Source: an optimization exercise on an open RTL-to-GDS flow (aim: a short achievable clock period and few clock cycles). Production flows keep margins and buffers that such runs may drop. RTL that was checked went through simulation tests only; none was proved equivalent to the original. Not every run is shown, and edits may drop behaviour that the tests do not exercise. No functional check of the RTL was part of runs 2 to 7.

## flow/config.mk

```make
export PLATFORM = sky130hd
export DESIGN_NAME = hw5_cpu
export DESIGN_NICKNAME = hw5_cpu
export VERILOG_FILES = /design/flow/design.v
export SDC_FILE = /design/flow/constraint.sdc
export NUM_CORES = 4
export LEC_CHECK = 0
export CAP_MARGIN = 20
export CORE_MARGIN = 2
export CORE_UTILIZATION = 40
export SLEW_MARGIN = 20
```

## flow/constraint.sdc

```tcl
create_clock -name core_clock -period 12.0 [get_ports {clk}]
set_input_delay 2.4000 -clock core_clock [delete_from_list [all_inputs] [get_ports {clk}]]
set_output_delay 2.4000 -clock core_clock [all_outputs]
set_load 0.01 [all_outputs]
```

## flow/design.v

```verilog
module SignExtension(
  In, 
  Out
);
input signed [15:0] In; 
output signed [31:0] Out;
assign Out = In;
endmodule  
module SevenSeg(OUT,IN);
input  [3:0] IN;
output [6:0] OUT;
assign OUT =
  (IN == 4'h0) ? 7'b1000000 :
  (IN == 4'h1) ? 7'b1111001 :
  (IN == 4'h2) ? 7'b0100100 :
  (IN == 4'h3) ? 7'b0110000 :
  (IN == 4'h4) ? 7'b0011001 :
  (IN == 4'h5) ? 7'b0010010 :
  (IN == 4'h6) ? 7'b0000010 :
  (IN == 4'h7) ? 7'b1111000 :
  (IN == 4'h8) ? 7'b0000000 :
  (IN == 4'h9) ? 7'b0010000 :
  (IN == 4'hA) ? 7'b0001000 :
  (IN == 4'hb) ? 7'b0000011 :
  (IN == 4'hc) ? 7'b1000110 :
  (IN == 4'hd) ? 7'b0100001 :
  (IN == 4'he) ? 7'b0000110 :
    7'b0001110 ;
endmodule
module Fetch(
  I_CLOCK,
  I_LOCK,
  I_BranchPC,
  I_BranchAddrSelect,
  I_BranchStallSignal,
  I_DepStallSignal,
  O_LOCK,
  O_PC,
  O_IR,
  O_FetchStall,
  O_IMemAddr,
  I_IMemData
);
input I_CLOCK;
input I_LOCK;
input [16-1:0] I_BranchPC;  
input[1:0] I_BranchAddrSelect;  
input I_BranchStallSignal;  
input I_DepStallSignal;  
output reg O_LOCK;
output reg [16-1:0] O_PC;
output reg [32-1:0] O_IR;
output reg O_FetchStall; 
output [9:0] O_IMemAddr;
input [32-1:0] I_IMemData;
reg[16-1:0] PC;  
reg branchwait;
assign O_IMemAddr = (I_LOCK == 1 && I_BranchAddrSelect == 1 && branchwait == 1) ?
  I_BranchPC[11:2] : PC[11:2];
always @(negedge I_CLOCK)
begin      
   O_LOCK <= I_LOCK;
   if (I_LOCK == 0)
   begin
      PC <= 0;
      branchwait <= 0;
      O_FetchStall <= 0;
      O_IR <= I_IMemData;
      O_PC <= 16'h4;
   end 
	else  
   begin
		  if(I_BranchAddrSelect == 1 && branchwait == 1) 
        begin
            O_FetchStall <= 0;
            PC <= I_BranchPC + 16'h4;
            O_IR <= I_IMemData;
            O_PC <= I_BranchPC;
            branchwait <= 0;
        end 
		  else if(I_BranchAddrSelect == 0 && branchwait == 1)  
        begin
            O_FetchStall <= 0;
            O_IR <= I_IMemData;
				PC <= PC + 16'h4;
            O_PC <= PC;
				branchwait <= 0;
        end 
		  else if(branchwait == 1)  
        begin
            O_FetchStall <= 1;  
        end 
		  else if(I_BranchStallSignal == 1'b1)  
        begin
            O_FetchStall <= 1;  
            branchwait <= 1;
        end 
		  else if(I_DepStallSignal == 1'b1)  
		  begin
        end 
		  else  
        begin
            O_FetchStall <= 0;
            O_IR <= I_IMemData;
            PC <= PC + 16'h4;
            O_PC <= PC;
        end
   end  
end  
endmodule  
module Decode(
  I_CLOCK,
  I_LOCK,
  I_PC,
  I_IR,
  I_FetchStall,
  I_WriteBackEnable,
  I_WriteBackRegIdx,
  I_WriteBackData,
  O_LOCK,
  O_PC,
  O_Opcode,
  O_Src1Value,
  O_Src2Value,
  O_DestRegIdx,
  O_DestValue,
  O_Imm,
  O_FetchStall,
  O_DepStall,
  O_BranchStallSignal,
  O_DepStallSignal
);
input I_CLOCK;
input I_LOCK;
input [16-1:0] I_PC;
input [32-1:0] I_IR;
input I_FetchStall;
input I_WriteBackEnable;
input [3:0] I_WriteBackRegIdx;
input [16-1:0] I_WriteBackData;
output reg O_LOCK;
output reg [16-1:0] O_PC;
output reg [8-1:0] O_Opcode;
output reg [16-1:0] O_Src1Value;
output reg [16-1:0] O_Src2Value;
output reg [3:0] O_DestRegIdx;
output reg [16-1:0] O_DestValue;
output reg [16-1:0] O_Imm;
output reg O_FetchStall;
output reg O_DepStall;  
output O_DepStallSignal;
output O_BranchStallSignal;
reg [16-1:0] RF[0:16-1];  
reg RF_VALID[0:16-1];  
wire [16-1:0] Imm32;  
reg [2:0] ConditionalCode;  
reg [3:0] counter; 
integer trav;
wire __DepStallSignal;
function RegBusy;
  input [3:0] idx;
  RegBusy = (RF_VALID[idx] != 1) && !((I_WriteBackEnable == 1) && (I_WriteBackRegIdx == idx));
endfunction
assign __DepStallSignal = 
  (I_LOCK == 1'b1) ? 
   ( (I_IR[31:24] == 8'b00000001    ) ? ((I_WriteBackEnable == 1) ? ((I_WriteBackRegIdx == I_IR[19:16]) ? (1'b0) : (RF_VALID[I_IR[19:16]] != 1)) : (RF_VALID[I_IR[19:16]] != 1)) || RegBusy(I_IR[23:20]) : 
	  (I_IR[31:24] == 8'b00001001    ) ? ((I_WriteBackEnable == 1) ? ((I_WriteBackRegIdx == I_IR[19:16]) ? (1'b0) : (RF_VALID[I_IR[19:16]] != 1)) : (RF_VALID[I_IR[19:16]] != 1)) || RegBusy(I_IR[23:20]) : 
     (I_IR[31:24] == 8'b00010000       ) ? (RegBusy(I_IR[11:8]) || RegBusy(I_IR[19:16])) : 
	  (I_IR[31:24] == 8'b00010001    ) ? (RegBusy(I_IR[19:16])) : 
	  (I_IR[31:24] == 8'b00000000     ) ? ((RF_VALID[I_IR[19:16]] == 1 && RF_VALID[I_IR[11:8]] == 1) ? (1'b0) : (1'b1)) || RegBusy(I_IR[23:20]) :
	  (I_IR[31:24] == 8'b00001000     ) ? ((RF_VALID[I_IR[19:16]] == 1 && RF_VALID[I_IR[11:8]] == 1) ? (1'b0) : (1'b1)) || RegBusy(I_IR[23:20]) :
     (I_IR[31:24] == 8'b11011100       ) ? (ConditionalCode != 3'b100) : 
	  (I_IR[31:24] == 8'b11011010       ) ? (ConditionalCode != 3'b010) : 
	  (I_IR[31:24] == 8'b11011001       ) ? (ConditionalCode != 3'b001) : 
	  (I_IR[31:24] == 8'b11011110      ) ? (ConditionalCode != 3'b110) : 
	  (I_IR[31:24] == 8'b11011101      ) ? (ConditionalCode != 3'b101) : 
	  (I_IR[31:24] == 8'b11011011      ) ? (ConditionalCode != 3'b011) : 
	  (I_IR[31:24] == 8'b11011111     ) ? (ConditionalCode != 3'b111) : 
	  (I_IR[31:24] == 8'b00101010       ) ? ((I_WriteBackEnable == 1) ? ((I_WriteBackRegIdx == I_IR[23:20]) ? (1'b0) : (RF_VALID[I_IR[23:20]] != 1)) : (RF_VALID[I_IR[23:20]] != 1)) || RegBusy(I_IR[19:16]) :
	  (I_IR[31:24] == 8'b00110010       ) ? ((RF_VALID[I_IR[19:16]] == 1 && RF_VALID[I_IR[23:20]] == 1) ? (1'b0) : (1'b1)) :
	  (I_IR[31:24] == 8'b11100000       ) ? ((I_WriteBackEnable == 1) ? ((I_WriteBackRegIdx == I_IR[19:16]) ? (1'b0) : (RF_VALID[I_IR[19:16]] != 1)) : (RF_VALID[I_IR[19:16]] != 1)) :
	  (I_IR[31:24] == 8'b11110000       ) ? (1'b0) :
	  (I_IR[31:24] == 8'b11111000      ) ? ((I_WriteBackEnable == 1) ? ((I_WriteBackRegIdx == I_IR[19:16]) ? (1'b0) : (RF_VALID[I_IR[19:16]] != 1)) : (RF_VALID[I_IR[19:16]] != 1)) :
     (1'b0)
    ) : (1'b0);
assign O_DepStallSignal = (__DepStallSignal);
wire IsJump = (I_IR[31:24] == 8'b11100000 || I_IR[31:24] == 8'b11110000 || I_IR[31:24] == 8'b11111000);
wire IsBranchOrJump = (I_IR[31:27] == 5'b11011) || IsJump;
assign O_BranchStallSignal = 
  (I_LOCK == 1'b1) ? 
    ((I_IR[31:24] == 8'b11011100  ) ? (1'b1) : 
     (I_IR[31:24] == 8'b11011010  ) ? (1'b1) : 
     (I_IR[31:24] == 8'b11011001  ) ? (1'b1) : 
     (I_IR[31:24] == 8'b11011110 ) ? (1'b1) : 
     (I_IR[31:24] == 8'b11011101 ) ? (1'b1) : 
     (I_IR[31:24] == 8'b11011011 ) ? (1'b1) : 
     (I_IR[31:24] == 8'b11011111) ? (1'b1) : 
     (I_IR[31:24] == 8'b11100000  ) ? (1'b1) : 
     (I_IR[31:24] == 8'b11110000  ) ? (1'b1) : 
     (I_IR[31:24] == 8'b11111000 ) ? (1'b1) : 
     (1'b0)
    ) : (1'b0);
always @(posedge I_CLOCK)
begin
  if (I_LOCK == 1'b1)
  begin
	 if(I_WriteBackEnable == 1)
	 begin
		RF[I_WriteBackRegIdx] <= I_WriteBackData;
		if($signed(I_WriteBackData) > 0)
		begin
			ConditionalCode <= 3'b001;
		end else
		if($signed(I_WriteBackData) == 0)
		begin
			ConditionalCode <= 3'b010;
		end else
		if($signed(I_WriteBackData) < 0)
		begin
			ConditionalCode <= 3'b100;
		end
	 end
  end  
  else
  begin
    for (trav = 0; trav < 16; trav = trav + 1)
      RF[trav] <= 0;
    ConditionalCode <= 0;
  end
end  
always @(negedge I_CLOCK)
begin
  O_LOCK <= I_LOCK;
  O_FetchStall <= I_FetchStall;
  O_DepStall <= I_LOCK;  
  if(counter == 0)
  begin
	O_PC <= I_PC;
  end
  else
  begin
  O_PC <= I_PC;
  end
  if (I_LOCK == 1'b1)
  begin
	  if(I_WriteBackEnable == 1)
	  begin
		RF_VALID[I_WriteBackRegIdx] <= 1'b1;
	  end
	  if(IsBranchOrJump || counter >= 1)
	  begin
		counter <= counter + 1'b1;
	  end
	  else
	  begin
		counter <= 0;
	  end
	  if(I_FetchStall && counter <= 2 && !((I_IR[31:24] == 8'b11100000 || I_IR[31:24] == 8'b11110000 || I_IR[31:24] == 8'b11111000) && !__DepStallSignal))
		  begin 
		  end
     else if((counter >= 4'b0100 && IsBranchOrJump && !(IsJump && __DepStallSignal)) || (!IsBranchOrJump && !__DepStallSignal))
     begin
	   O_Opcode <= I_IR[31:24];
	   counter <= 0;
		O_FetchStall <= 0;
		O_DepStall <= 0;
			 case(I_IR[31:24]) 
					8'b00000001:
						 begin
							  O_DestRegIdx <= I_IR[23:20];
							  O_DestValue <= RF[I_IR[23:20]];
							  RF_VALID[I_IR[23:20]] <= 1'b0;
							  O_Src1Value <= RF[I_IR[19:16]];
							  O_Imm <= Imm32;
						 end
					8'b00000000:
						 begin
							  O_DestRegIdx <= I_IR[23:20];
							  O_DestValue <= RF[I_IR[23:20]];
							  RF_VALID[I_IR[23:20]] <= 1'b0;
							  O_Src1Value <= RF[I_IR[19:16]];
							  O_Src2Value <= RF[I_IR[11:8]];
						 end
					8'b00001000:
						 begin
							  O_DestRegIdx <= I_IR[23:20];
							  O_DestValue <= RF[I_IR[23:20]];
							  RF_VALID[I_IR[23:20]] <= 1'b0;
							  O_Src1Value <= RF[I_IR[19:16]];
							  O_Src2Value <= RF[I_IR[11:8]];
						 end
					8'b00001001:
						 begin
							  O_DestRegIdx <= I_IR[23:20];
							  O_DestValue <= RF[I_IR[23:20]];
							  RF_VALID[I_IR[23:20]] <= 1'b0;
							  O_Src1Value <= RF[I_IR[19:16]];
							  O_Imm <= Imm32;
						 end
					8'b00010001:
						 begin
							  O_DestRegIdx <= I_IR[19:16];
							  O_Src1Value <= RF[I_IR[19:16]];
							  RF_VALID[I_IR[19:16]] <= 1'b0;
							  O_Imm <= Imm32;
						 end
					8'b00010000:
						 begin
							  O_DestRegIdx <= I_IR[19:16];
							  O_Src1Value <= RF[I_IR[19:16]];
							  RF_VALID[I_IR[19:16]] <= 1'b0;
							  O_Src2Value <= RF[I_IR[11:8]];
						 end
					8'b00101010:
						 begin
							  O_DestRegIdx <= I_IR[23:20];
							  O_DestValue <= RF[I_IR[23:20]];
							  RF_VALID[I_IR[23:20]] <= 1'b0;
							  O_Src1Value <= RF[I_IR[19:16]];
							  O_Imm <= Imm32;
						 end
					8'b00110010:
						 begin
							  O_DestValue <= RF[I_IR[23:20]];
							  O_Src1Value <= RF[I_IR[19:16]];
							  O_Imm <= Imm32;
						 end
					8'b11100000:
						 begin
							  O_Src1Value <= RF[I_IR[19:16]];
						 end
					8'b11110000:
						 begin
							  O_Imm <= Imm32;
						 end
					8'b11111000:
						 begin
							  O_DestRegIdx <= I_IR[19:16];
							  O_Src1Value <= RF[I_IR[19:16]];
						 end 
						 8'b11011100:
						 begin
							  O_Imm <= I_IR[15:0];
							  O_DestValue <= ConditionalCode;
						 end 
					8'b11011010:
						 begin
							  O_Imm <= I_IR[15:0];
							  O_DestValue <= ConditionalCode;
						 end
					8'b11011001:
						 begin
							  O_Imm <= I_IR[15:0];
							  O_DestValue <= ConditionalCode;
						 end
					8'b11011110:
						 begin
							  O_Imm <= I_IR[15:0];
							  O_DestValue <= ConditionalCode;
						 end
					8'b11011101:
						 begin
							  O_Imm <= I_IR[15:0];
							  O_DestValue <= ConditionalCode;
						 end
					8'b11011011:
						 begin
							  O_Imm <= I_IR[15:0];
							  O_DestValue <= ConditionalCode;
						 end
					8'b11011111:
						 begin
							  O_Imm <= I_IR[15:0];
							  O_DestValue <= ConditionalCode;
						 end
			  endcase
		  end    
  end  
  else
  begin
    for (trav = 0; trav < 16; trav = trav + 1)
      RF_VALID[trav] <= 1'b1;
    counter <= 0;
    O_Opcode <= 0;
  end
end  
SignExtension SE0(.In(I_IR[15:0]), .Out(Imm32));
endmodule  
module Execute(
  I_CLOCK,
  I_LOCK,
  I_PC,
  I_Opcode,
  I_Src1Value,
  I_Src2Value,
  I_DestRegIdx,
  I_Imm,
  I_DestValue,
  I_FetchStall,
  I_DepStall,
  O_LOCK,
  O_ALUOut,
  O_Opcode,
  O_DestRegIdx,
  O_DestValue,
  O_FetchStall,
  O_DepStall
);
input I_CLOCK;
input I_LOCK;
input [16-1:0] I_PC;
input [8-1:0] I_Opcode;
input [3:0] I_DestRegIdx;
input [16-1:0] I_Src1Value;
input [16-1:0] I_Src2Value;
input [16-1:0] I_Imm;
input [16-1:0] I_DestValue;
input I_FetchStall;
input I_DepStall;
output reg O_LOCK;
output reg [16-1:0] O_ALUOut;
output reg [8-1:0] O_Opcode;
output reg [3:0] O_DestRegIdx;
output reg [16-1:0] O_DestValue;
output reg O_FetchStall;
output reg O_DepStall;
always @(negedge I_CLOCK)
begin
  O_LOCK <= I_LOCK;
  if(I_LOCK == 1'b1) 
  begin
	  O_FetchStall <= I_FetchStall;
	  O_DepStall <= I_DepStall;
	  if(I_DepStall || I_FetchStall)
	  begin
	  end
	  else
	  begin
	  O_DestRegIdx <= I_DestRegIdx;
	  O_DestValue <= I_DestValue;
	  O_Opcode <= I_Opcode;
		case(I_Opcode)
			8'b00000000: O_ALUOut <= I_Src1Value + I_Src2Value;
			8'b00000001: O_ALUOut <= I_Src1Value + I_Imm;
			8'b00001000: O_ALUOut <= I_Src1Value & I_Src2Value;
			8'b00001001: O_ALUOut <= I_Src1Value & I_Imm;
			8'b00010000: O_ALUOut <= I_Src2Value;
			8'b00010001: O_ALUOut <= I_Imm;
			8'b00101010: O_ALUOut <= I_Src1Value + I_Imm;
			8'b00110010: O_ALUOut <= I_Src1Value + I_Imm;
			8'b11011100: O_ALUOut <=   I_PC + (I_Imm<<2) + 16'h4;
			8'b11011010: O_ALUOut <=   I_PC + (I_Imm<<2) + 16'h4;
			8'b11011001: O_ALUOut <=   I_PC + (I_Imm<<2) + 16'h4;
			8'b11011110: O_ALUOut <=  I_PC + (I_Imm<<2) + 16'h4;
			8'b11011101: O_ALUOut <=  I_PC + (I_Imm<<2) + 16'h4;
			8'b11011011: O_ALUOut <=  I_PC + (I_Imm<<2) + 16'h4;
			8'b11011111: O_ALUOut <= I_PC + (I_Imm<<2) + 16'h4;
			8'b11100000: O_ALUOut <= I_Src1Value;
			8'b11110000: 
			 begin
				O_DestValue <= (I_PC + 16'h4);
				O_ALUOut <= I_PC + (I_Imm<<2) + 16'h4;	
			 end
			8'b11111000: 
			 begin
				O_DestValue <= (I_PC + 16'h4);
				O_ALUOut <= I_PC + (I_Src1Value<<2) + 16'h4;
			 end
		 endcase
	  end
  end  
  else
  begin
    O_ALUOut <= 0;  
  end
end  
endmodule  
module Memory(
  I_CLOCK,
  I_LOCK,
  I_ALUOut,
  I_Opcode,
  I_DestRegIdx,
  I_DestValue,
  I_FetchStall,
  I_DepStall,
  O_LOCK,
  O_ALUOut,
  O_Opcode,
  O_MemOut,
  O_DestRegIdx,
  O_BranchPC,
  O_BranchAddrSelect,
  O_FetchStall,
  O_DepStall,
  O_LEDR,
  O_LEDG,
  O_HEX0,
  O_HEX1,
  O_HEX2,
  O_HEX3,
  O_DMemAddr,
  O_DMemWE,
  O_DMemWData,
  I_DMemRData
);
input I_CLOCK;
input I_LOCK;
input [16-1:0] I_ALUOut;
input [8-1:0] I_Opcode;
input [3:0] I_DestRegIdx;
input [16-1:0] I_DestValue;
input I_FetchStall;
input I_DepStall;
output reg O_LOCK;
output reg [16-1:0] O_ALUOut;
output reg [8-1:0] O_Opcode;
output reg [3:0] O_DestRegIdx;
output reg [16-1:0] O_MemOut;
output reg O_FetchStall;
output reg O_DepStall;
output reg [16-1:0] O_BranchPC;
output reg [1:0] O_BranchAddrSelect;
output [9:0] O_LEDR;
output [7:0] O_LEDG;
output [6:0] O_HEX0, O_HEX1, O_HEX2, O_HEX3;
output [9:0] O_DMemAddr;
output O_DMemWE;
output [16-1:0] O_DMemWData;
input [16-1:0] I_DMemRData;
assign O_DMemAddr = I_ALUOut[9:0];
assign O_DMemWE = (I_LOCK == 1'b1) && (I_FetchStall == 1'b0) && (I_DepStall == 1'b0) && (I_Opcode == 8'b00110010);
assign O_DMemWData = I_DestValue;
always @(negedge I_CLOCK)
begin
  O_LOCK <= I_LOCK;
  O_BranchAddrSelect <=2'b10;
  O_FetchStall <= I_FetchStall;
  O_DepStall <= I_DepStall;
  if (I_LOCK == 1'b1)
  begin
	 if(I_FetchStall || I_DepStall)
	 begin 
	 end
	 else
	 begin
	 O_ALUOut <= I_ALUOut;
	 O_Opcode <= I_Opcode;
	 O_DestRegIdx <= I_DestRegIdx;
		case(I_Opcode)
			8'b00101010:
				begin
					O_MemOut <= I_DMemRData;
				end
			8'b00110010:   
				begin
				end
			8'b11011100: 
				begin
					if(I_DestValue[2:0] == 3'b100)
					begin
						O_BranchAddrSelect <= 1'b1;
					end
					else
					begin
						O_BranchAddrSelect <= 1'b0;
					end
					O_BranchPC <= I_ALUOut;
				end
			8'b11011010: 
				begin
					if(I_DestValue[2:0] == 3'b010)
					begin
						O_BranchAddrSelect <= 1'b1;
					end
					else
					begin
						O_BranchAddrSelect <= 1'b0;
					end
					O_BranchPC <= I_ALUOut;
				end
			8'b11011001: 
				begin
					if(I_DestValue[2:0] == 3'b001)
					begin
						O_BranchAddrSelect <= 1'b1;
					end
					else
					begin
						O_BranchAddrSelect <= 1'b0;
					end
					O_BranchPC <= I_ALUOut;
				end
			8'b11011110: 
				begin
					if(I_DestValue[2:0] == 3'b100 || I_DestValue[2:0] == 3'b010)
					begin
						O_BranchAddrSelect <= 1'b1;
					end
					else
					begin
						O_BranchAddrSelect <= 1'b0;
					end
					O_BranchPC <= I_ALUOut;
				end
			8'b11011101: 
				begin
					if(I_DestValue[2:0] == 3'b100 || I_DestValue[2:0] == 3'b001)
					begin
						O_BranchAddrSelect <= 1'b1;
					end
					else
					begin
						O_BranchAddrSelect <= 1'b0;
					end
					O_BranchPC <= I_ALUOut;
				end
			8'b11011011: 
				begin
					if(I_DestValue[2:0] == 3'b010 || I_DestValue[2:0] == 3'b001)
					begin
						O_BranchAddrSelect <= 1'b1;
					end
					else
					begin
						O_BranchAddrSelect <= 1'b0;
					end
					O_BranchPC <= I_ALUOut;
				end	
			8'b11011111: 
				begin
					if(I_DestValue[2:0] == 3'b100 || I_DestValue[2:0] == 3'b010 || I_DestValue[2:0] == 3'b001)
					begin
						O_BranchAddrSelect <= 1'b1;
					end
					else
					begin
						O_BranchAddrSelect <= 1'b0;
					end
					O_BranchPC <= I_ALUOut;
				end	
			8'b11100000: 
				begin
					O_BranchAddrSelect <= 1'b1;
					O_BranchPC <= I_ALUOut;
				end	
			8'b11110000: 
				begin
					O_BranchAddrSelect <= 1'b1;
					O_BranchPC <= I_ALUOut;
					O_ALUOut <= I_DestValue;
				end	
			8'b11111000: 
				begin
					O_BranchAddrSelect <= 1'b1;
					O_BranchPC <= I_ALUOut;
					O_ALUOut <= I_DestValue;
				end	
		endcase
	end
  end 
  else  
  begin
    O_BranchAddrSelect <= 1'b0;
  end  
end  
reg [15:0] HexOut;
reg [9:0] LedROut;
reg [7:0] LedGOut;
always @(negedge I_CLOCK)
begin
	if (I_LOCK == 0) begin
		HexOut <= 16'hDEAD;
      LedGOut <= 8'b11111111;
      LedROut <= 10'b1111111111;
   end else begin  
		if ((I_FetchStall == 1'b0) && (I_DepStall == 1'b0)) begin
			if (I_Opcode == 8'b00110010) begin
				if (I_ALUOut[9:0] == 1022)
					HexOut <= I_DestValue;
				else if (I_ALUOut[9:0] == 1020)
					LedROut <= I_DestValue;
				else if (I_ALUOut[9:0] == 1021)
					LedGOut <= I_DestValue;
			end  
		end  
	end  
end  
SevenSeg sseg0(.OUT(O_HEX3), .IN(HexOut[15:12]));
SevenSeg sseg1(.OUT(O_HEX2), .IN(HexOut[11:8]));
SevenSeg sseg2(.OUT(O_HEX1), .IN(HexOut[7:4]));
SevenSeg sseg3(.OUT(O_HEX0), .IN(HexOut[3:0]));
assign O_LEDR = LedROut;
assign O_LEDG = LedGOut;
endmodule  
module Writeback(
  I_CLOCK,
  I_LOCK,
  I_Opcode,
  I_ALUOut,
  I_MemOut,
  I_DestRegIdx,
  I_FetchStall,
  I_DepStall,
  O_WriteBackEnable,
  O_WriteBackRegIdx,
  O_WriteBackData
);
input I_CLOCK;
input I_LOCK;
input I_FetchStall;
input [8-1:0] I_Opcode;
input [3:0] I_DestRegIdx;
input [16-1:0] I_ALUOut;
input [16-1:0] I_MemOut;
input I_DepStall;
output O_WriteBackEnable;
output [3:0] O_WriteBackRegIdx;
output [16-1:0] O_WriteBackData;
assign O_WriteBackEnable = 
  ((I_LOCK == 1'b1) && (I_FetchStall == 1'b0)) ? 
    ((I_DepStall == 1'b0) ?
      ((I_Opcode == 8'b00000000 ) ? (1'b1) :
       (I_Opcode == 8'b00000001) ? (1'b1) :
       (I_Opcode == 8'b00010001) ? (1'b1) :
		 (I_Opcode == 8'b00001000)  ? (1'b1) :
		 (I_Opcode == 8'b00001001) ? (1'b1) :
		 (I_Opcode == 8'b00010000)    ? (1'b1) :
       (I_Opcode == 8'b11111000  ) ? (1'b1) :   
		 (I_Opcode == 8'b11110000  )  ? (1'b1) :
		 (I_Opcode == 8'b00101010  )  ? (1'b1) : 	 
       (1'b0)
      ) : (1'b0)
    ) : (1'b0);
assign O_WriteBackRegIdx = 
  ((I_LOCK == 1'b1) && (I_FetchStall == 1'b0)) ? 
    ((I_DepStall == 1'b0) ?
      ((I_Opcode == 8'b00000000 ) ? (I_DestRegIdx) :
       (I_Opcode == 8'b00000001) ? (I_DestRegIdx) :
       (I_Opcode == 8'b00010001) ? (I_DestRegIdx) :
		 (I_Opcode == 8'b00001000)  ? (I_DestRegIdx) :
		 (I_Opcode == 8'b00001001) ? (I_DestRegIdx) :
		 (I_Opcode == 8'b00010000)    ? (I_DestRegIdx) :
		 (I_Opcode == 8'b00101010)    ? (I_DestRegIdx) : 
		 (I_Opcode == 8'b11111000)   ?(7) : 
		 (I_Opcode == 8'b11110000)    ? (7) : 
       (4'h0)
      ) : (1'b0)
    ) : (1'b0);
assign O_WriteBackData = 
  ((I_LOCK == 1'b1) && (I_FetchStall == 1'b0)) ? 
    ((I_DepStall == 1'b0) ?
      ((I_Opcode == 8'b00000000 ) ? (I_ALUOut) :
       (I_Opcode == 8'b00000001) ? (I_ALUOut) :
       (I_Opcode == 8'b00010001) ? (I_ALUOut) :
		 (I_Opcode == 8'b00001000)  ? (I_ALUOut) :
		 (I_Opcode == 8'b00001001) ? (I_ALUOut) :
		 (I_Opcode == 8'b00010000)    ? (I_ALUOut) :
		 (I_Opcode == 8'b11111000)   ? (I_ALUOut) :
		 (I_Opcode == 8'b11110000)    ? (I_ALUOut) :
		 (I_Opcode == 8'b00101010)    ? (I_MemOut) : 
       (16'h0000)
      ) : (1'b0)
    ) : (1'b0);
endmodule  
module hw5_cpu(
  clk,
  rst_n,
  imem_addr,
  imem_data,
  dmem_addr,
  dmem_we,
  dmem_wdata,
  dmem_rdata,
  LEDR, LEDG,
  HEX0, HEX1, HEX2, HEX3
);
input clk;
input rst_n;
output [9:0] imem_addr;
input [32-1:0] imem_data;
output [9:0] dmem_addr;
output dmem_we;
output [16-1:0] dmem_wdata;
input [16-1:0] dmem_rdata;
output [9:0] LEDR;
output [7:0] LEDG;
output [6:0] HEX0, HEX1, HEX2, HEX3;
wire LOCK_FD;
wire [16-1:0] PC_FD;
wire [32-1:0] IR_FD;
wire [16-1:0] BranchPC_FM;
wire [1:0] BranchAddrSelect_FM;
wire DepStallSignal_FD;
wire BranchStallSignal_FD;
wire FetchStall_FD;
Fetch Fetch0(
  .I_CLOCK(clk),
  .I_LOCK(rst_n),
  .I_BranchPC(BranchPC_FM),
  .I_BranchAddrSelect(BranchAddrSelect_FM),
  .I_BranchStallSignal(BranchStallSignal_FD),
  .I_DepStallSignal(DepStallSignal_FD),
  .O_LOCK(LOCK_FD),
  .O_FetchStall(FetchStall_FD),
  .O_PC(PC_FD),
  .O_IR(IR_FD),
  .O_IMemAddr(imem_addr),
  .I_IMemData(imem_data)
);
wire WritebackEnable_WD;
wire [3:0] WriteBackRegIdx_WD;
wire [16-1:0] WritebackData_WD;
wire LOCK_DE;
wire [16-1:0] PC_DE;
wire [8-1:0] Opcode_DE;
wire [16-1:0] Src1Value_DE;
wire [16-1:0] Src2Value_DE;
wire [3:0] DestRegIdx_DE;
wire [16-1:0] DestValue_DE;
wire [16-1:0] Imm_DE;
wire FetchStall_DE;
wire DepStall_DE;
Decode Decode0(
  .I_CLOCK(clk),
  .I_LOCK(LOCK_FD),
  .I_FetchStall(FetchStall_FD),
  .I_PC(PC_FD),
  .I_IR(IR_FD),
  .I_WriteBackEnable(WritebackEnable_WD),
  .I_WriteBackRegIdx(WriteBackRegIdx_WD),
  .I_WriteBackData(WritebackData_WD),
  .O_DepStallSignal(DepStallSignal_FD),
  .O_BranchStallSignal(BranchStallSignal_FD),
  .O_LOCK(LOCK_DE),
  .O_FetchStall(FetchStall_DE),
  .O_PC(PC_DE),
  .O_Opcode(Opcode_DE),
  .O_DepStall(DepStall_DE),
  .O_Src1Value(Src1Value_DE),
  .O_Src2Value(Src2Value_DE),
  .O_DestRegIdx(DestRegIdx_DE),
  .O_DestValue(DestValue_DE),
  .O_Imm(Imm_DE)
);
wire LOCK_EM;
wire [16-1:0] ALUOut_EM;
wire [8-1:0] Opcode_EM;
wire [3:0] DestRegIdx_EM;
wire [16-1:0] DestValue_EM;
wire FetchStall_EM;
wire DepStall_EM;
Execute Execute0(
  .I_CLOCK(clk),
  .I_LOCK(LOCK_DE),
  .I_FetchStall(FetchStall_DE),
  .I_PC(PC_DE),
  .I_Opcode(Opcode_DE),
  .I_Src1Value(Src1Value_DE),
  .I_Src2Value(Src2Value_DE),
  .I_DestRegIdx(DestRegIdx_DE),
  .I_DestValue(DestValue_DE),
  .I_Imm(Imm_DE),
  .I_DepStall(DepStall_DE),
  .O_LOCK(LOCK_EM),
  .O_FetchStall(FetchStall_EM),
  .O_ALUOut(ALUOut_EM),
  .O_Opcode(Opcode_EM),
  .O_DestRegIdx(DestRegIdx_EM),
  .O_DestValue(DestValue_EM),
  .O_DepStall(DepStall_EM)
);
wire LOCK_MW;
wire [16-1:0] ALUOut_MW;
wire [8-1:0] Opcode_MW;
wire [16-1:0] MemOut_MW;
wire [3:0] DestRegIdx_MW;
wire FetchStall_MW;
wire DepStall_MW;
Memory Memory0(
  .I_CLOCK(clk),
  .I_LOCK(LOCK_EM),
  .I_FetchStall(FetchStall_EM),
  .I_ALUOut(ALUOut_EM),
  .I_Opcode(Opcode_EM),
  .I_DestRegIdx(DestRegIdx_EM),
  .I_DestValue(DestValue_EM),
  .I_DepStall(DepStall_EM),
  .O_BranchPC(BranchPC_FM),
  .O_BranchAddrSelect(BranchAddrSelect_FM),
  .O_LOCK(LOCK_MW),
  .O_FetchStall(FetchStall_MW),
  .O_ALUOut(ALUOut_MW),
  .O_Opcode(Opcode_MW),
  .O_MemOut(MemOut_MW),
  .O_DestRegIdx(DestRegIdx_MW),
  .O_DepStall(DepStall_MW),
  .O_LEDR(LEDR),
  .O_LEDG(LEDG),
  .O_HEX0(HEX0),
  .O_HEX1(HEX1),
  .O_HEX2(HEX2),
  .O_HEX3(HEX3),
  .O_DMemAddr(dmem_addr),
  .O_DMemWE(dmem_we),
  .O_DMemWData(dmem_wdata),
  .I_DMemRData(dmem_rdata)
);
Writeback Writeback0(
  .I_CLOCK(clk),
  .I_LOCK(LOCK_MW),
  .I_FetchStall(FetchStall_MW),
  .I_ALUOut(ALUOut_MW),
  .I_Opcode(Opcode_MW),
  .I_MemOut(MemOut_MW),
  .I_DestRegIdx(DestRegIdx_MW),
  .I_DepStall(DepStall_MW),
  .O_WriteBackEnable(WritebackEnable_WD),
  .O_WriteBackRegIdx(WriteBackRegIdx_WD),
  .O_WriteBackData(WritebackData_WD)
);
endmodule  
```

## flow/run.sh

```bash
#!/bin/bash
# synth_recipe.tcl (not shown) runs the flow's synth.tcl, then flattens the netlist and writes it again
# the make line also repeats each setting of config.mk as NAME=value (left out here)
make -C /OpenROAD-flow-scripts/flow DESIGN_CONFIG=/design/flow/config.mk WORK_HOME=/design/flow/orfs CLKGATE_MAP_FILE= SYNTH_SCRIPT=/design/flow/synth_recipe.tcl finish
```

==> run_1/placement.png <==
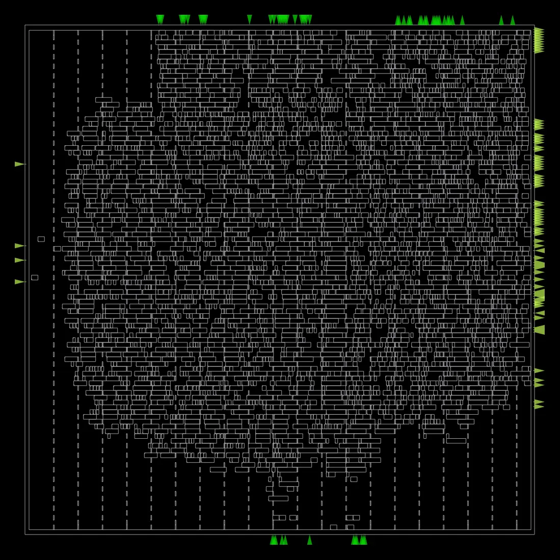
# Taps: 1060
# fillers: 7430

==> run_1/sizes.png <==
(2 px per um)
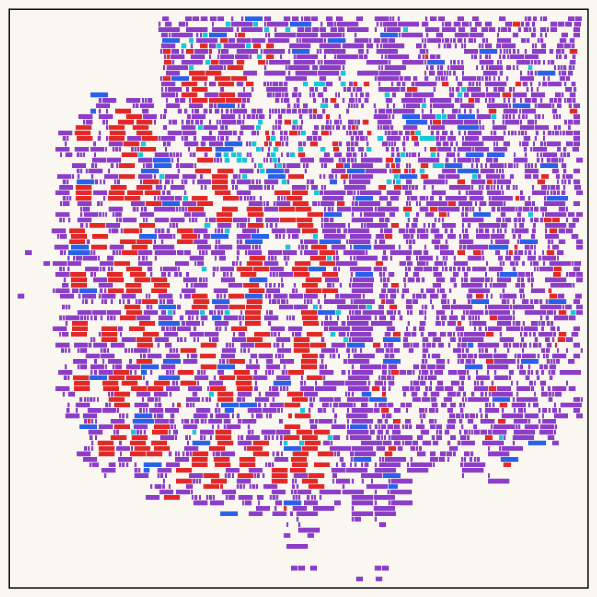
_0 and _1 cells: drawn in purple, cells 2983, most used nand2_1. _2 cells: drawn in red, cells 371, most used mux4_2. _6 and larger: drawn in blue, cells 100, most used clkbuf_16. _3 and _4 cells: drawn in cyan, cells 93, most used buf_4.

==> flow_metrics.py, run 1 <==
metrics = {
    "clock_tree": {
        "cts_root_buf": "clkbuf_16",
        "clockBufferDepth": 3,
        "hold_buffers": 0,
        "tritoncts": "done",
        "cts_resized": 0,
        "h-tree-depth": 3,
        "cts_buffers": 70,
        "clkLatencyLatePin_ns": 0.67,
        "path_clk_slew_ns": 0.05,
        "post_cts_buffers": 0,
        "cts.sinks": 599,
    },
    "global_routing": {
        "grt_pass1_wl_mm": 160,
        "grt.total_usage_pct": 25.4,
        "grt_max_degree": 120,
        "antenna_found_initial": 4,
        "grt_pass1_vias": 26000,
        "gr-total-overflow": 0,
    },
    "detailed_routing": {
        "postRouteAntennaNets": 0,
        "wl_mm": 108,
        "drtIter0Drc": 2806,
        "vias": 27000,
        "drcViolationCount": 0,
        "viasPerCell": 5.85,
        "first_pass_iters": 8,
        "wl_per_cell_um": 23.3,
    },
    "floorplan": {
        "core_area_sq_um": 80400,
        "dieWidth_um": 289,
        "start_util_pct": 40.3,
        "ios": 133,
        "rows": 104,
        "die_h_um": 289,
        "die_area_sq_um": 83300,
    },
    "yosys": {
        "synth.net_count": 3221,
        "synthDistinctLibCells": 85,
        "syn_inst": 3098,
        "yosys_warnings": 5,
        "synth_edf_count": 190,
        "synth.avg_cell_area_sq_um": 10.5,
        "synth_ff_type": "dfxtp_1",
        "ys_ff_latch": 599,
        "async_flop_share_pct": 0,
        "synth-seq-area-share_pct": 42.9,
        "netlist_area_sq_um": 32400,
    },
    "critical_path": {
        "worstSetupPathType": "flop to output port",
        "startpoint_type": "flop",
        "worstPathRequired_ns": 9.60,
        "crit_path_max_fanout": 11,
        "crit_arrival_ns": 8.68,
        "cp-end-kind": "output port",
    },
    "final_layout": {
        "final_area_sq_um": 38600,
        "largest_reg_flops": 256,
        "area_growth_syn_to_layout_pct": 19.1,
        "utilization_pct": 48.0,
        "layout_common_cells": "481 x nand2_1, 409 x dfxtp_1, 396 x inv_1, 270 x a21oi_1, 263 x nor2_1",
        "final_common_cell": "nand2_1",
        "top_register": "Decode0.RF",
        "nets": 3613,
        "final_layout_size_suffix_gt1_share_pct": 15.9,
        "reg_top3": "Decode0.RF (256), Fetch0.O_IR (32)",
    },
    "timing": {
        "tightestPinTransition_ns": 1.18,
        "tns_ns": 0,
        "rsz0062_at_grt": "false",
        "fin_skew_ns": 0.0655,
        "slew_headroom_pct": 20.9,
        "hold_violations": 0,
        "finalMaxSlewViolations": 0,
        "setup_violations": 0,
    },
    "placement": {
        "gp_congestion": 0.918,
        "port_buffers": 132,
        "post_dp_cell_area_sq_um": 34800,
        "hpwl_mm": 70.4,
    },
    "flow_run": {
        "cap_violations": 0,
    },
    "worst_hold_path": {
        "hold_class": "flop to flop",
    },
    "run_status": {
        "status": "timing/DRC/antenna clean",
    },
}
Testbench counts for the RTL of run 1, summed over its fixed seeds: cycles 43,176.
==> run_1/wires.png <==
(2 px per um) Only two layers are drawn.
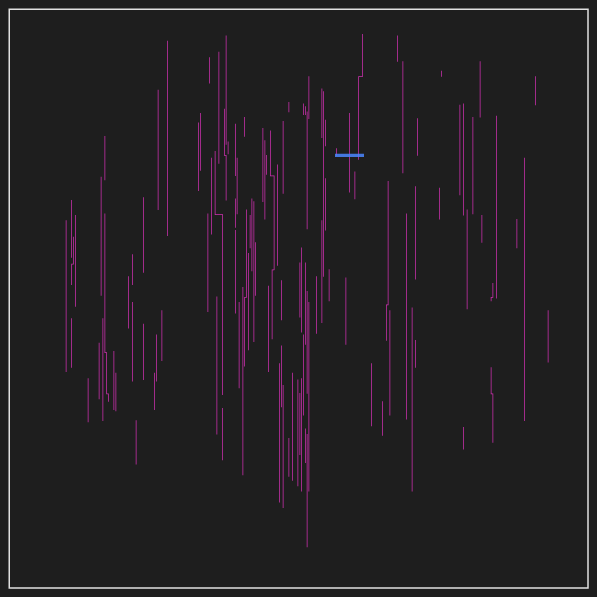
metal 5: drawn in blue, wire length 12.9 um. metal 4: drawn in magenta, wire length 4690 um.

==> run_1/flops_by_reg.png <==
(1.5 px per um) Other sequential cells in the stronger grey, the rest of the logic in the fainter grey.
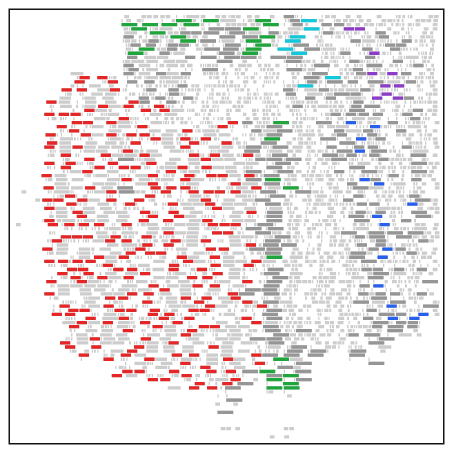
`Fetch0.O_PC`: drawn in blue, flops 16, where middle right. `Fetch0.O_IR`: drawn in green, flops 32. `Execute0.O_Opcode`: drawn in cyan, flops 8. `Decode0.RF`: drawn in red, flops 256. `Memory0.LedROut`: drawn in purple, flops 10, where upper right.

-- run 1: layer usage --
metal / part of all wire [%] / vias to the layer above / GRT usage [%] / routed length, um
li1: - / 12300 / - / -
met1: 41 / 13100 / 32.9 / 43600
met2: 47 / 1349 / 40.5 / 50000
met3: 8.5 / 283 / 5.66 / 9180
met4: 4.4 / 2 / 11.8 / 4690
met5: 0.011 / - / 0 / 12
-- run 1: final cells by class --
| class | instances | area [sq um] |
|---|---|---|
| Antenna cell | 2 | 5.00 |
| Clock buffer | 86 | 2000 |
| Clock inverter | 383 | 1770 |
| Fill cell | 7430 | 41800 |
| Inverter | 51 | 199 |
| Multi-Input combinational cell | 2215 | 17400 |
| Sequential cell | 599 | 13900 |
| Tap cell | 1060 | 1330 |
| Timing Repair Buffer | 213 | 1950 |
-- run 1: worst paths after layout --
path	endpoint	startpoint	slack [ns]	depth (start not counted)
worst max register to register	Decode0.ConditionalCode[1]	Memory0.O_Opcode[2]	1.71	11
worst min register to register	Decode0.O_PC[1]	Fetch0.O_PC[1]	0.33	0
worst min-delay path	Decode0.O_PC[1]	Fetch0.O_PC[1]	0.33	0
worst max-delay path	imem_addr[5]	Fetch0.branchwait	0.92	5
-- run 1: worst max-delay path: stages, from the launching register on --
cell             delay, ns
dfxtp_1               0.34
nor2b_1               0.33
and2_1                0.21
nand2_1               0.29
mux2_2                0.33
clkdlybuf4s50_1       0.53
-- run 1: cell usage after synthesis (12+ instances only) --
master	number	share of area [%]
nor2b_1	31	0.60
nor3b_1	12	0.28
nor3_1	39	0.60
mux2_2	67	2.3
dfxtp_1	409	25
a31oi_1	27	0.52
nor2_1	268	3.1
nor4_1	14	0.27
o22ai_1	15	0.29
xnor2_1	31	0.84
clkbuf_1	183	2.1
a21oi_1	270	4.2
nand3_1	92	1.4
inv_1	51	0.59
a21o_1	24	0.56
mux4_2	254	18
nand2b_1	32	0.62
ha_1	70	2.7
and3_1	18	0.35
o211ai_1	13	0.30
a211oi_1	39	0.90
buf_1	27	0.31
xor2_1	33	0.89
o21ai_0	77	1.2
mux2i_1	102	3.2
nand2_1	482	5.6
edfxtp_1	190	18
a21boi_0	14	0.32
o31ai_1	17	0.39
-- run 1: through the flow --
stage | hold slack (ns) | setup slack (ns) | cells
4_1_cts | 0.336 | 0.902 | 4606
3_3_place_gp | 0.334 | 1.63 | 4138
3_5_place_dp | 0.338 | 1.60 | 4138
5_1_grt | 0.342 | 0.769 | 4607
2_1_floorplan | 0.329 | 1.27 | 3098
6_report | 0.334 | 0.923 | 4609
-- run 1: cell families (layout without fill, tap and decap cells) --
kind of cell / count (synthesis) / after routing / synth area share (%)
multiplexers: 425 / 425 / 23.2
XOR/XNOR: 64 / 64 / 1.73
AND/OR/NAND/NOR: 1053 / 1053 / 14.3
flip-flops: 599 / 599 / 42.9
other: 0 / 2 / 0
AO/OA/AOI/OAI: 600 / 600 / 11.5
adder cells (fa/ha/maj): 73 / 73 / 2.89
buffers and inverters: 284 / 733 / 3.52
--- run 2 (changed files replaced; the others as in run 1) ---
==> flow/design.v <==
module SignExtension(
  In, 
  Out
);
input signed [15:0] In; 
output signed [31:0] Out;
assign Out = In;
endmodule  
module SevenSeg(OUT,IN);
input  [3:0] IN;
output [6:0] OUT;
assign OUT =
  (IN == 4'h0) ? 7'b1000000 :
  (IN == 4'h1) ? 7'b1111001 :
  (IN == 4'h2) ? 7'b0100100 :
  (IN == 4'h3) ? 7'b0110000 :
  (IN == 4'h4) ? 7'b0011001 :
  (IN == 4'h5) ? 7'b0010010 :
  (IN == 4'h6) ? 7'b0000010 :
  (IN == 4'h7) ? 7'b1111000 :
  (IN == 4'h8) ? 7'b0000000 :
  (IN == 4'h9) ? 7'b0010000 :
  (IN == 4'hA) ? 7'b0001000 :
  (IN == 4'hb) ? 7'b0000011 :
  (IN == 4'hc) ? 7'b1000110 :
  (IN == 4'hd) ? 7'b0100001 :
  (IN == 4'he) ? 7'b0000110 :
    7'b0001110 ;
endmodule
module hw5_cpu(
  clk,
  rst_n,
  imem_addr,
  imem_data,
  dmem_addr,
  dmem_we,
  dmem_wdata,
  dmem_rdata,
  LEDR, LEDG,
  HEX0, HEX1, HEX2, HEX3
);
input clk;
input rst_n;
output [9:0] imem_addr;
input [32-1:0] imem_data;
output [9:0] dmem_addr;
output dmem_we;
output [16-1:0] dmem_wdata;
input [16-1:0] dmem_rdata;
output [9:0] LEDR;
output [7:0] LEDG;
output [6:0] HEX0, HEX1, HEX2, HEX3;
reg rst_q;
always @(posedge clk)
  rst_q <= rst_n;
reg [15:0] pc_f;
reg        x_v;
reg [31:0] x_ir;
reg [15:0] x_pc;
reg        m_wreg;
reg        m_load;
reg        m_we;
reg [3:0]  m_rd;
reg [15:0] m_res;
reg [15:0] m_sdata;
reg        w_wreg;
reg [3:0]  w_rd;
reg [15:0] w_res;
reg [15:0] rf [0:15];
reg [2:0]  cc;
reg [9:0]  ledr_q;
reg [7:0]  ledg_q;
reg [6:0]  hex0_q, hex1_q, hex2_q, hex3_q;
assign imem_addr  = pc_f[11:2];
assign dmem_addr  = m_res[9:0];
assign dmem_we    = m_we;
assign dmem_wdata = m_sdata;
assign LEDR = ledr_q;
assign LEDG = ledg_q;
assign HEX0 = hex0_q;
assign HEX1 = hex1_q;
assign HEX2 = hex2_q;
assign HEX3 = hex3_q;
wire [7:0]  op  = x_ir[31:24];
wire [3:0]  ra  = x_ir[23:20];
wire [3:0]  rb  = x_ir[19:16];
wire [3:0]  rc  = x_ir[11:8];
wire [15:0] imm = x_ir[15:0];
wire is_add  = (op == 8'b00000000);
wire is_addi = (op == 8'b00000001);
wire is_and  = (op == 8'b00001000);
wire is_andi = (op == 8'b00001001);
wire is_mov  = (op == 8'b00010000);
wire is_movi = (op == 8'b00010001);
wire is_ldw  = (op == 8'b00101010);
wire is_stw  = (op == 8'b00110010);
wire is_br   = (op[7:3] == 5'b11011);
wire is_jmp  = (op == 8'b11100000);
wire is_jsr  = (op == 8'b11110000);
wire is_jsrr = (op == 8'b11111000);
wire uses_b = is_add | is_addi | is_and | is_andi | is_ldw | is_stw | is_jmp | is_jsrr;
wire uses_c = is_add | is_and | is_mov;
wire wreg   = is_add | is_addi | is_and | is_andi | is_mov | is_movi | is_ldw | is_jsr | is_jsrr;
wire [3:0] rd = (is_mov | is_movi) ? rb : (is_jsr | is_jsrr) ? 4'd7 : ra;
wire hit_m_b = m_wreg && (m_rd == rb);
wire hit_m_c = m_wreg && (m_rd == rc);
wire hit_m_a = m_wreg && (m_rd == ra);
wire hit_w_b = w_wreg && (w_rd == rb);
wire hit_w_c = w_wreg && (w_rd == rc);
wire hit_w_a = w_wreg && (w_rd == ra);
wire [15:0] fb = hit_m_b ? m_res : hit_w_b ? w_res : rf[rb];
wire [15:0] fc = hit_m_c ? m_res : hit_w_c ? w_res : rf[rc];
wire [15:0] fa = hit_m_a ? m_res : hit_w_a ? w_res : rf[ra];
wire stall = x_v && m_load &&
  ((uses_b && m_rd == rb) || (uses_c && m_rd == rc) || (is_stw && m_rd == ra) || is_br);
wire [15:0] pc4 = x_pc + 16'h4;
wire [15:0] opb = (is_addi | is_andi | is_ldw | is_stw) ? imm : fc;
wire [15:0] sum = fb + opb;
wire [15:0] res = (is_and | is_andi) ? (fb & opb) :
                  is_mov ? fc :
                  is_movi ? imm :
                  (is_jsr | is_jsrr) ? pc4 :
                  sum;
function [2:0] ccof;
  input [15:0] v;
  ccof = v[15] ? 3'b100 : (v == 16'h0) ? 3'b010 : 3'b001;
endfunction
wire [2:0] cc_now = m_wreg ? ccof(m_res) : w_wreg ? ccof(w_res) : cc;
wire br_taken = is_br && ((op[2:0] & cc_now) != 3'b000);
wire redirect = x_v && !stall && (is_jmp || is_jsr || is_jsrr || br_taken);
wire [15:0] target = is_jmp ? fb : pc4 + {(is_jsrr ? fb[13:0] : imm[13:0]), 2'b00};
wire go = x_v && !stall;
always @(posedge clk)
begin
  if (!rst_n) begin
    pc_f <= 16'h0;
    x_v  <= 1'b0;
  end else if (redirect) begin
    pc_f <= target;
    x_v  <= 1'b0;
  end else if (!stall) begin
    pc_f <= pc_f + 16'h4;
    x_v  <= 1'b1;
    x_ir <= imem_data;
    x_pc <= pc_f;
  end
end
always @(posedge clk)
begin
  if (!rst_q) begin
    m_wreg <= 1'b0;
    m_load <= 1'b0;
    m_we   <= 1'b0;
    m_res  <= 16'h0;
  end else begin
    m_wreg <= go && wreg;
    m_load <= go && is_ldw;
    m_we   <= go && is_stw;
    m_res  <= res;
  end
  m_rd    <= rd;
  m_sdata <= fa;
end
always @(posedge clk)
begin
  if (!rst_q)
    w_wreg <= 1'b0;
  else
    w_wreg <= m_wreg;
  w_rd  <= m_rd;
  w_res <= m_load ? dmem_rdata : m_res;
end
integer i;
always @(posedge clk)
begin
  if (!rst_q) begin
    for (i = 0; i < 16; i = i + 1)
      rf[i] <= 16'h0;
    cc <= 3'b000;
  end else if (w_wreg) begin
    rf[w_rd] <= w_res;
    cc <= ccof(w_res);
  end
end
wire [6:0] seg0, seg1, seg2, seg3;
SevenSeg sseg0(.OUT(seg3), .IN(m_sdata[15:12]));
SevenSeg sseg1(.OUT(seg2), .IN(m_sdata[11:8]));
SevenSeg sseg2(.OUT(seg1), .IN(m_sdata[7:4]));
SevenSeg sseg3(.OUT(seg0), .IN(m_sdata[3:0]));
always @(posedge clk)
begin
  if (!rst_q) begin
    ledr_q <= 10'h3FF;
    ledg_q <= 8'hFF;
    hex3_q <= 7'b0100001;  
    hex2_q <= 7'b0000110;  
    hex1_q <= 7'b0001000;  
    hex0_q <= 7'b0100001;  
  end else if (m_we) begin
    if (m_res[9:0] == 1020)
      ledr_q <= m_sdata[9:0];
    if (m_res[9:0] == 1021)
      ledg_q <= m_sdata[7:0];
    if (m_res[9:0] == 1022) begin
      hex3_q <= seg3;
      hex2_q <= seg2;
      hex1_q <= seg1;
      hex0_q <= seg0;
    end
  end
end
endmodule  
==> run_2/flops_by_reg.png <==
(2 px per um) Other sequential cells in the stronger grey, the rest of the logic in the fainter grey.
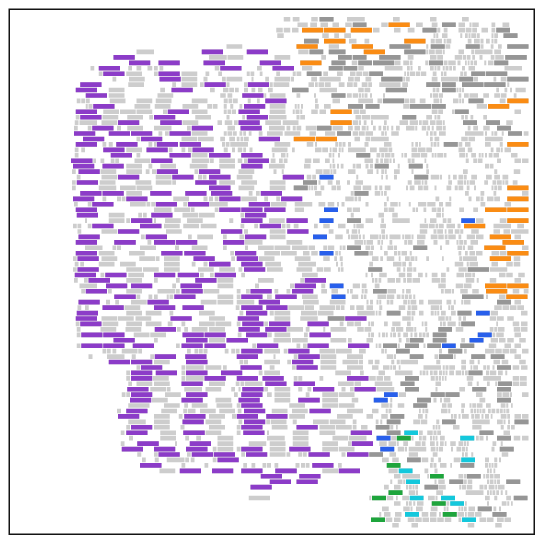
fin util: 45.9%
sequential portion of the cell area: 39.6%
Sequential Area: 11900 sq um

==> run_2/sizes.png <==
(2 px per um)
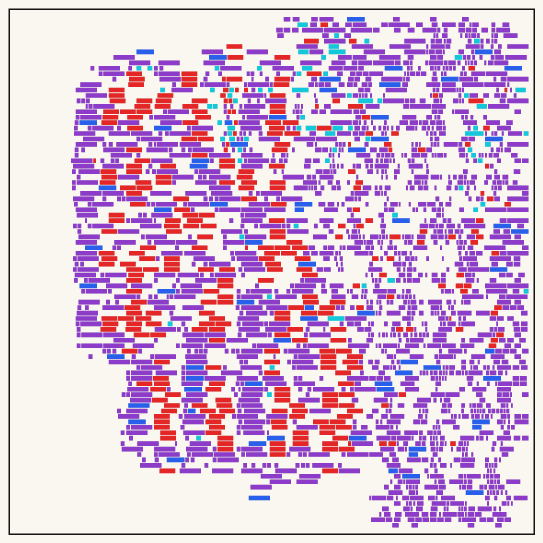
_3 and _4 cells: drawn in cyan, cells 71, most used buf_4. _2 cells: drawn in red, cells 321, most used mux4_2. _6 and larger: drawn in blue, cells 67, most used clkbuf_16. _0 and _1 cells: drawn in purple, cells 1787, most used edfxtp_1.

==> run_2/wires.png <==
(2 px per um) Only two layers are drawn.
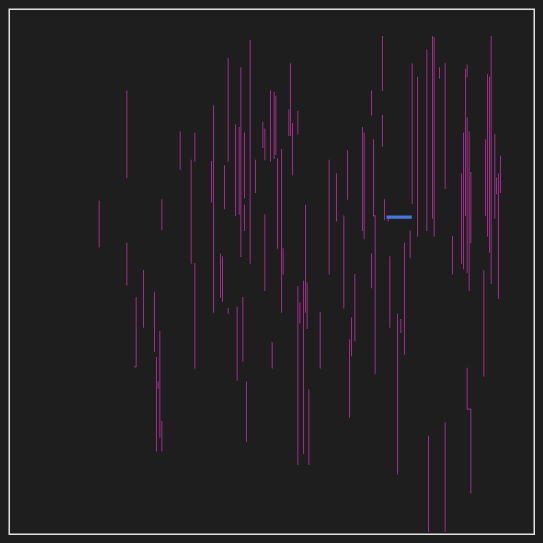
metal 5: drawn in blue, wire length 11.0 um. metal 4: drawn in magenta, wire length 4210 um.

==> run 2 against run 1 <==
Register-to-register slack improved by 4.4 ns. Final area down 22%. Final cell count down 33%. Critical endpoint is now m_res[15]. Synthesized cell count is 29% lower. Critical path type is now flop to flop. Utilization down 2.1 points. Clock-buffer cell count decreased by 18. Global-route usage is 0.32 points higher. Die area fell by 18%. Largest cell class unchanged. Non-clock buffer count is 33 lower. Area after synthesis shrank 18%. Setup slack gained 5.2 ns.
==> flow_metrics.py, run 2 <==
metrics = {
    "detailed_routing": {
        "drcViolationCount": 0,
        "postRouteAntennaNets": 0,
        "wl_met3_mm": 7.53,
        "drtIter0Drc": 1984,
        "wl_mm": 88.1,
        "first_pass_iters": 5,
        "viasPerCell": 6.16,
        "m1WireLength_mm": 34.3,
        "highest_layer": "met5",
        "wl_met2_mm": 42.1,
    },
    "final_layout": {
        "fillers": 5831,
        "top_register": "rf",
        "layout_common_cells": "304 x edfxtp_1, 250 x and2_1, 238 x mux4_2, 161 x nand2_1, 132 x clkdlybuf4s50_1",
        "area_growth_syn_to_layout_pct": 13.5,
        "largest_reg_flops": 256,
        "reg_top3": "rf (256), x_ir (32)",
        "nets": 2290,
        "final_layout_size_suffix_gt1_share_pct": 20.4,
        "final_common_cell": "edfxtp_1",
    },
    "critical_path": {
        "worstPathRequired_ns": 12.51,
        "crit_top_cell": "mux4_2",
        "path_cells": "buf_4, mux4_2, mux4_2, nor2b_1, a211oi_1, nor2_1, mux2_2, ha_1, or2_1, a21o_1, or4_4, a41oi_2, a211o_1, o21ai_1, or4_1, a32o_1",
        "worstSetupPathType": "flop to flop",
        "slowest_delay_ns": 0.82,
        "crit_buf_inv": 1,
        "cpLargestDelayFamily": "simple AND/OR/NAND/NOR gates",
        "slowest_stage": "buf_4",
        "cp-end-kind": "flop",
        "crit_path_max_fanout": 43,
        "startpoint_type": "flop",
    },
    "clock_tree": {
        "clkLatencyLatePin_ns": 0.62,
        "clockBufferDepth": 3,
        "cts.sinks": 443,
        "h-tree-depth": 2,
        "post_cts_buffers": 0,
        "cts_resized": 0,
        "cts_root_buf": "clkbuf_16",
        "cts_buffers": 50,
        "tritoncts": "done",
        "path_clk_slew_ns": 0.07,
        "hold_buffers": 0,
    },
    "global_routing": {
        "grt_pass1_vias": 18900,
        "gr-total-overflow": 0,
        "antenna_found_initial": 2,
        "grt_max_degree": 72,
        "grt.total_usage_pct": 25.7,
        "grt_pass1_wl_mm": 128,
    },
    "yosys": {
        "synthDistinctLibCells": 85,
        "synth_common_cells": "304 x edfxtp_1, 250 x and2_1, 238 x mux4_2",
        "synth_ff_type": "edfxtp_1",
        "synth_top_area_share_pct": 34.4,
        "ys_ff_latch": 443,
        "syn_inst": 2187,
        "yosysMostFrequentCell": "edfxtp_1",
        "synth.net_count": 2270,
        "synth-seq-area-share_pct": 44.8,
        "netlist_area_sq_um": 26600,
        "async_flop_share_pct": 0,
        "synth.largest_area_cell": "edfxtp_1",
        "yosys_warnings": 1,
    },
    "timing": {
        "period_minus_slack_ns": 5.88,
        "whs_ns": 0.441,
        "finalMaxSlewViolations": 0,
        "tightestPinTransition_ns": 1.25,
        "slew_headroom_pct": 16.8,
        "fin_skew_ns": 0.0269,
        "setup_violations": 0,
        "rsz0062_at_grt": "false",
        "hold_violations": 0,
    },
    "floorplan": {
        "start_util_pct": 40.4,
        "rows": 94,
        "die_h_um": 262,
        "dieWidth_um": 262,
        "ios": 133,
    },
    "worst_hold_path": {
        "hold_class": "flop to flop",
    },
    "placement": {
        "hpwl_mm": 58.6,
        "port_buffers": 132,
        "gp_congestion": 0.958,
        "post_dp_cell_area_sq_um": 28400,
    },
    "flow_run": {
        "cap_violations": 0,
    },
    "run_status": {
        "status": "timing/DRC/antenna clean",
    },
}
==> run 2: final timing paths <==
path,from,end,slack [ns],cells after the start
worst max-delay path,flop,m_res[15],6.12,16
worst min-delay path,m_rd[0],w_rd[0],0.44,0
worst max register to register,flop,m_res[15],6.12,16
worst min register to register,m_rd[0],w_rd[0],0.44,0
==> run 2: logic make-up (layout without fill, tap and decap cells) <==
| logic type | count (synthesis) | count (layout) | synth area share [%] |
|---|---|---|---|
| flops | 443 | 443 | 44.8 |
| xor+xnor | 62 | 62 | 2.04 |
| fa+ha+maj | 33 | 33 | 1.61 |
| compound gates | 313 | 313 | 7.55 |
| mux | 360 | 360 | 25.2 |
| buf+inv | 230 | 289 | 3.97 |
| simple gates | 746 | 746 | 14.8 |
==> run 2: area by class of cell <==
cell class,instances,area share [%]
Clock buffer,68,4.93
Clock inverter,23,0.784
Timing Repair Buffer,180,5.59
Sequential cell,443,39.6
Multi-Input combinational cell,1514,45.3
Tap cell,864,3.59
Inverter,18,0.224
==> run 2: layer usage <==
metal	global-route usage [%]	vias to the layer above
met5	0	-
met4	11.8	2
met3	4.21	226
met2	42.3	943
met1	33.3	9663
li1	-	8320
==> run 2: stage by stage <==
step | std cells | setup WS, ns
floorplan | 2187 | 7.21
detailed placement | 3018 | 6.10
global placement | 3018 | 6.06
CTS | 3109 | 6.09
global route | 3110 | 5.80
finish | 3110 | 6.12
==> run 2: worst register-to-register path, stage by stage (launching register included) <==
cell	delay, ns
dfxtp_4	0.64
buf_4	0.85
mux4_2	0.61
mux4_2	0.48
nor2b_1	0.15
a211oi_1	0.33
nor2_1	0.09
mux2_2	0.27
ha_1	0.24
or2_1	0.26
a21o_1	0.16
or4_4	0.52
a41oi_2	0.23
a211o_1	0.19
o21ai_1	0.10
or4_1	0.40
a32o_1	0.26
==> run 2 -> run 3 <==
==> flow/flow/run.sh (new file) <==
#!/bin/bash
# The standard layout, with timing repair aimed below the design's period.
set -euo pipefail
bash standard.sh SETUP_SLACK_MARGIN=9 finish > flow.log 2>&1
==> flow/standard.sh (new file) <==
#!/bin/bash
# synth_recipe.tcl (not shown) runs the flow's synth.tcl, then flattens the netlist and writes it again
# the make line also repeats each setting of config.mk as NAME=value (left out here)
make -C /OpenROAD-flow-scripts/flow DESIGN_CONFIG=/design/flow/config.mk WORK_HOME=/design/flow/orfs CLKGATE_MAP_FILE= SYNTH_SCRIPT=/design/flow/synth_recipe.tcl "${@:-finish}"
removed: flow/run.sh
==> run_3/flops_by_reg.png <==
(2 px per um) Other sequential cells in the stronger grey, the rest of the logic in the fainter grey.
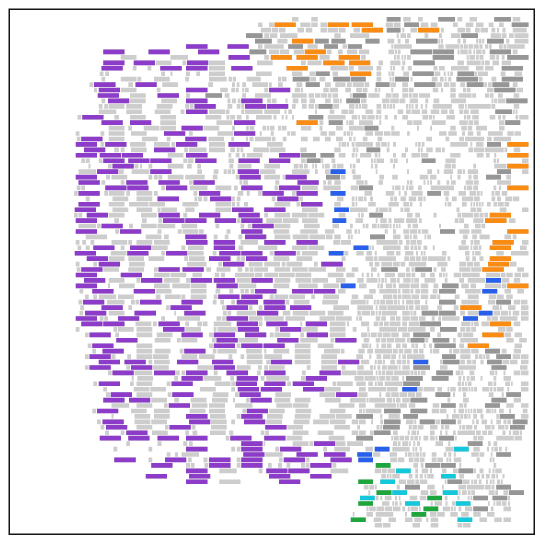
`rf`: drawn in purple, flops 256. `ledg_q`: drawn in green, flops 8. `ledr_q`: drawn in cyan, flops 10, where lower right. `x_ir`: drawn in orange, flops 32. `w_res`: drawn in blue, flops 16.
Another 121 sequential cells are not coloured.

==> run_3/layer_met3.png <==
(2 px per um) Cells faint in the background.
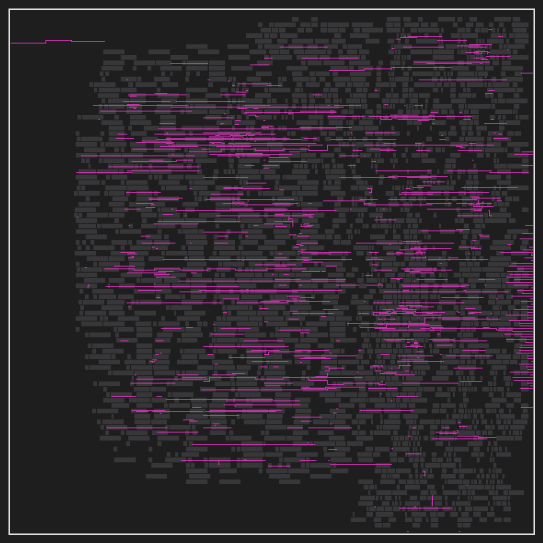
The layer carries 7410 um of wire. The longest straight run is 94.3 um.

==> run 3 against run 2 <==
Final area rose by 11%. Utilization increased by 5.1 points. Register-to-register slack better by 1.2 ns. Critical path type unchanged. Critical path depth is 1 higher. Still clean on timing, DRC and antenna. Global-route usage rose by 1.6 points. Worst hold slack lost 0.013 ns.
==> flow_metrics.py, run 3 <==
metrics = {
    "critical_path": {
        "crit_path_max_fanout": 5,
        "worstPathRequired_ns": 12.53,
        "crit_arrival_ns": 5.24,
        "startpoint_type": "flop",
        "worstSetupPathType": "flop to flop",
        "cp-end-kind": "flop",
    },
    "floorplan": {
        "ios": 133,
        "start_util_pct": 40.4,
        "dieWidth_um": 262,
        "die_h_um": 262,
        "core_area_sq_um": 65700,
        "rows": 94,
        "die_area_sq_um": 68500,
    },
    "final_layout": {
        "utilization_pct": 51.0,
        "final_layout_size_suffix_gt1_share_pct": 38.9,
        "nets": 2477,
        "largest_reg_flops": 256,
        "final_common_cell": "edfxtp_1",
        "stdcell_count": 3302,
        "final_area_sq_um": 33500,
        "top_register": "rf",
        "area_growth_syn_to_layout_pct": 26.2,
        "reg_top3": "rf (256), x_ir (32)",
        "layout_common_cells": "304 x edfxtp_1, 249 x and2_1, 238 x mux4_2, 161 x buf_4, 154 x nand2_1",
    },
    "timing": {
        "tns_ns": 0,
        "rsz0062_at_grt": "true",
        "max_freq_mhz": 212,
        "period_share_pct": 39.3,
        "finalMaxSlewViolations": 0,
        "fin_ws_ns": 7.28,
        "hold_violations": 0,
        "tightestPinTransition_ns": 1.08,
        "setup_violations": 0,
        "whs_ns": 0.428,
        "fin_skew_ns": 0.0385,
        "slew_headroom_pct": 27.8,
        "period_minus_slack_ns": 4.72,
    },
    "yosys": {
        "synth_top_area_share_pct": 34.4,
        "ys_ff_latch": 443,
        "netlist_area_sq_um": 26600,
        "synth_edf_count": 304,
        "async_flop_share_pct": 0,
        "yosysMostFrequentCell": "edfxtp_1",
        "yosys_warnings": 1,
        "synth_common_cells": "304 x edfxtp_1, 250 x and2_1, 238 x mux4_2",
        "synth-seq-area-share_pct": 44.8,
        "synth.net_count": 2270,
        "synth_area_leaders": "edfxtp_1 34%, mux4_2 20%, dfxtp_1 10%",
        "synth_ff_type": "edfxtp_1",
        "synthDistinctLibCells": 85,
        "syn_inst": 2187,
        "synth.largest_area_cell": "edfxtp_1",
        "synth.avg_cell_area_sq_um": 12.1,
    },
    "global_routing": {
        "grt_pass1_vias": 19900,
        "grt_max_degree": 65,
        "antenna_found_initial": 3,
        "grt_pass1_wl_mm": 136,
        "gr-total-overflow": 0,
        "grt.total_usage_pct": 27.3,
    },
    "detailed_routing": {
        "drcViolationCount": 0,
        "vias": 20500,
        "first_pass_iters": 6,
        "wl_mm": 95.3,
        "postRouteAntennaNets": 0,
        "viasPerCell": 6.20,
        "wl_per_cell_um": 28.8,
        "drtIter0Drc": 2479,
    },
    "clock_tree": {
        "cts_buffers": 50,
        "cts.sinks": 443,
        "h-tree-depth": 2,
        "clockBufferDepth": 3,
        "path_clk_slew_ns": 0.07,
        "tritoncts": "done",
        "hold_buffers": 0,
        "cts_root_buf": "clkbuf_16",
        "clkLatencyLatePin_ns": 0.63,
    },
    "placement": {
        "port_buffers": 132,
        "gp_congestion": 0.947,
        "post_dp_cell_area_sq_um": 28600,
        "place_inst": 3016,
        "hpwl_mm": 59.1,
        "place_ws_ns": 6.25,
    },
    "run_status": {
        "status": "timing/DRC/antenna clean",
    },
    "worst_hold_path": {
        "hold_class": "flop to flop",
    },
    "flow_run": {
        "cap_violations": 0,
    },
}
==> run_3/sizes.png <==
(2 px per um)
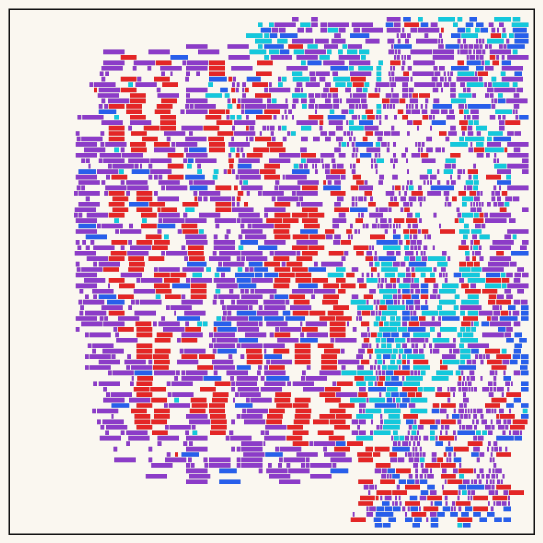
_0 and _1 cells: drawn in purple, cells 1489, most used edfxtp_1. _3 and _4 cells: drawn in cyan, cells 284, most used buf_4. _6 and larger: drawn in blue, cells 215, most used buf_6. _2 cells: drawn in red, cells 447, most used mux4_2.

[run 3: worst paths after layout]
check,from,to,slack [ns],depth (start not counted)
setup / recovery,flop,m_res[15],7.28,17
hold / removal,m_rd[0],w_rd[0],0.43,0
setup reg to reg,flop,m_res[15],7.28,17
hold reg to reg,m_rd[0],w_rd[0],0.43,0
[run 3: final cells by class]
type / count / area, sq um
flip-flops and latches: 443 / 12100
repair buffers: 365 / 3980
clock inverters: 31 / 265
inverters: 18 / 70.1
fillers: 5498 / 32200
well taps: 864 / 1080
multi-input cells: 1516 / 14600
diodes: 3 / 7.51
clock buffers: 62 / 1340
[run 3: kinds of logic (layout without fill, tap and decap cells)]
kind of cell	after synthesis	after routing	synth area share (%)
AND/OR/NAND/NOR	746	748	14.8
other	0	3	0
XOR/XNOR	62	62	2.04
AO/OA/AOI/OAI	313	313	7.55
adder cells (fa/ha/maj)	33	33	1.61
multiplexers	360	360	25.2
flip-flops	443	443	44.8
buffers and inverters	230	476	3.97
[run 3: critical path, cell delays in order (launching register included)]
cell and delay, ns:
dfxtp_4 0.43, buf_12 0.14, buf_12 0.11, buf_16 0.12, mux4_2 0.49, mux4_2 0.49, mux2i_1 0.20, a21oi_1 0.13
mux2_4 0.29, ha_4 0.18, a21oi_4 0.13, and4b_1 0.23, or4_4 0.54, a41oi_2 0.17, a211o_1 0.17, o21ai_1 0.09
or4_1 0.42, a32o_1 0.26
[run 3: layer usage]
layer  up-vias  share of wire (%)  track usage [%]
li1       8728                  -                -
met1     10400                 39             34.2
met5         -                  0                0
met4         0                5.0             11.8
met2      1059                 49             45.6
met3       249                7.8             5.76
[run 3: what timing repair did]
item                                    CTS  global route
gates resized for setup                 716            64
setup buffers                           125            46
pin swaps                                51            33
endpoints found under the hold margin     0             0
gates cloned                             15             4
endpoints found under the setup margin  297           222
==> run 4: a larger rewrite; changed files in full <==
removed: flow/flow/run.sh
removed: flow/standard.sh
==> flow/design.v <==
module SignExtension(
  In, 
  Out
);
input signed [15:0] In; 
output signed [31:0] Out;
assign Out = In;
endmodule  
module SevenSeg(OUT,IN);
input  [3:0] IN;
output [6:0] OUT;
assign OUT =
  (IN == 4'h0) ? 7'b1000000 :
  (IN == 4'h1) ? 7'b1111001 :
  (IN == 4'h2) ? 7'b0100100 :
  (IN == 4'h3) ? 7'b0110000 :
  (IN == 4'h4) ? 7'b0011001 :
  (IN == 4'h5) ? 7'b0010010 :
  (IN == 4'h6) ? 7'b0000010 :
  (IN == 4'h7) ? 7'b1111000 :
  (IN == 4'h8) ? 7'b0000000 :
  (IN == 4'h9) ? 7'b0010000 :
  (IN == 4'hA) ? 7'b0001000 :
  (IN == 4'hb) ? 7'b0000011 :
  (IN == 4'hc) ? 7'b1000110 :
  (IN == 4'hd) ? 7'b0100001 :
  (IN == 4'he) ? 7'b0000110 :
    7'b0001110 ;
endmodule
module hw5_cpu(
  clk,
  rst_n,
  imem_addr,
  imem_data,
  dmem_addr,
  dmem_we,
  dmem_wdata,
  dmem_rdata,
  LEDR, LEDG,
  HEX0, HEX1, HEX2, HEX3
);
input clk;
input rst_n;
output [9:0] imem_addr;
input [32-1:0] imem_data;
output [9:0] dmem_addr;
output dmem_we;
output [16-1:0] dmem_wdata;
input [16-1:0] dmem_rdata;
output [9:0] LEDR;
output [7:0] LEDG;
output [6:0] HEX0, HEX1, HEX2, HEX3;
reg rst_q;
always @(posedge clk)
  rst_q <= rst_n;
reg [15:0] pc_f;
reg        x_v;
reg [15:0] x_pc4;                   
reg [15:0] x_tgt;                   
reg        x_sum, x_and, x_link;    
reg        x_wreg, x_load, x_store;
reg        x_br, x_jmp, x_jsr, x_jsrr;
reg [2:0]  x_nzp;
reg [3:0]  x_rd;
reg [15:0] x_b, x_c, x_a;           
reg        x_bm, x_bw, x_bv, x_bn;  
reg        x_cm, x_cw, x_cv, x_cn;
reg        x_am, x_aw, x_av, x_an;
reg        m_wreg;
reg        m_load;
reg        m_we;
reg [3:0]  m_rd;
reg [15:0] m_res;
reg [15:0] m_sdata;
reg        w_wreg;
reg [3:0]  w_rd;
reg [15:0] w_res;
reg        v_wreg;
reg [3:0]  v_rd;
reg [15:0] v_res;
reg [15:0] rf [0:15];
reg [2:0]  cc;
reg [9:0]  ledr_q;
reg [7:0]  ledg_q;
reg [6:0]  hex0_q, hex1_q, hex2_q, hex3_q;
assign imem_addr  = pc_f[11:2];
assign dmem_addr  = m_res[9:0];
assign dmem_we    = m_we;
assign dmem_wdata = m_sdata;
assign LEDR = ledr_q;
assign LEDG = ledg_q;
assign HEX0 = hex0_q;
assign HEX1 = hex1_q;
assign HEX2 = hex2_q;
assign HEX3 = hex3_q;
wire [7:0]  f_op  = imem_data[31:24];
wire [3:0]  f_ra  = imem_data[23:20];
wire [3:0]  f_rb  = imem_data[19:16];
wire [3:0]  f_rc  = imem_data[11:8];
wire [15:0] f_imm = imem_data[15:0];
wire f_add  = (f_op == 8'b00000000);
wire f_addi = (f_op == 8'b00000001);
wire f_and  = (f_op == 8'b00001000);
wire f_andi = (f_op == 8'b00001001);
wire f_mov  = (f_op == 8'b00010000);
wire f_movi = (f_op == 8'b00010001);
wire f_ldw  = (f_op == 8'b00101010);
wire f_stw  = (f_op == 8'b00110010);
wire f_br   = (f_op[7:3] == 5'b11011);
wire f_jmp  = (f_op == 8'b11100000);
wire f_jsr  = (f_op == 8'b11110000);
wire f_jsrr = (f_op == 8'b11111000);
wire f_immt   = f_addi | f_andi | f_ldw | f_stw | f_movi;
wire f_uses_b = f_add | f_addi | f_and | f_andi | f_ldw | f_stw | f_jmp | f_jsrr;
wire f_uses_c = f_add | f_and | f_mov;
wire f_wreg   = f_add | f_addi | f_and | f_andi | f_mov | f_movi | f_ldw | f_jsr | f_jsrr;
wire [3:0] f_rd = (f_mov | f_movi) ? f_rb : (f_jsr | f_jsrr) ? 4'd7 : f_ra;
wire xw = x_v && x_wreg;
wire b_m = xw     && (x_rd == f_rb);
wire b_w = m_wreg && (m_rd == f_rb);
wire b_v = w_wreg && (w_rd == f_rb);
wire c_m = xw     && (x_rd == f_rc);
wire c_w = m_wreg && (m_rd == f_rc);
wire c_v = w_wreg && (w_rd == f_rc);
wire a_m = xw     && (x_rd == f_ra);
wire a_w = m_wreg && (m_rd == f_ra);
wire a_v = w_wreg && (w_rd == f_ra);
wire f_stall = x_v && x_load &&
  ((f_uses_b && x_rd == f_rb) || (f_uses_c && x_rd == f_rc) || (f_stw && x_rd == f_ra) || f_br);
wire [15:0] pc4_f = pc_f + 16'h4;
wire [15:0] tgt_f = pc4_f + {f_imm[13:0], 2'b00};
wire [15:0] fb = ({16{x_bm}} & m_res) | ({16{x_bw}} & w_res) | ({16{x_bv}} & v_res) | ({16{x_bn}} & x_b);
wire [15:0] fc = ({16{x_cm}} & m_res) | ({16{x_cw}} & w_res) | ({16{x_cv}} & v_res) | ({16{x_cn}} & x_c);
wire [15:0] fa = ({16{x_am}} & m_res) | ({16{x_aw}} & w_res) | ({16{x_av}} & v_res) | ({16{x_an}} & x_a);
wire [15:0] sum = fb + fc;
wire [15:0] res = x_sum ? sum :
                  x_and ? (fb & fc) :
                  x_link ? x_pc4 :
                  fc;
function [2:0] ccof;
  input [15:0] v;
  ccof = v[15] ? 3'b100 : (v == 16'h0) ? 3'b010 : 3'b001;
endfunction
wire [2:0] cc_now = m_wreg ? ccof(m_res) : w_wreg ? ccof(w_res) : cc;
wire br_taken = x_br && ((x_nzp & cc_now) != 3'b000);
wire redirect = x_v && (x_jmp || x_jsr || x_jsrr || br_taken);
wire [15:0] target = x_jmp ? fb : x_jsrr ? (x_pc4 + {fb[13:0], 2'b00}) : x_tgt;
always @(posedge clk)
begin
  if (!rst_n) begin
    pc_f <= 16'h0;
    x_v  <= 1'b0;
  end else if (redirect) begin
    pc_f <= target;
    x_v  <= 1'b0;
  end else if (f_stall) begin
    x_v  <= 1'b0;
  end else begin
    pc_f <= pc4_f;
    x_v  <= 1'b1;
  end
  x_pc4   <= pc4_f;
  x_tgt   <= tgt_f;
  x_sum   <= f_add | f_addi | f_ldw | f_stw;
  x_and   <= f_and | f_andi;
  x_link  <= f_jsr | f_jsrr;
  x_wreg  <= f_wreg;
  x_load  <= f_ldw;
  x_store <= f_stw;
  x_br    <= f_br;
  x_jmp   <= f_jmp;
  x_jsr   <= f_jsr;
  x_jsrr  <= f_jsrr;
  x_nzp   <= f_op[2:0];
  x_rd    <= f_rd;
  x_b  <= rf[f_rb];
  x_bm <= b_m;
  x_bw <= !b_m && b_w;
  x_bv <= !b_m && !b_w && b_v;
  x_bn <= !b_m && !b_w && !b_v;
  x_c  <= f_immt ? f_imm : rf[f_rc];
  x_cm <= !f_immt && c_m;
  x_cw <= !f_immt && !c_m && c_w;
  x_cv <= !f_immt && !c_m && !c_w && c_v;
  x_cn <= f_immt || (!c_m && !c_w && !c_v);
  x_a  <= rf[f_ra];
  x_am <= a_m;
  x_aw <= !a_m && a_w;
  x_av <= !a_m && !a_w && a_v;
  x_an <= !a_m && !a_w && !a_v;
end
always @(posedge clk)
begin
  if (!rst_q) begin
    m_wreg <= 1'b0;
    m_load <= 1'b0;
    m_we   <= 1'b0;
    m_res  <= 16'h0;
  end else begin
    m_wreg <= x_v && x_wreg;
    m_load <= x_v && x_load;
    m_we   <= x_v && x_store;
    m_res  <= res;
  end
  m_rd    <= x_rd;
  m_sdata <= fa;
end
always @(posedge clk)
begin
  if (!rst_q) begin
    w_wreg <= 1'b0;
    v_wreg <= 1'b0;
  end else begin
    w_wreg <= m_wreg;
    v_wreg <= w_wreg;
  end
  w_rd  <= m_rd;
  w_res <= m_load ? dmem_rdata : m_res;
  v_rd  <= w_rd;
  v_res <= w_res;
end
integer i;
always @(posedge clk)
begin
  if (!rst_q) begin
    for (i = 0; i < 16; i = i + 1)
      rf[i] <= 16'h0;
    cc <= 3'b000;
  end else if (w_wreg) begin
    rf[w_rd] <= w_res;
    cc <= ccof(w_res);
  end
end
wire [6:0] seg0, seg1, seg2, seg3;
SevenSeg sseg0(.OUT(seg3), .IN(m_sdata[15:12]));
SevenSeg sseg1(.OUT(seg2), .IN(m_sdata[11:8]));
SevenSeg sseg2(.OUT(seg1), .IN(m_sdata[7:4]));
SevenSeg sseg3(.OUT(seg0), .IN(m_sdata[3:0]));
always @(posedge clk)
begin
  if (!rst_q) begin
    ledr_q <= 10'h3FF;
    ledg_q <= 8'hFF;
    hex3_q <= 7'b0100001;  
    hex2_q <= 7'b0000110;  
    hex1_q <= 7'b0001000;  
    hex0_q <= 7'b0100001;  
  end else if (m_we) begin
    if (m_res[9:0] == 1020)
      ledr_q <= m_sdata[9:0];
    if (m_res[9:0] == 1021)
      ledg_q <= m_sdata[7:0];
    if (m_res[9:0] == 1022) begin
      hex3_q <= seg3;
      hex2_q <= seg2;
      hex1_q <= seg1;
      hex0_q <= seg0;
    end
  end
end
endmodule  
==> flow/run.sh <==
#!/bin/bash
# synth_recipe.tcl (not shown) runs the flow's synth.tcl, then flattens the netlist and writes it again
# the make line also repeats each setting of config.mk as NAME=value (left out here)
make -C /OpenROAD-flow-scripts/flow DESIGN_CONFIG=/design/flow/config.mk WORK_HOME=/design/flow/orfs CLKGATE_MAP_FILE= SYNTH_SCRIPT=/design/flow/synth_recipe.tcl finish
==> run 4 against run 3 <==
First-iteration DRC count decreased by 3.5%. Still clean. Routed wire length decreased by 5.4%. Clock skew decreased by 0.020 ns. Die area increased by 4.6%. Setup slack got worse by 0.59 ns. Final cell count about the same.
==> flow_metrics.py, run 4 <==
metrics = {
    "run_status": {
        "status": "timing/DRC/antenna clean",
    },
    "placement": {
        "gp_congestion": 0.891,
        "post_dp_cell_area_sq_um": 29800,
        "port_buffers": 132,
        "hpwl_mm": 59.0,
    },
    "clock_tree": {
        "cts.sinks": 506,
        "post_cts_buffers": 0,
        "cts_buffers": 55,
        "clockBufferDepth": 3,
        "path_clk_slew_ns": 0.06,
        "h-tree-depth": 2,
    },
    "yosys": {
        "async_flop_share_pct": 0,
        "synth_top_area_share_pct": 27.6,
        "synth.avg_cell_area_sq_um": 12.0,
        "synthDistinctLibCells": 79,
        "synth_area_leaders": "edfxtp_1 28%, mux4_2 19%, dfxtp_1 18%",
    },
    "detailed_routing": {
        "postRouteAntennaNets": 0,
        "wl_mm": 90.1,
        "viasPerCell": 6.08,
        "drtIter0Drc": 2393,
        "drcViolationCount": 0,
        "wl_per_cell_um": 27.3,
    },
    "global_routing": {
        "gr-total-overflow": 0,
        "grt.total_usage_pct": 25.2,
        "antenna_found_initial": 5,
        "grt_pass1_wl_mm": 132,
        "grt_pass1_vias": 19700,
    },
    "floorplan": {
        "ios": 133,
        "die_h_um": 268,
        "start_util_pct": 40.5,
        "dieWidth_um": 268,
    },
    "worst_hold_path": {
        "hold_class": "flop to flop",
        "holdPathStages": 0,
    },
    "final_layout": {
        "largest_reg_flops": 256,
        "nets": 2417,
        "final_common_cell": "and2_1",
        "final_area_sq_um": 31800,
    },
    "critical_path": {
        "ff2ff_path_depth": 12,
        "reg2reg_to": "m_res[13]",
        "crit_arrival_ns": 5.81,
        "reg2reg_slack_ns": 7.63,
        "cp-end-kind": "flop",
        "worstSetupPathType": "input pin to flop",
        "startpoint_type": "input pin",
        "crit_path_max_fanout": 23,
        "worstPathRequired_ns": 12.50,
    },
    "timing": {
        "rsz0062_at_grt": "false",
        "setup_violations": 0,
        "period_minus_slack_ns": 5.31,
        "finalMaxSlewViolations": 0,
        "tightestPinTransition_ns": 1.18,
    },
}
[run 4: changes by cell type in the layout (fill, tap and decap cells not counted), moves of 24 or more]
cell | previous run | this run
dfxtp_1 | 30 | 249
clkdlybuf4s50_1 | 50 | 125
dfxtp_4 | 39 | 1
edfxtp_1 | 304 | 256
ha_1 | 17 | 44
nor2_1 | 104 | 64
dfxtp_2 | 70 | 0
mux2i_1 | 55 | 27
nand2_1 | 154 | 180
buf_6 | 110 | 0
mux2_4 | 24 | 0
buf_4 | 161 | 45
a22oi_1 | 2 | 98
[run 4: how the worst max path moves through the flow]
stage | startpoint | endpoint | slack [ns] | depth (start not counted)
after floorplan | imem_data[8] | x_c[9] | 7.51 | 8
after global placement | imem_data[22] | pc_f[15] | 6.15 | 10
after detailed placement | imem_data[22] | pc_f[15] | 6.06 | 10
after CTS | imem_data[22] | pc_f[15] | 6.73 | 10
after global routing | imem_data[18] | pc_f[15] | 6.51 | 10
final | imem_data[22] | pc_f[15] | 6.69 | 10
[run 4: layout make-up]
| cell class | count | area (sq um) |
|---|---|---|
| sequential | 506 | 12700 |
| fill | 6112 | 36900 |
| clock inverter | 29 | 335 |
| timing repair buffer | 174 | 1610 |
| tap | 931 | 1160 |
| antenna | 2 | 5.00 |
| inverter | 26 | 97.6 |
| clock buffer | 75 | 1620 |
| multi-input combinational | 1557 | 14300 |
[run 4: worst max-delay path, stage by stage]
cell and delay, ns:
clkdlybuf4s50_1 0.46, buf_4 0.42, xor2_1 0.12, nor4_1 0.64, o211ai_1 0.16, nand2_1 0.11
o211ai_1 0.28, nor2_2 0.81, or4b_4 0.26, a41oi_2 0.11
[run 4: cell families after synthesis]
kind of cell	share of synthesized area, %
AOI/OAI and AO/OA	9.41
muxes	21.8
DFF	45.6
xor gates and xnor gates	2.74
and+or+nand+nor	14.4
buffers and inverters	3.76
adders and majority gates	2.20
[run 4: per-stage QoR]
stage	utilization [%]	setup WS [ns]	cells	hold slack, ns
after floorplan	-	7.51	2311	0.331
after global placement	43.4	6.15	3194	0.337
after detailed placement	43.4	6.06	3194	0.346
after CTS	46.3	6.73	3298	0.361
after global routing	46.3	6.51	3299	0.379
final	46.3	6.69	3300	0.359
[run 4: per-layer routing]
layer | track usage, % | up-vias | wire (um)
met5 | 0 | - | 13
met3 | 6.05 | 215 | 8680
met4 | 10.3 | 2 | 3980
li1 | - | 8714 | -
met1 | 33.0 | 9999 | 35400
met2 | 40.1 | 1119 | 42000
==> run_4/layer_met3.png <==
(2 px per um) Cells faint in the background.
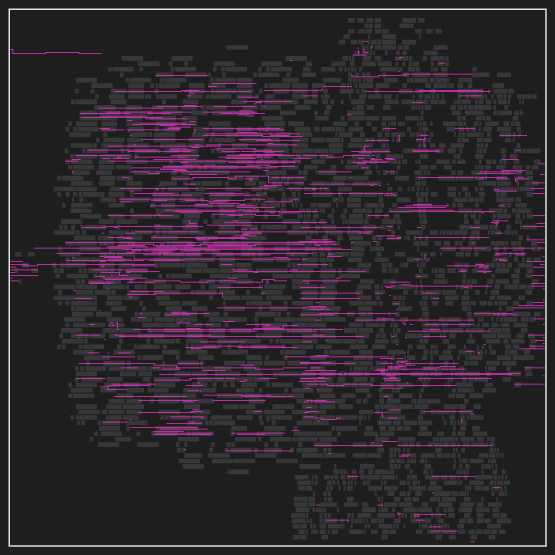
319 nets have wire on it. The wires run mostly horizontal. The layer carries 8680 um of wire. The longest straight run is 176 um. The layer holds 9.6% of the routed length.

==> run_4/flops_by_reg.png <==
(2 px per um) Other sequential cells in the stronger grey, the rest of the logic in the fainter grey.
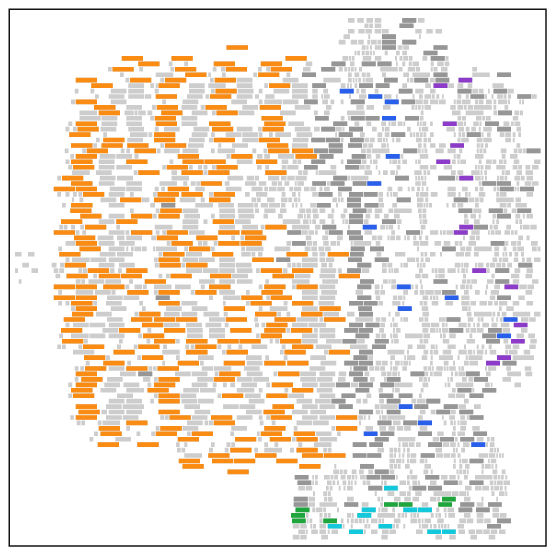
`ledg_q`: drawn in green, flops 8. `ledr_q`: drawn in cyan, flops 10. `x_pc4`: drawn in purple, flops 14. `rf`: drawn in orange, flops 256. `w_res`: drawn in blue, flops 16.
Another 202 sequential cells are not coloured.

==> run_4/placement.png <==
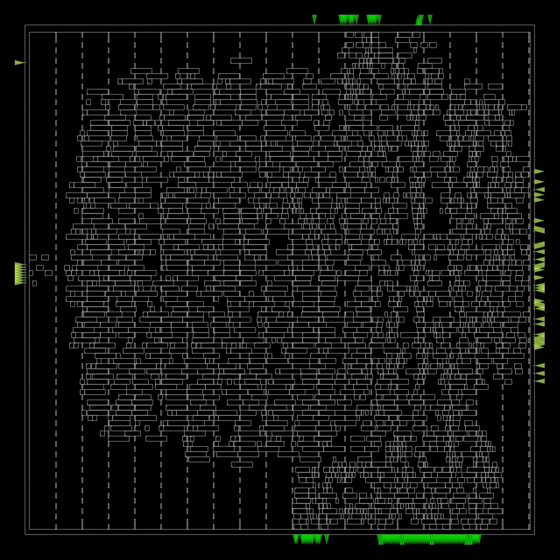
sequential portion of the cell area: 39.9%
fin util: 46.3%
core box area: 68700 sq um
# fillers: 6112
FP Rows: 96

==> run 4 -> run 5 <==
--- a/flow/design.v
+++ b/flow/design.v
@@ -57,9 +57,9 @@
 reg        x_v;
 reg [15:0] x_pc4;                   
-reg [15:0] x_tgt;                   
 reg        x_sum, x_and, x_link;    
 reg        x_wreg, x_load, x_store;
-reg        x_br, x_jmp, x_jsr, x_jsrr;
-reg [2:0]  x_nzp;
+reg        x_jmp, x_jsrr, x_movi;
+reg        x_pv;                    
+reg [15:0] x_pval;                  
 reg [3:0]  x_rd;
 reg [15:0] x_b, x_c, x_a;           
@@ -79,4 +79,5 @@
 reg [3:0]  v_rd;
 reg [15:0] v_res;
+reg [15:0] lr;                      
 reg [15:0] rf [0:15];
 reg [2:0]  cc;
@@ -130,4 +131,7 @@
 wire [15:0] pc4_f = pc_f + 16'h4;
 wire [15:0] tgt_f = pc4_f + {f_imm[13:0], 2'b00};
+wire movi_hit = x_v && x_movi && (x_rd == f_rb);
+wire [15:0] jmp_pval = movi_hit ? x_c : (f_rb == 4'd7) ? lr : pc4_f;
+wire [15:0] jsrr_pf  = pc4_f + {x_c[13:0], 2'b00};
 wire [15:0] fb = ({16{x_bm}} & m_res) | ({16{x_bw}} & w_res) | ({16{x_bv}} & v_res) | ({16{x_bn}} & x_b);
 wire [15:0] fc = ({16{x_cm}} & m_res) | ({16{x_cw}} & w_res) | ({16{x_cv}} & v_res) | ({16{x_cn}} & x_c);
@@ -135,5 +139,5 @@
 wire [15:0] sum = fb + fc;
 wire [15:0] res = x_sum ? sum :
-                  x_and ? (fb & fc) :
+                  x_and ? andv :
                   x_link ? x_pc4 :
                   fc;
@@ -142,8 +146,15 @@
   ccof = v[15] ? 3'b100 : (v == 16'h0) ? 3'b010 : 3'b001;
 endfunction
-wire [2:0] cc_now = m_wreg ? ccof(m_res) : w_wreg ? ccof(w_res) : cc;
-wire br_taken = x_br && ((x_nzp & cc_now) != 3'b000);
-wire redirect = x_v && (x_jmp || x_jsr || x_jsrr || br_taken);
-wire [15:0] target = x_jmp ? fb : x_jsrr ? (x_pc4 + {fb[13:0], 2'b00}) : x_tgt;
+wire [15:0] andv = fb & fc;
+wire sum_zero = ((fb ^ fc) == {fb[14:0] | fc[14:0], 1'b0});
+wire [2:0] cc_sum = sum[15] ? 3'b100 : sum_zero ? 3'b010 : 3'b001;
+wire [2:0] cc_x = x_sum ? cc_sum : x_and ? ccof(andv) : x_link ? ccof(x_pc4) : ccof(fc);
+wire [2:0] cc_m = m_load ? ccof(dmem_rdata) : ccof(m_res);
+wire [2:0] cc_now = m_wreg ? cc_m : w_wreg ? ccof(w_res) : cc;
+wire [2:0] cc_live = (x_v && x_wreg) ? cc_x : cc_now;
+wire f_take = f_jsr || (f_br && ((f_op[2:0] & cc_live) != 3'b000));
+wire pred_ok = x_pv && (fb == x_pval);
+wire redirect = x_v && (x_jmp || x_jsrr) && !pred_ok;
+wire [15:0] target = x_jmp ? fb : (x_pc4 + {fb[13:0], 2'b00});
 always @(posedge clk)
 begin
@@ -157,9 +168,19 @@
     x_v  <= 1'b0;
   end else begin
-    pc_f <= pc4_f;
+    if (f_take)
+      pc_f <= tgt_f;
+    else if (f_jmp)
+      pc_f <= jmp_pval;
+    else if (f_jsrr && movi_hit)
+      pc_f <= jsrr_pf;
+    else
+      pc_f <= pc4_f;
     x_v  <= 1'b1;
   end
+  if (!rst_q)
+    lr <= 16'h0;
+  else if (!redirect && !f_stall && (f_jsr || f_jsrr))
+    lr <= pc4_f;
   x_pc4   <= pc4_f;
-  x_tgt   <= tgt_f;
   x_sum   <= f_add | f_addi | f_ldw | f_stw;
   x_and   <= f_and | f_andi;
@@ -168,9 +189,9 @@
   x_load  <= f_ldw;
   x_store <= f_stw;
-  x_br    <= f_br;
   x_jmp   <= f_jmp;
-  x_jsr   <= f_jsr;
   x_jsrr  <= f_jsrr;
-  x_nzp   <= f_op[2:0];
+  x_movi  <= f_movi;
+  x_pv    <= f_jmp || movi_hit;
+  x_pval  <= f_jmp ? jmp_pval : x_c;
   x_rd    <= f_rd;
   x_b  <= rf[f_rb];
==> flow/flow/run.sh (new file) <==
#!/bin/bash
# The standard layout, with timing repair aimed below the design's period.
set -euo pipefail
bash standard.sh SETUP_SLACK_MARGIN=9 finish > flow.log 2>&1
==> flow/standard.sh (new file) <==
#!/bin/bash
# synth_recipe.tcl (not shown) runs the flow's synth.tcl, then flattens the netlist and writes it again
# the make line also repeats each setting of config.mk as NAME=value (left out here)
make -C /OpenROAD-flow-scripts/flow DESIGN_CONFIG=/design/flow/config.mk WORK_HOME=/design/flow/orfs CLKGATE_MAP_FILE= SYNTH_SCRIPT=/design/flow/synth_recipe.tcl "${@:-finish}"
removed: flow/run.sh
==> run_5/wires.png <==
(2 px per um) Only two layers are drawn.
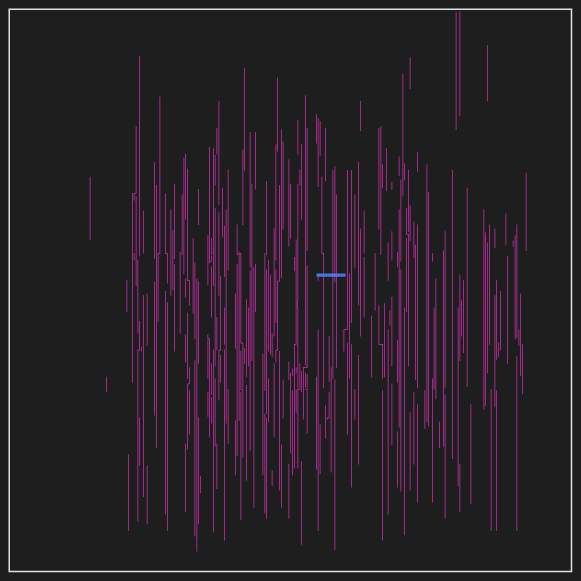
metal 5: drawn in blue, wire length 12.9 um. metal 4: drawn in magenta, wire length 11700 um.

==> run_5/layer_met3.png <==
(2 px per um) Cells faint in the background.
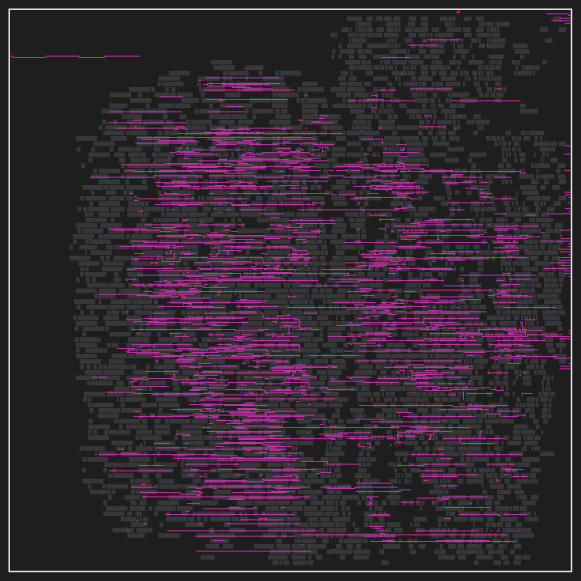
The longest straight run is 87.4 um. The wires run mostly horizontal. 584 nets have wire on it.

==> run_5/sizes.png <==
(2 px per um)
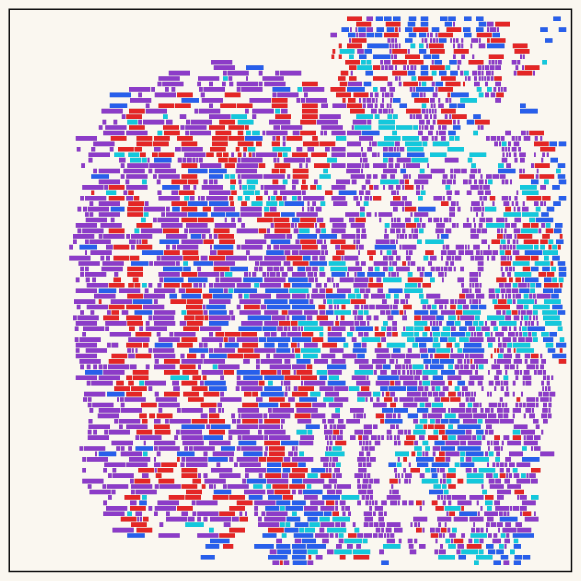
_0 and _1 cells: drawn in purple, cells 1956, most used edfxtp_1. _3 and _4 cells: drawn in cyan, cells 357, most used buf_4. _2 cells: drawn in red, cells 494, most used mux4_2. _6 and larger: drawn in blue, cells 333, most used buf_6.

==> run 5 against run 4 <==
First-iteration DRC count up 54%. Worst hold slack better by 0.077 ns. Setup slack better by 0.97 ns. Critical path type unchanged. Critical endpoint unchanged. Largest cell class unchanged.
==> flow_metrics.py, run 5 <==
metrics = {
    "yosys": {
        "synthMuxAreaShare_pct": 19.8,
        "synthDistinctLibCells": 80,
        "synth_top_family_by_area": "multiplexers",
        "async_flop_share_pct": 0,
        "synthXorXnorAreaFrac_pct": 3.70,
        "yosys.area_share.simple_pct": 14.5,
        "synth_area_leaders": "edfxtp_1 25%, dfxtp_1 17%, mux4_2 14%",
        "synth-compound-area-share_pct": 11.9,
        "synth.avg_cell_area_sq_um": 10.9,
    },
    "final_layout": {
        "multi_input_area_sq_um": 18000,
        "seq_area_sq_um": 13200,
        "stdcell_count": 4120,
        "fillers": 6215,
        "largest_reg_flops": 256,
        "final_common_cell": "edfxtp_1",
    },
    "global_routing": {
        "gr-total-overflow": 0,
        "grt.total_usage_pct": 32.4,
        "grt_pass1_wl_mm": 184,
        "grt_pass1_vias": 26100,
        "antenna_found_initial": 7,
    },
    "run_status": {
        "status": "timing/DRC/antenna clean",
    },
    "floorplan": {
        "ios": 133,
        "start_util_pct": 40.3,
        "core_area_sq_um": 75800,
        "die_h_um": 280,
        "dieWidth_um": 280,
    },
    "clock_tree": {
        "clockBufferDepth": 3,
        "cts.sinks": 521,
        "path_clk_slew_ns": 0.06,
        "h-tree-depth": 2,
    },
    "critical_path": {
        "worstSetupPathType": "input pin to flop",
        "worstPathRequired_ns": 12.53,
        "slowest_delay_ns": 0.55,
        "path_cells": "clkdlybuf4s50_1, ha_4, o21ai_2, o21ai_1, a31oi_2, nor2b_1, o21a_1, o41ai_4, buf_4, o211ai_1, o2111a_1",
        "crit_arrival_ns": 4.87,
        "cp-end-kind": "flop",
    },
    "detailed_routing": {
        "viasPerCell": 6.44,
        "wl_mm": 129,
        "wl_per_cell_um": 31.4,
        "postRouteAntennaNets": 0,
        "drtIter0Drc": 3678,
    },
    "timing": {
        "rsz0062_at_grt": "true",
        "setup_violations": 0,
        "period_minus_slack_ns": 4.34,
    },
    "placement": {
        "post_dp_cell_area_sq_um": 32900,
        "place_ws_ns": 5.62,
        "place_inst": 3715,
        "gp_congestion": 0.966,
        "hpwl_mm": 75.7,
    },
    "worst_hold_path": {
        "hold_class": "flop to flop",
    },
}
run 5: changes by cell type in the layout (fill, tap and decap cells not counted), sizes merged, moves of 32 or more:
cell,change
a211oi,+33
a21oi,+32
buf,+389
clkdlybuf4s50,-117
inv,+42
mux2i,+96
mux4,-48
nor2,+94
nor3,+34
o21ai,+60
xnor2,+48
run 5: final timing paths:
| check | from | end | slack, ns | depth (start not counted) |
|---|---|---|---|---|
| setup / recovery | imem_data[3] | pc_f[15] | 7.66 | 11 |
| hold / removal | m_rd[0] | w_rd[0] | 0.44 | 0 |
| setup reg to reg | w_res[3] | pc_f[6] | 7.93 | 18 |
| hold reg to reg | m_rd[0] | w_rd[0] | 0.44 | 0 |
run 5: area by class of cell:
cell class	instances	area share (%)
Timing Repair Buffer	471	14.6
Inverter	61	0.606
Clock inverter	43	1.21
Clock buffer	68	3.77
Sequential cell	521	32.5
Antenna cell	2	0.0123
Multi-Input combinational cell	1974	44.2
Timing Repair inverter	2	0.0616
Tap cell	978	3.01
run 5: cells by family after synthesis:
group,count (synthesis)
AOI/OAI and AO/OA,537
xor gates and xnor gates,129
adders and majority gates,75
buffers and inverters,314
DFF,521
muxes,362
and+or+nand+nor,866
run 5: metal layers:
metal  global-route usage, %  share of wire [%]  vias up
met5                       0             0.0093        -
met4                    24.6                9.0        2
met3                    6.93                 10      578
met2                    50.9                 45     1968
met1                    39.0                 36    12900
li1                        -                  -    11000
run 5: critical path: cells and delay by family:
kind | cells | cell delay [ns]
compound gates | 7 | 1.42
fa+ha+maj | 1 | 0.24
buf+inv | 2 | 0.75
simple gates | 1 | 0.07
run 5: what timing repair did:
action	CTS	global route
cloned	50	3
hold buffers	0	0
resized for setup	1094	126
setup endpoints to repair	299	223
buffers inserted	196	43
pin swaps	104	55
==> run 5 -> run 6 <==
--- a/flow/design.v
+++ b/flow/design.v
@@ -28,4 +28,48 @@
     7'b0001110 ;
 endmodule
+module Add16(
+  A,
+  B,
+  S
+);
+input  [15:0] A;
+input  [15:0] B;
+output [15:0] S;
+wire [15:0] p0 = A ^ B;
+wire [15:0] g0 = A & B;
+wire [15:0] g1, p1, g2, p2, g3, p3, g4;
+genvar i;
+generate
+  for (i = 0; i < 16; i = i + 1) begin : lv
+    if (i >= 1) begin : l1
+      assign g1[i] = g0[i] | (p0[i] & g0[i-1]);
+      assign p1[i] = p0[i] & p0[i-1];
+    end else begin : l1n
+      assign g1[i] = g0[i];
+      assign p1[i] = p0[i];
+    end
+    if (i >= 2) begin : l2
+      assign g2[i] = g1[i] | (p1[i] & g1[i-2]);
+      assign p2[i] = p1[i] & p1[i-2];
+    end else begin : l2n
+      assign g2[i] = g1[i];
+      assign p2[i] = p1[i];
+    end
+    if (i >= 4) begin : l3
+      assign g3[i] = g2[i] | (p2[i] & g2[i-4]);
+      assign p3[i] = p2[i] & p2[i-4];
+    end else begin : l3n
+      assign g3[i] = g2[i];
+      assign p3[i] = p2[i];
+    end
+    if (i >= 8) begin : l4
+      assign g4[i] = g3[i] | (p3[i] & g3[i-8]);
+    end else begin : l4n
+      assign g4[i] = g3[i];
+    end
+  end
+endgenerate
+assign S = p0 ^ {g4[14:0], 1'b0};
+endmodule  
 module hw5_cpu(
   clk,
@@ -130,12 +174,15 @@
   ((f_uses_b && x_rd == f_rb) || (f_uses_c && x_rd == f_rc) || (f_stw && x_rd == f_ra) || f_br);
 wire [15:0] pc4_f = pc_f + 16'h4;
-wire [15:0] tgt_f = pc4_f + {f_imm[13:0], 2'b00};
+wire [15:0] tgt_f;
+Add16 add_tgt(.A(pc4_f), .B({f_imm[13:0], 2'b00}), .S(tgt_f));
 wire movi_hit = x_v && x_movi && (x_rd == f_rb);
 wire [15:0] jmp_pval = movi_hit ? x_c : (f_rb == 4'd7) ? lr : pc4_f;
-wire [15:0] jsrr_pf  = pc4_f + {x_c[13:0], 2'b00};
+wire [15:0] jsrr_pf;
+Add16 add_jsrr(.A(pc4_f), .B({x_c[13:0], 2'b00}), .S(jsrr_pf));
 wire [15:0] fb = ({16{x_bm}} & m_res) | ({16{x_bw}} & w_res) | ({16{x_bv}} & v_res) | ({16{x_bn}} & x_b);
 wire [15:0] fc = ({16{x_cm}} & m_res) | ({16{x_cw}} & w_res) | ({16{x_cv}} & v_res) | ({16{x_cn}} & x_c);
 wire [15:0] fa = ({16{x_am}} & m_res) | ({16{x_aw}} & w_res) | ({16{x_av}} & v_res) | ({16{x_an}} & x_a);
-wire [15:0] sum = fb + fc;
+wire [15:0] sum;
+Add16 add_alu(.A(fb), .B(fc), .S(sum));
 wire [15:0] res = x_sum ? sum :
                   x_and ? andv :
@@ -156,5 +203,7 @@
 wire pred_ok = x_pv && (fb == x_pval);
 wire redirect = x_v && (x_jmp || x_jsrr) && !pred_ok;
-wire [15:0] target = x_jmp ? fb : (x_pc4 + {fb[13:0], 2'b00});
+wire [15:0] jsrr_x;
+Add16 add_jsrx(.A(x_pc4), .B({fb[13:0], 2'b00}), .S(jsrr_x));
+wire [15:0] target = x_jmp ? fb : jsrr_x;
 always @(posedge clk)
 begin
==> run_6/flops_by_reg.png <==
(1.5 px per um) Other sequential cells in the stronger grey, the rest of the logic in the fainter grey.
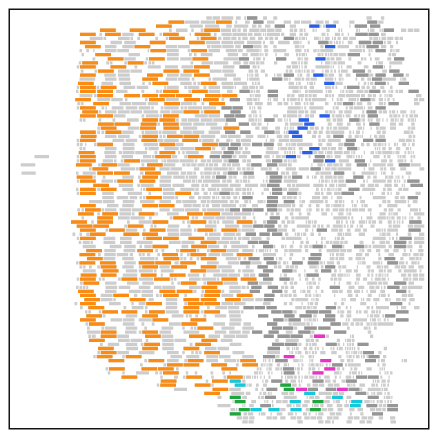
`ledr_q`: drawn in cyan, flops 10. `hex1_q`: drawn in magenta, flops 7, where lower right. `rf`: drawn in orange, flops 256. `ledg_q`: drawn in green, flops 8, where bottom centre. `x_pval`: drawn in blue, flops 16.

==> run_6/wires.png <==
(2 px per um) Only two layers are drawn.
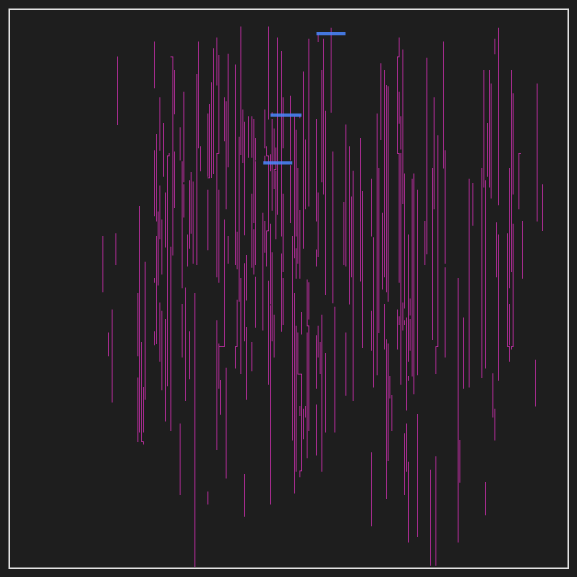
metal 4: drawn in magenta, wire length 10800 um. metal 5: drawn in blue, wire length 39.6 um.

==> run 6 against run 5 <==
Synthesized cell count down 5.7%. Clock-buffer cell count up 11. Still clean on timing, DRC and antenna. Highest routed layer unchanged. Largest cell class unchanged. Worst hold slack got worse by 0.0077 ns.
==> flow_metrics.py, run 6 <==
metrics = {
    "global_routing": {
        "grt_pass1_vias": 24600,
        "gr-total-overflow": 0,
        "grt.total_usage_pct": 30.4,
        "grt_pass1_wl_mm": 171,
        "antenna_found_initial": 6,
    },
    "clock_tree": {
        "cts_root_buf": "clkbuf_16",
        "path_clk_slew_ns": 0.06,
        "cts.sinks": 521,
        "clkLatencyLatePin_ns": 0.64,
        "hold_buffers": 0,
        "h-tree-depth": 2,
        "clockBufferDepth": 3,
    },
    "floorplan": {
        "die_h_um": 279,
        "ios": 133,
        "dieWidth_um": 279,
        "start_util_pct": 40.5,
        "core_area_sq_um": 74600,
    },
    "worst_hold_path": {
        "hold_class": "flop to flop",
    },
    "timing": {
        "period_minus_slack_ns": 4.59,
        "setup_violations": 0,
        "rsz0062_at_grt": "true",
        "tightestPinTransition_ns": 1.11,
        "hold_violations": 0,
    },
    "yosys": {
        "synth.net_count": 2770,
        "synth.avg_cell_area_sq_um": 11.4,
        "synth_area_leaders": "edfxtp_1 25%, mux4_2 18%, dfxtp_1 18%",
        "synthDistinctLibCells": 79,
        "async_flop_share_pct": 0,
    },
    "detailed_routing": {
        "postRouteAntennaNets": 0,
        "viasPerCell": 6.34,
        "wl_mm": 120,
        "drtIter0Drc": 3161,
        "wl_per_cell_um": 30.7,
    },
    "final_layout": {
        "final_common_cell": "and2_1",
        "largest_reg_flops": 256,
        "top_register": "rf",
    },
    "critical_path": {
        "crit_arrival_ns": 5.12,
        "worstSetupPathType": "input pin to flop",
        "cp-end-kind": "flop",
        "worstPathRequired_ns": 12.52,
    },
    "placement": {
        "place_inst": 3555,
        "hpwl_mm": 71.9,
        "gp_congestion": 0.927,
    },
    "run_status": {
        "status": "timing/DRC/antenna clean",
    },
}
==> run_6/placement.png <==
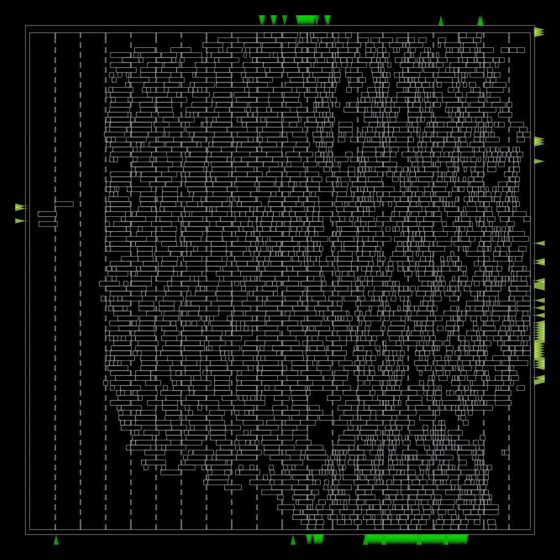
FP Rows: 100
fin util: 52.5%
# fillers: 6174
# Taps: 969
Cell Count, Final, Fillers Out: 3907

==> run 6: cell count changes in the layout (fill, tap and decap cells not counted), sizes merged, moves of 11 or more <==
cell,delta
a221oi,-21
clkbuf,+12
a211oi,-11
and2,+20
nand2,-16
nor3,-17
buf,-65
o21ai,-19
mux4,+48
nand3,-22
a21oi,-11
mux2,-13
mux2i,-38
==> run 6: routing by layer <==
layer,wire length [um],GRT usage (%)
met1,42000,36.0
met2,55100,48.5
met3,12000,6.89
met4,10800,22.7
met5,39,0
==> run 6: repair_timing <==
| action | 4_1_cts | 5_1_grt |
|---|---|---|
| setup endpoints to repair | 365 | 236 |
| pin swaps | 63 | 49 |
| endpoints found under the hold margin | 0 | 0 |
| cloned | 47 | 4 |
| setup buffers | 149 | 39 |
| gates resized for setup | 966 | 110 |
==> run 6: metrics by stage <==
step                      setup slack (ns)  hold slack (ns)  utilization [%]  instance area [sq um]
after global routing                  7.38            0.440             52.5                  39200
after CTS                             7.44            0.418             51.4                  38300
after detailed placement              5.82            0.407             43.5                  32400
after floorplan                       7.23            0.349                -                  30900
after global placement                5.93            0.416             43.4                  32400
final                                 7.41            0.428             52.5                  39200
==> run 6: cell families (layout without fill, tap and decap cells) <==
logic type,count (synthesis),after routing,synth area share [%]
AO/OA/AOI/OAI,457,458,10.3
other,0,4,0
XOR/XNOR,126,126,3.66
buffers and inverters,294,580,4.00
flip-flops,521,521,43.0
adder cells (fa/ha/maj),75,75,3.21
AND/OR/NAND/NOR,813,815,13.8
multiplexers,359,359,21.9
==> run 6: layout make-up <==
class	instances	area, sq um
Fill cell	6174	35400
Multi-Input combinational cell	1833	17200
Sequential cell	521	13200
Timing Repair Buffer	405	5210
Clock buffer	79	1670
Tap cell	969	1210
Clock inverter	30	348
Inverter	63	272
Timing Repair inverter	3	38.8
Antenna cell	4	10.0
==> run 6: path summary, 6_finish.rpt <==
check,from,end,slack (ns),depth (start not counted)
min,m_rd[1],w_rd[1],0.43,0
max reg2reg,pc_f[3],pc_f[15],8.00,13
min reg2reg,m_rd[1],w_rd[1],0.43,0
max,dmem_rdata[7],pc_f[13],7.41,12
==> run 6: worst max-delay path: stages <==
cell and delay, ns:
buf_6 0.09, or4_4 0.54, o41ai_4 0.46, a21boi_1 0.16
o31ai_2 0.31, mux2i_1 0.13, mux2i_1 0.27, a221oi_4 0.08
buf_6 0.16, buf_16 0.14, mux2i_2 0.15, a32o_1 0.23
==> run 6 -> run 7 <==
--- a/flow/design.v
+++ b/flow/design.v
@@ -108,7 +108,5 @@
 reg [3:0]  x_rd;
 reg [15:0] x_b, x_c, x_a;           
-reg        x_bm, x_bw, x_bv, x_bn;  
-reg        x_cm, x_cw, x_cv, x_cn;
-reg        x_am, x_aw, x_av, x_an;
+reg        x_bm, x_cm, x_am;        
 reg        m_wreg;
 reg        m_load;
@@ -120,7 +118,4 @@
 reg [3:0]  w_rd;
 reg [15:0] w_res;
-reg        v_wreg;
-reg [3:0]  v_rd;
-reg [15:0] v_res;
 reg [15:0] lr;                      
 reg [15:0] rf [0:15];
@@ -171,6 +166,11 @@
 wire a_w = m_wreg && (m_rd == f_ra);
 wire a_v = w_wreg && (w_rd == f_ra);
-wire f_stall = x_v && x_load &&
-  ((f_uses_b && x_rd == f_rb) || (f_uses_c && x_rd == f_rc) || (f_stw && x_rd == f_ra) || f_br);
+wire [15:0] w_next = m_load ? dmem_rdata : m_res;
+wire [15:0] f_bval = b_w ? w_next : b_v ? w_res : rf[f_rb];
+wire [15:0] f_cval = c_w ? w_next : c_v ? w_res : rf[f_rc];
+wire [15:0] f_aval = a_w ? w_next : a_v ? w_res : rf[f_ra];
+wire f_stall = (x_v && x_load &&
+  ((f_uses_b && x_rd == f_rb) || (f_uses_c && x_rd == f_rc) || (f_stw && x_rd == f_ra) || f_br)) ||
+  (f_br && !xw && m_load);
 wire [15:0] pc4_f = pc_f + 16'h4;
 wire [15:0] tgt_f;
@@ -180,7 +180,7 @@
 wire [15:0] jsrr_pf;
 Add16 add_jsrr(.A(pc4_f), .B({x_c[13:0], 2'b00}), .S(jsrr_pf));
-wire [15:0] fb = ({16{x_bm}} & m_res) | ({16{x_bw}} & w_res) | ({16{x_bv}} & v_res) | ({16{x_bn}} & x_b);
-wire [15:0] fc = ({16{x_cm}} & m_res) | ({16{x_cw}} & w_res) | ({16{x_cv}} & v_res) | ({16{x_cn}} & x_c);
-wire [15:0] fa = ({16{x_am}} & m_res) | ({16{x_aw}} & w_res) | ({16{x_av}} & v_res) | ({16{x_an}} & x_a);
+wire [15:0] fb = x_bm ? m_res : x_b;
+wire [15:0] fc = x_cm ? m_res : x_c;
+wire [15:0] fa = x_am ? m_res : x_a;
 wire [15:0] sum;
 Add16 add_alu(.A(fb), .B(fc), .S(sum));
@@ -197,6 +197,5 @@
 wire [2:0] cc_sum = sum[15] ? 3'b100 : sum_zero ? 3'b010 : 3'b001;
 wire [2:0] cc_x = x_sum ? cc_sum : x_and ? ccof(andv) : x_link ? ccof(x_pc4) : ccof(fc);
-wire [2:0] cc_m = m_load ? ccof(dmem_rdata) : ccof(m_res);
-wire [2:0] cc_now = m_wreg ? cc_m : w_wreg ? ccof(w_res) : cc;
+wire [2:0] cc_now = m_wreg ? ccof(m_res) : w_wreg ? ccof(w_res) : cc;
 wire [2:0] cc_live = (x_v && x_wreg) ? cc_x : cc_now;
 wire f_take = f_jsr || (f_br && ((f_op[2:0] & cc_live) != 3'b000));
@@ -244,19 +243,10 @@
   x_pval  <= f_jmp ? jmp_pval : x_c;
   x_rd    <= f_rd;
-  x_b  <= rf[f_rb];
+  x_b  <= f_bval;
   x_bm <= b_m;
-  x_bw <= !b_m && b_w;
-  x_bv <= !b_m && !b_w && b_v;
-  x_bn <= !b_m && !b_w && !b_v;
-  x_c  <= f_immt ? f_imm : rf[f_rc];
+  x_c  <= f_immt ? f_imm : f_cval;
   x_cm <= !f_immt && c_m;
-  x_cw <= !f_immt && !c_m && c_w;
-  x_cv <= !f_immt && !c_m && !c_w && c_v;
-  x_cn <= f_immt || (!c_m && !c_w && !c_v);
-  x_a  <= rf[f_ra];
+  x_a  <= f_aval;
   x_am <= a_m;
-  x_aw <= !a_m && a_w;
-  x_av <= !a_m && !a_w && a_v;
-  x_an <= !a_m && !a_w && !a_v;
 end
 always @(posedge clk)
@@ -278,15 +268,10 @@
 always @(posedge clk)
 begin
-  if (!rst_q) begin
+  if (!rst_q)
     w_wreg <= 1'b0;
-    v_wreg <= 1'b0;
-  end else begin
+  else
     w_wreg <= m_wreg;
-    v_wreg <= w_wreg;
-  end
   w_rd  <= m_rd;
-  w_res <= m_load ? dmem_rdata : m_res;
-  v_rd  <= w_rd;
-  v_res <= w_res;
+  w_res <= w_next;
 end
 integer i;
==> run_7/wires.png <==
(2 px per um) Only two layers are drawn.
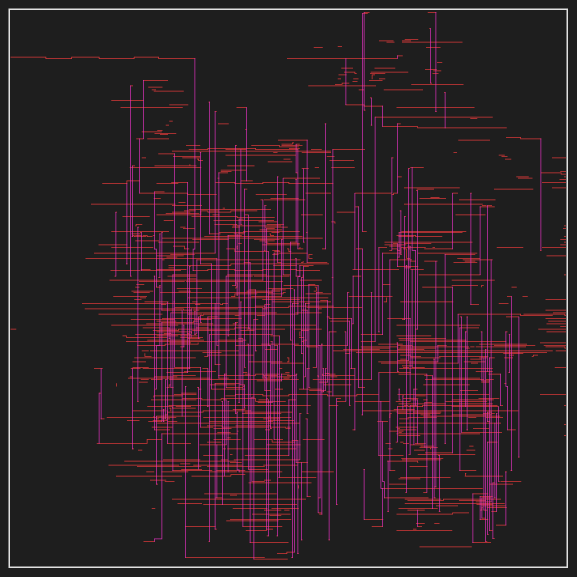
metal 4: drawn in magenta, wire length 10300 um. metal 3: drawn in red, wire length 10700 um.

==> run_7/sizes.png <==
(2 px per um)
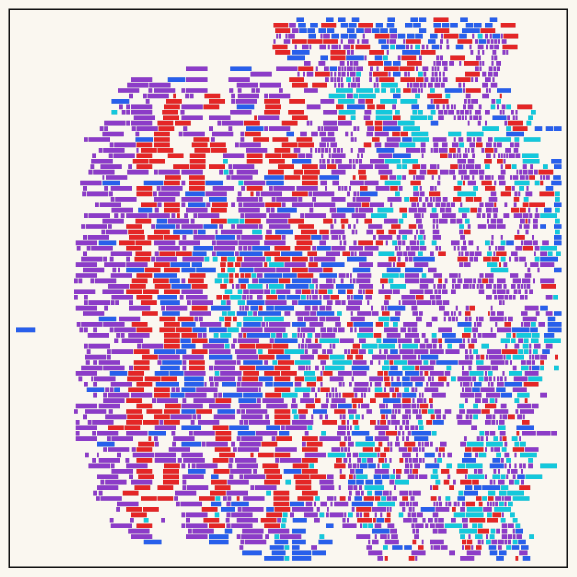
_3 and _4 cells: drawn in cyan, cells 321, most used buf_4. _6 and larger: drawn in blue, cells 322, most used buf_6. _2 cells: drawn in red, cells 539, most used mux4_2. _0 and _1 cells: drawn in purple, cells 1847, most used and2_1.

==> run 7 against run 6 <==
Routed wire length shrank 0.41%. First-iteration DRC count decreased by 4.8%. Sequential share of layout area fell by 2.0 points. Register-to-register slack improved by 0.07 ns. Synthesized cell count rose by 1.7%. Critical endpoint is now pc_f[14].
==> flow_metrics.py, run 7 <==
metrics = {
    "clock_tree": {
        "path_clk_slew_ns": 0.06,
        "h-tree-depth": 2,
        "clockBufferDepth": 3,
        "cts_root_buf": "clkbuf_16",
        "hold_buffers": 0,
        "clkLatencyLatePin_ns": 0.63,
    },
    "yosys": {
        "synth_top_family_by_area": "multiplexers",
        "synthXorXnorAreaFrac_pct": 3.76,
        "synthDistinctLibCells": 76,
    },
    "global_routing": {
        "gr-total-overflow": 0,
        "antenna_found_initial": 6,
        "grt_pass1_vias": 24300,
        "grt.total_usage_pct": 30.0,
        "grt_pass1_wl_mm": 169,
    },
    "critical_path": {
        "worstSetupPathType": "input pin to flop",
        "slowest_delay_ns": 0.36,
        "path_cells": "buf_8, ha_4, fa_2, a21o_1, a21oi_2, o21bai_1, a21o_1, a21oi_2, o21ai_2, o41ai_2, xnor2_1, mux2i_1, o2bb2ai_1",
        "slowest_stage": "fa_2",
        "r2r-start": "pc_f[2]",
        "crit_arrival_ns": 4.75,
        "cpLargestDelayFamily": "compound AO/OA/AOI/OAI gates",
        "worstPathRequired_ns": 12.56,
        "setup.worst_path.start": "imem_data[0]",
    },
    "timing": {
        "rsz0062_at_grt": "true",
        "hold_violations": 0,
        "setup_violations": 0,
        "tightestPinTransition_ns": 1.20,
    },
    "detailed_routing": {
        "wl_mm": 119,
        "viasPerCell": 6.15,
        "postRouteAntennaNets": 0,
    },
    "final_layout": {
        "final_common_cell": "and2_1",
    },
    "placement": {
        "place_ws_ns": 6.06,
        "hpwl_mm": 71.9,
    },
    "floorplan": {
        "dieWidth_um": 278,
        "start_util_pct": 40.4,
        "ios": 133,
        "die_h_um": 278,
    },
    "worst_hold_path": {
        "hold_class": "flop to flop",
    },
    "run_status": {
        "status": "timing/DRC/antenna clean",
    },
}
==> run_7/flops_by_reg.png <==
(1.5 px per um) Other sequential cells in the stronger grey, the rest of the logic in the fainter grey.
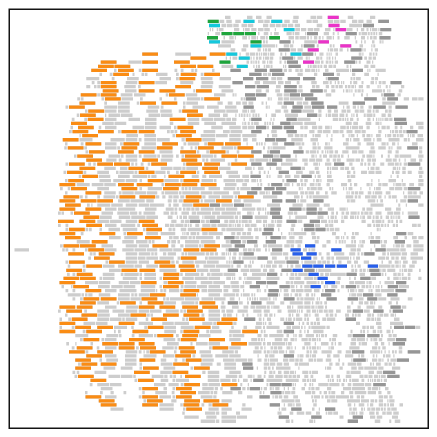
sequential portion of the cell area: 31.8%
fin util: 53.6%
Sequential Area: 12700 sq um

[run 7: changes by cell type in the layout (fill, tap and decap cells not counted), moves of 12 or more]
cell	before	now
a22oi_1	84	0
o21ai_2	10	26
mux2i_4	1	15
a211oi_1	24	37
o21ai_0	83	56
a21oi_1	64	79
buf_4	141	184
o21ai_1	16	60
mux2_2	22	48
nand3_1	18	30
nor2_1	144	160
mux2i_1	76	95
mux2_4	14	1
[run 7: routing by layer]
layer  routed length (um)  up-vias  GRT usage, %
met5                    0        -             0
met4                10300        0          21.7
met3                10700      473          5.58
met2                56200     1543          49.1
met1                42200    12000          35.5
li1                     -    10600             -
[run 7: per-stage QoR]
step,hold slack (ns),cell area (sq um),std cells,util [%]
after CTS,0.401,38800,3927,52.1
after global placement,0.384,32400,3606,43.5
after floorplan,0.363,30900,2690,-
after detailed placement,0.388,32400,3607,43.5
final,0.412,39900,4004,53.6
after global routing,0.417,39900,4001,53.6
[run 7: cell type report]
class | count | area (sq um)
tap | 969 | 1210
timing repair buffer | 459 | 5780
fill | 6179 | 34500
sequential | 496 | 12700
multi-input combinational | 1905 | 18000
inverter | 61 | 249
clock buffer | 67 | 1560
clock inverter | 39 | 375
antenna | 6 | 15.0
timing repair inverter | 2 | 25.0
[run 7: logic make-up (layout without fill, tap and decap cells)]
logic type,count (synthesis),in the layout
adders and majority gates,75,75
xor gates and xnor gates,129,129
other,0,6
AOI/OAI and AO/OA,422,422
muxes,415,415
and+or+nand+nor,856,864
buffers and inverters,297,628
DFF,496,496
[run 7: final timing paths]
path / cells past startpoint / endpoint
max: 13 / pc_f[14]
min reg2reg: 0 / x_pc4[0]
max reg2reg: 15 / pc_f[15]
min: 0 / x_pc4[0]
[run 7: repair_timing]
action | 4_1_cts | 5_1_grt
pin swaps | 85 | 69
cloned | 48 | 5
gates resized for setup | 972 | 125
buffers inserted | 166 | 65
setup endpoints to repair | 247 | 311

==> notes/layouts.md <==
Pictures saved along the way, in no particular order.

Cell placement.
panel A
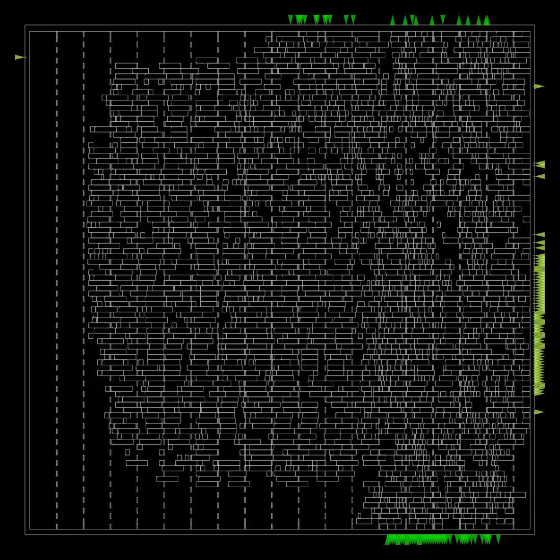
panel B
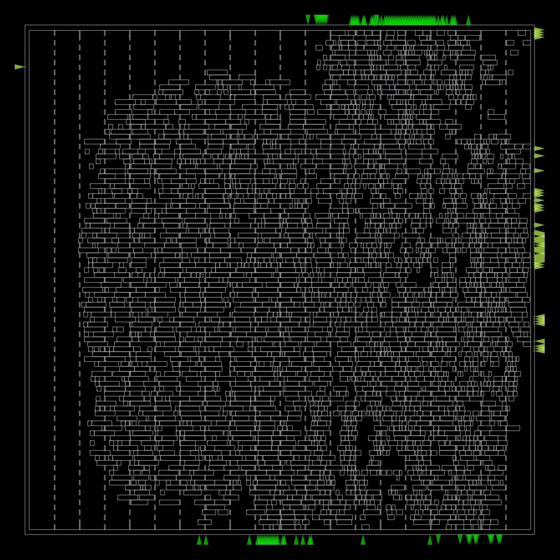
Run 5 is panel B.
Run 3 is panel A.
Of these, most cells: panel B


==> gallery <==
M3 wires.
(2 px per um) Cells faint in the background.
Plate I
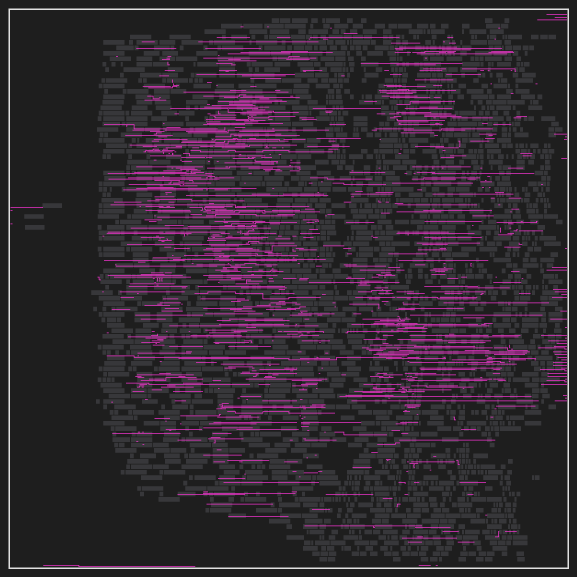
Plate II
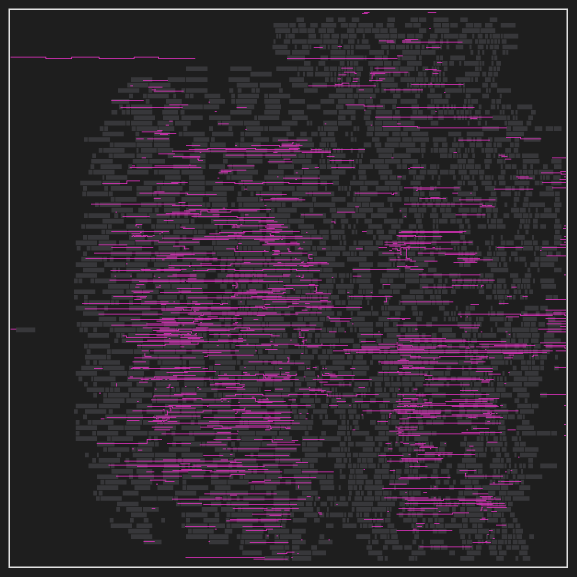
run 6 -> Plate I
run 7 -> Plate II

Key to Plate I:
494 nets have wire on it. The longest straight run is 95.7 um. The wires run mostly horizontal. The layer holds 10% of the routed length.

-- afterwards: timing with drivers on the ports --
In the flow no input, the clock included, has a driving cell. The finished layouts below were timed again as built, in two steps. Step 1 assumes that a clkbuf_16 drives the clock port and a buf_2 every other input. Step 2 adds t to the input delays and takes it off the output delays; t is the mean of the earliest and latest rising clock arrival at the registers after step 1. Input paths then give back, and output paths get back, about the clock's delay inside the block. Three values: no drivers, after step 1, after step 2; two values: the first two.
| run | shift t [ns] | slack for setup (ns) | worst hold slack (ns) | cell pins on the clock port's net |
|---|---|---|---|---|
| run 2 | 0.665 | 6.119 / 6.119 / 6.119 | 0.441 / 0.441 / 0.441 | 1 |
| run 3 | 0.681 | 7.282 / 7.282 / 7.282 | 0.428 / 0.428 / 0.428 | 1 |
| run 4 | 0.689 | 6.692 / 6.732 / 6.043 | 0.359 / 0.359 / 0.359 | 1 |
| run 5 | 0.730 | 7.663 / 7.688 / 6.958 | 0.436 / 0.436 / 0.436 | 1 |
| run 6 | 0.690 | 7.406 / 7.437 / 6.747 | 0.428 / 0.428 / 0.428 | 1 |
| run 7 | 0.682 | 7.814 / 7.840 / 7.157 | 0.412 / 0.412 / 0.412 | 1 |
After both steps setup and hold are still met in every run listed. The setup slack of run 5, which loses most, moves by +0.025 ns with the drivers and by -0.705 ns with both steps.
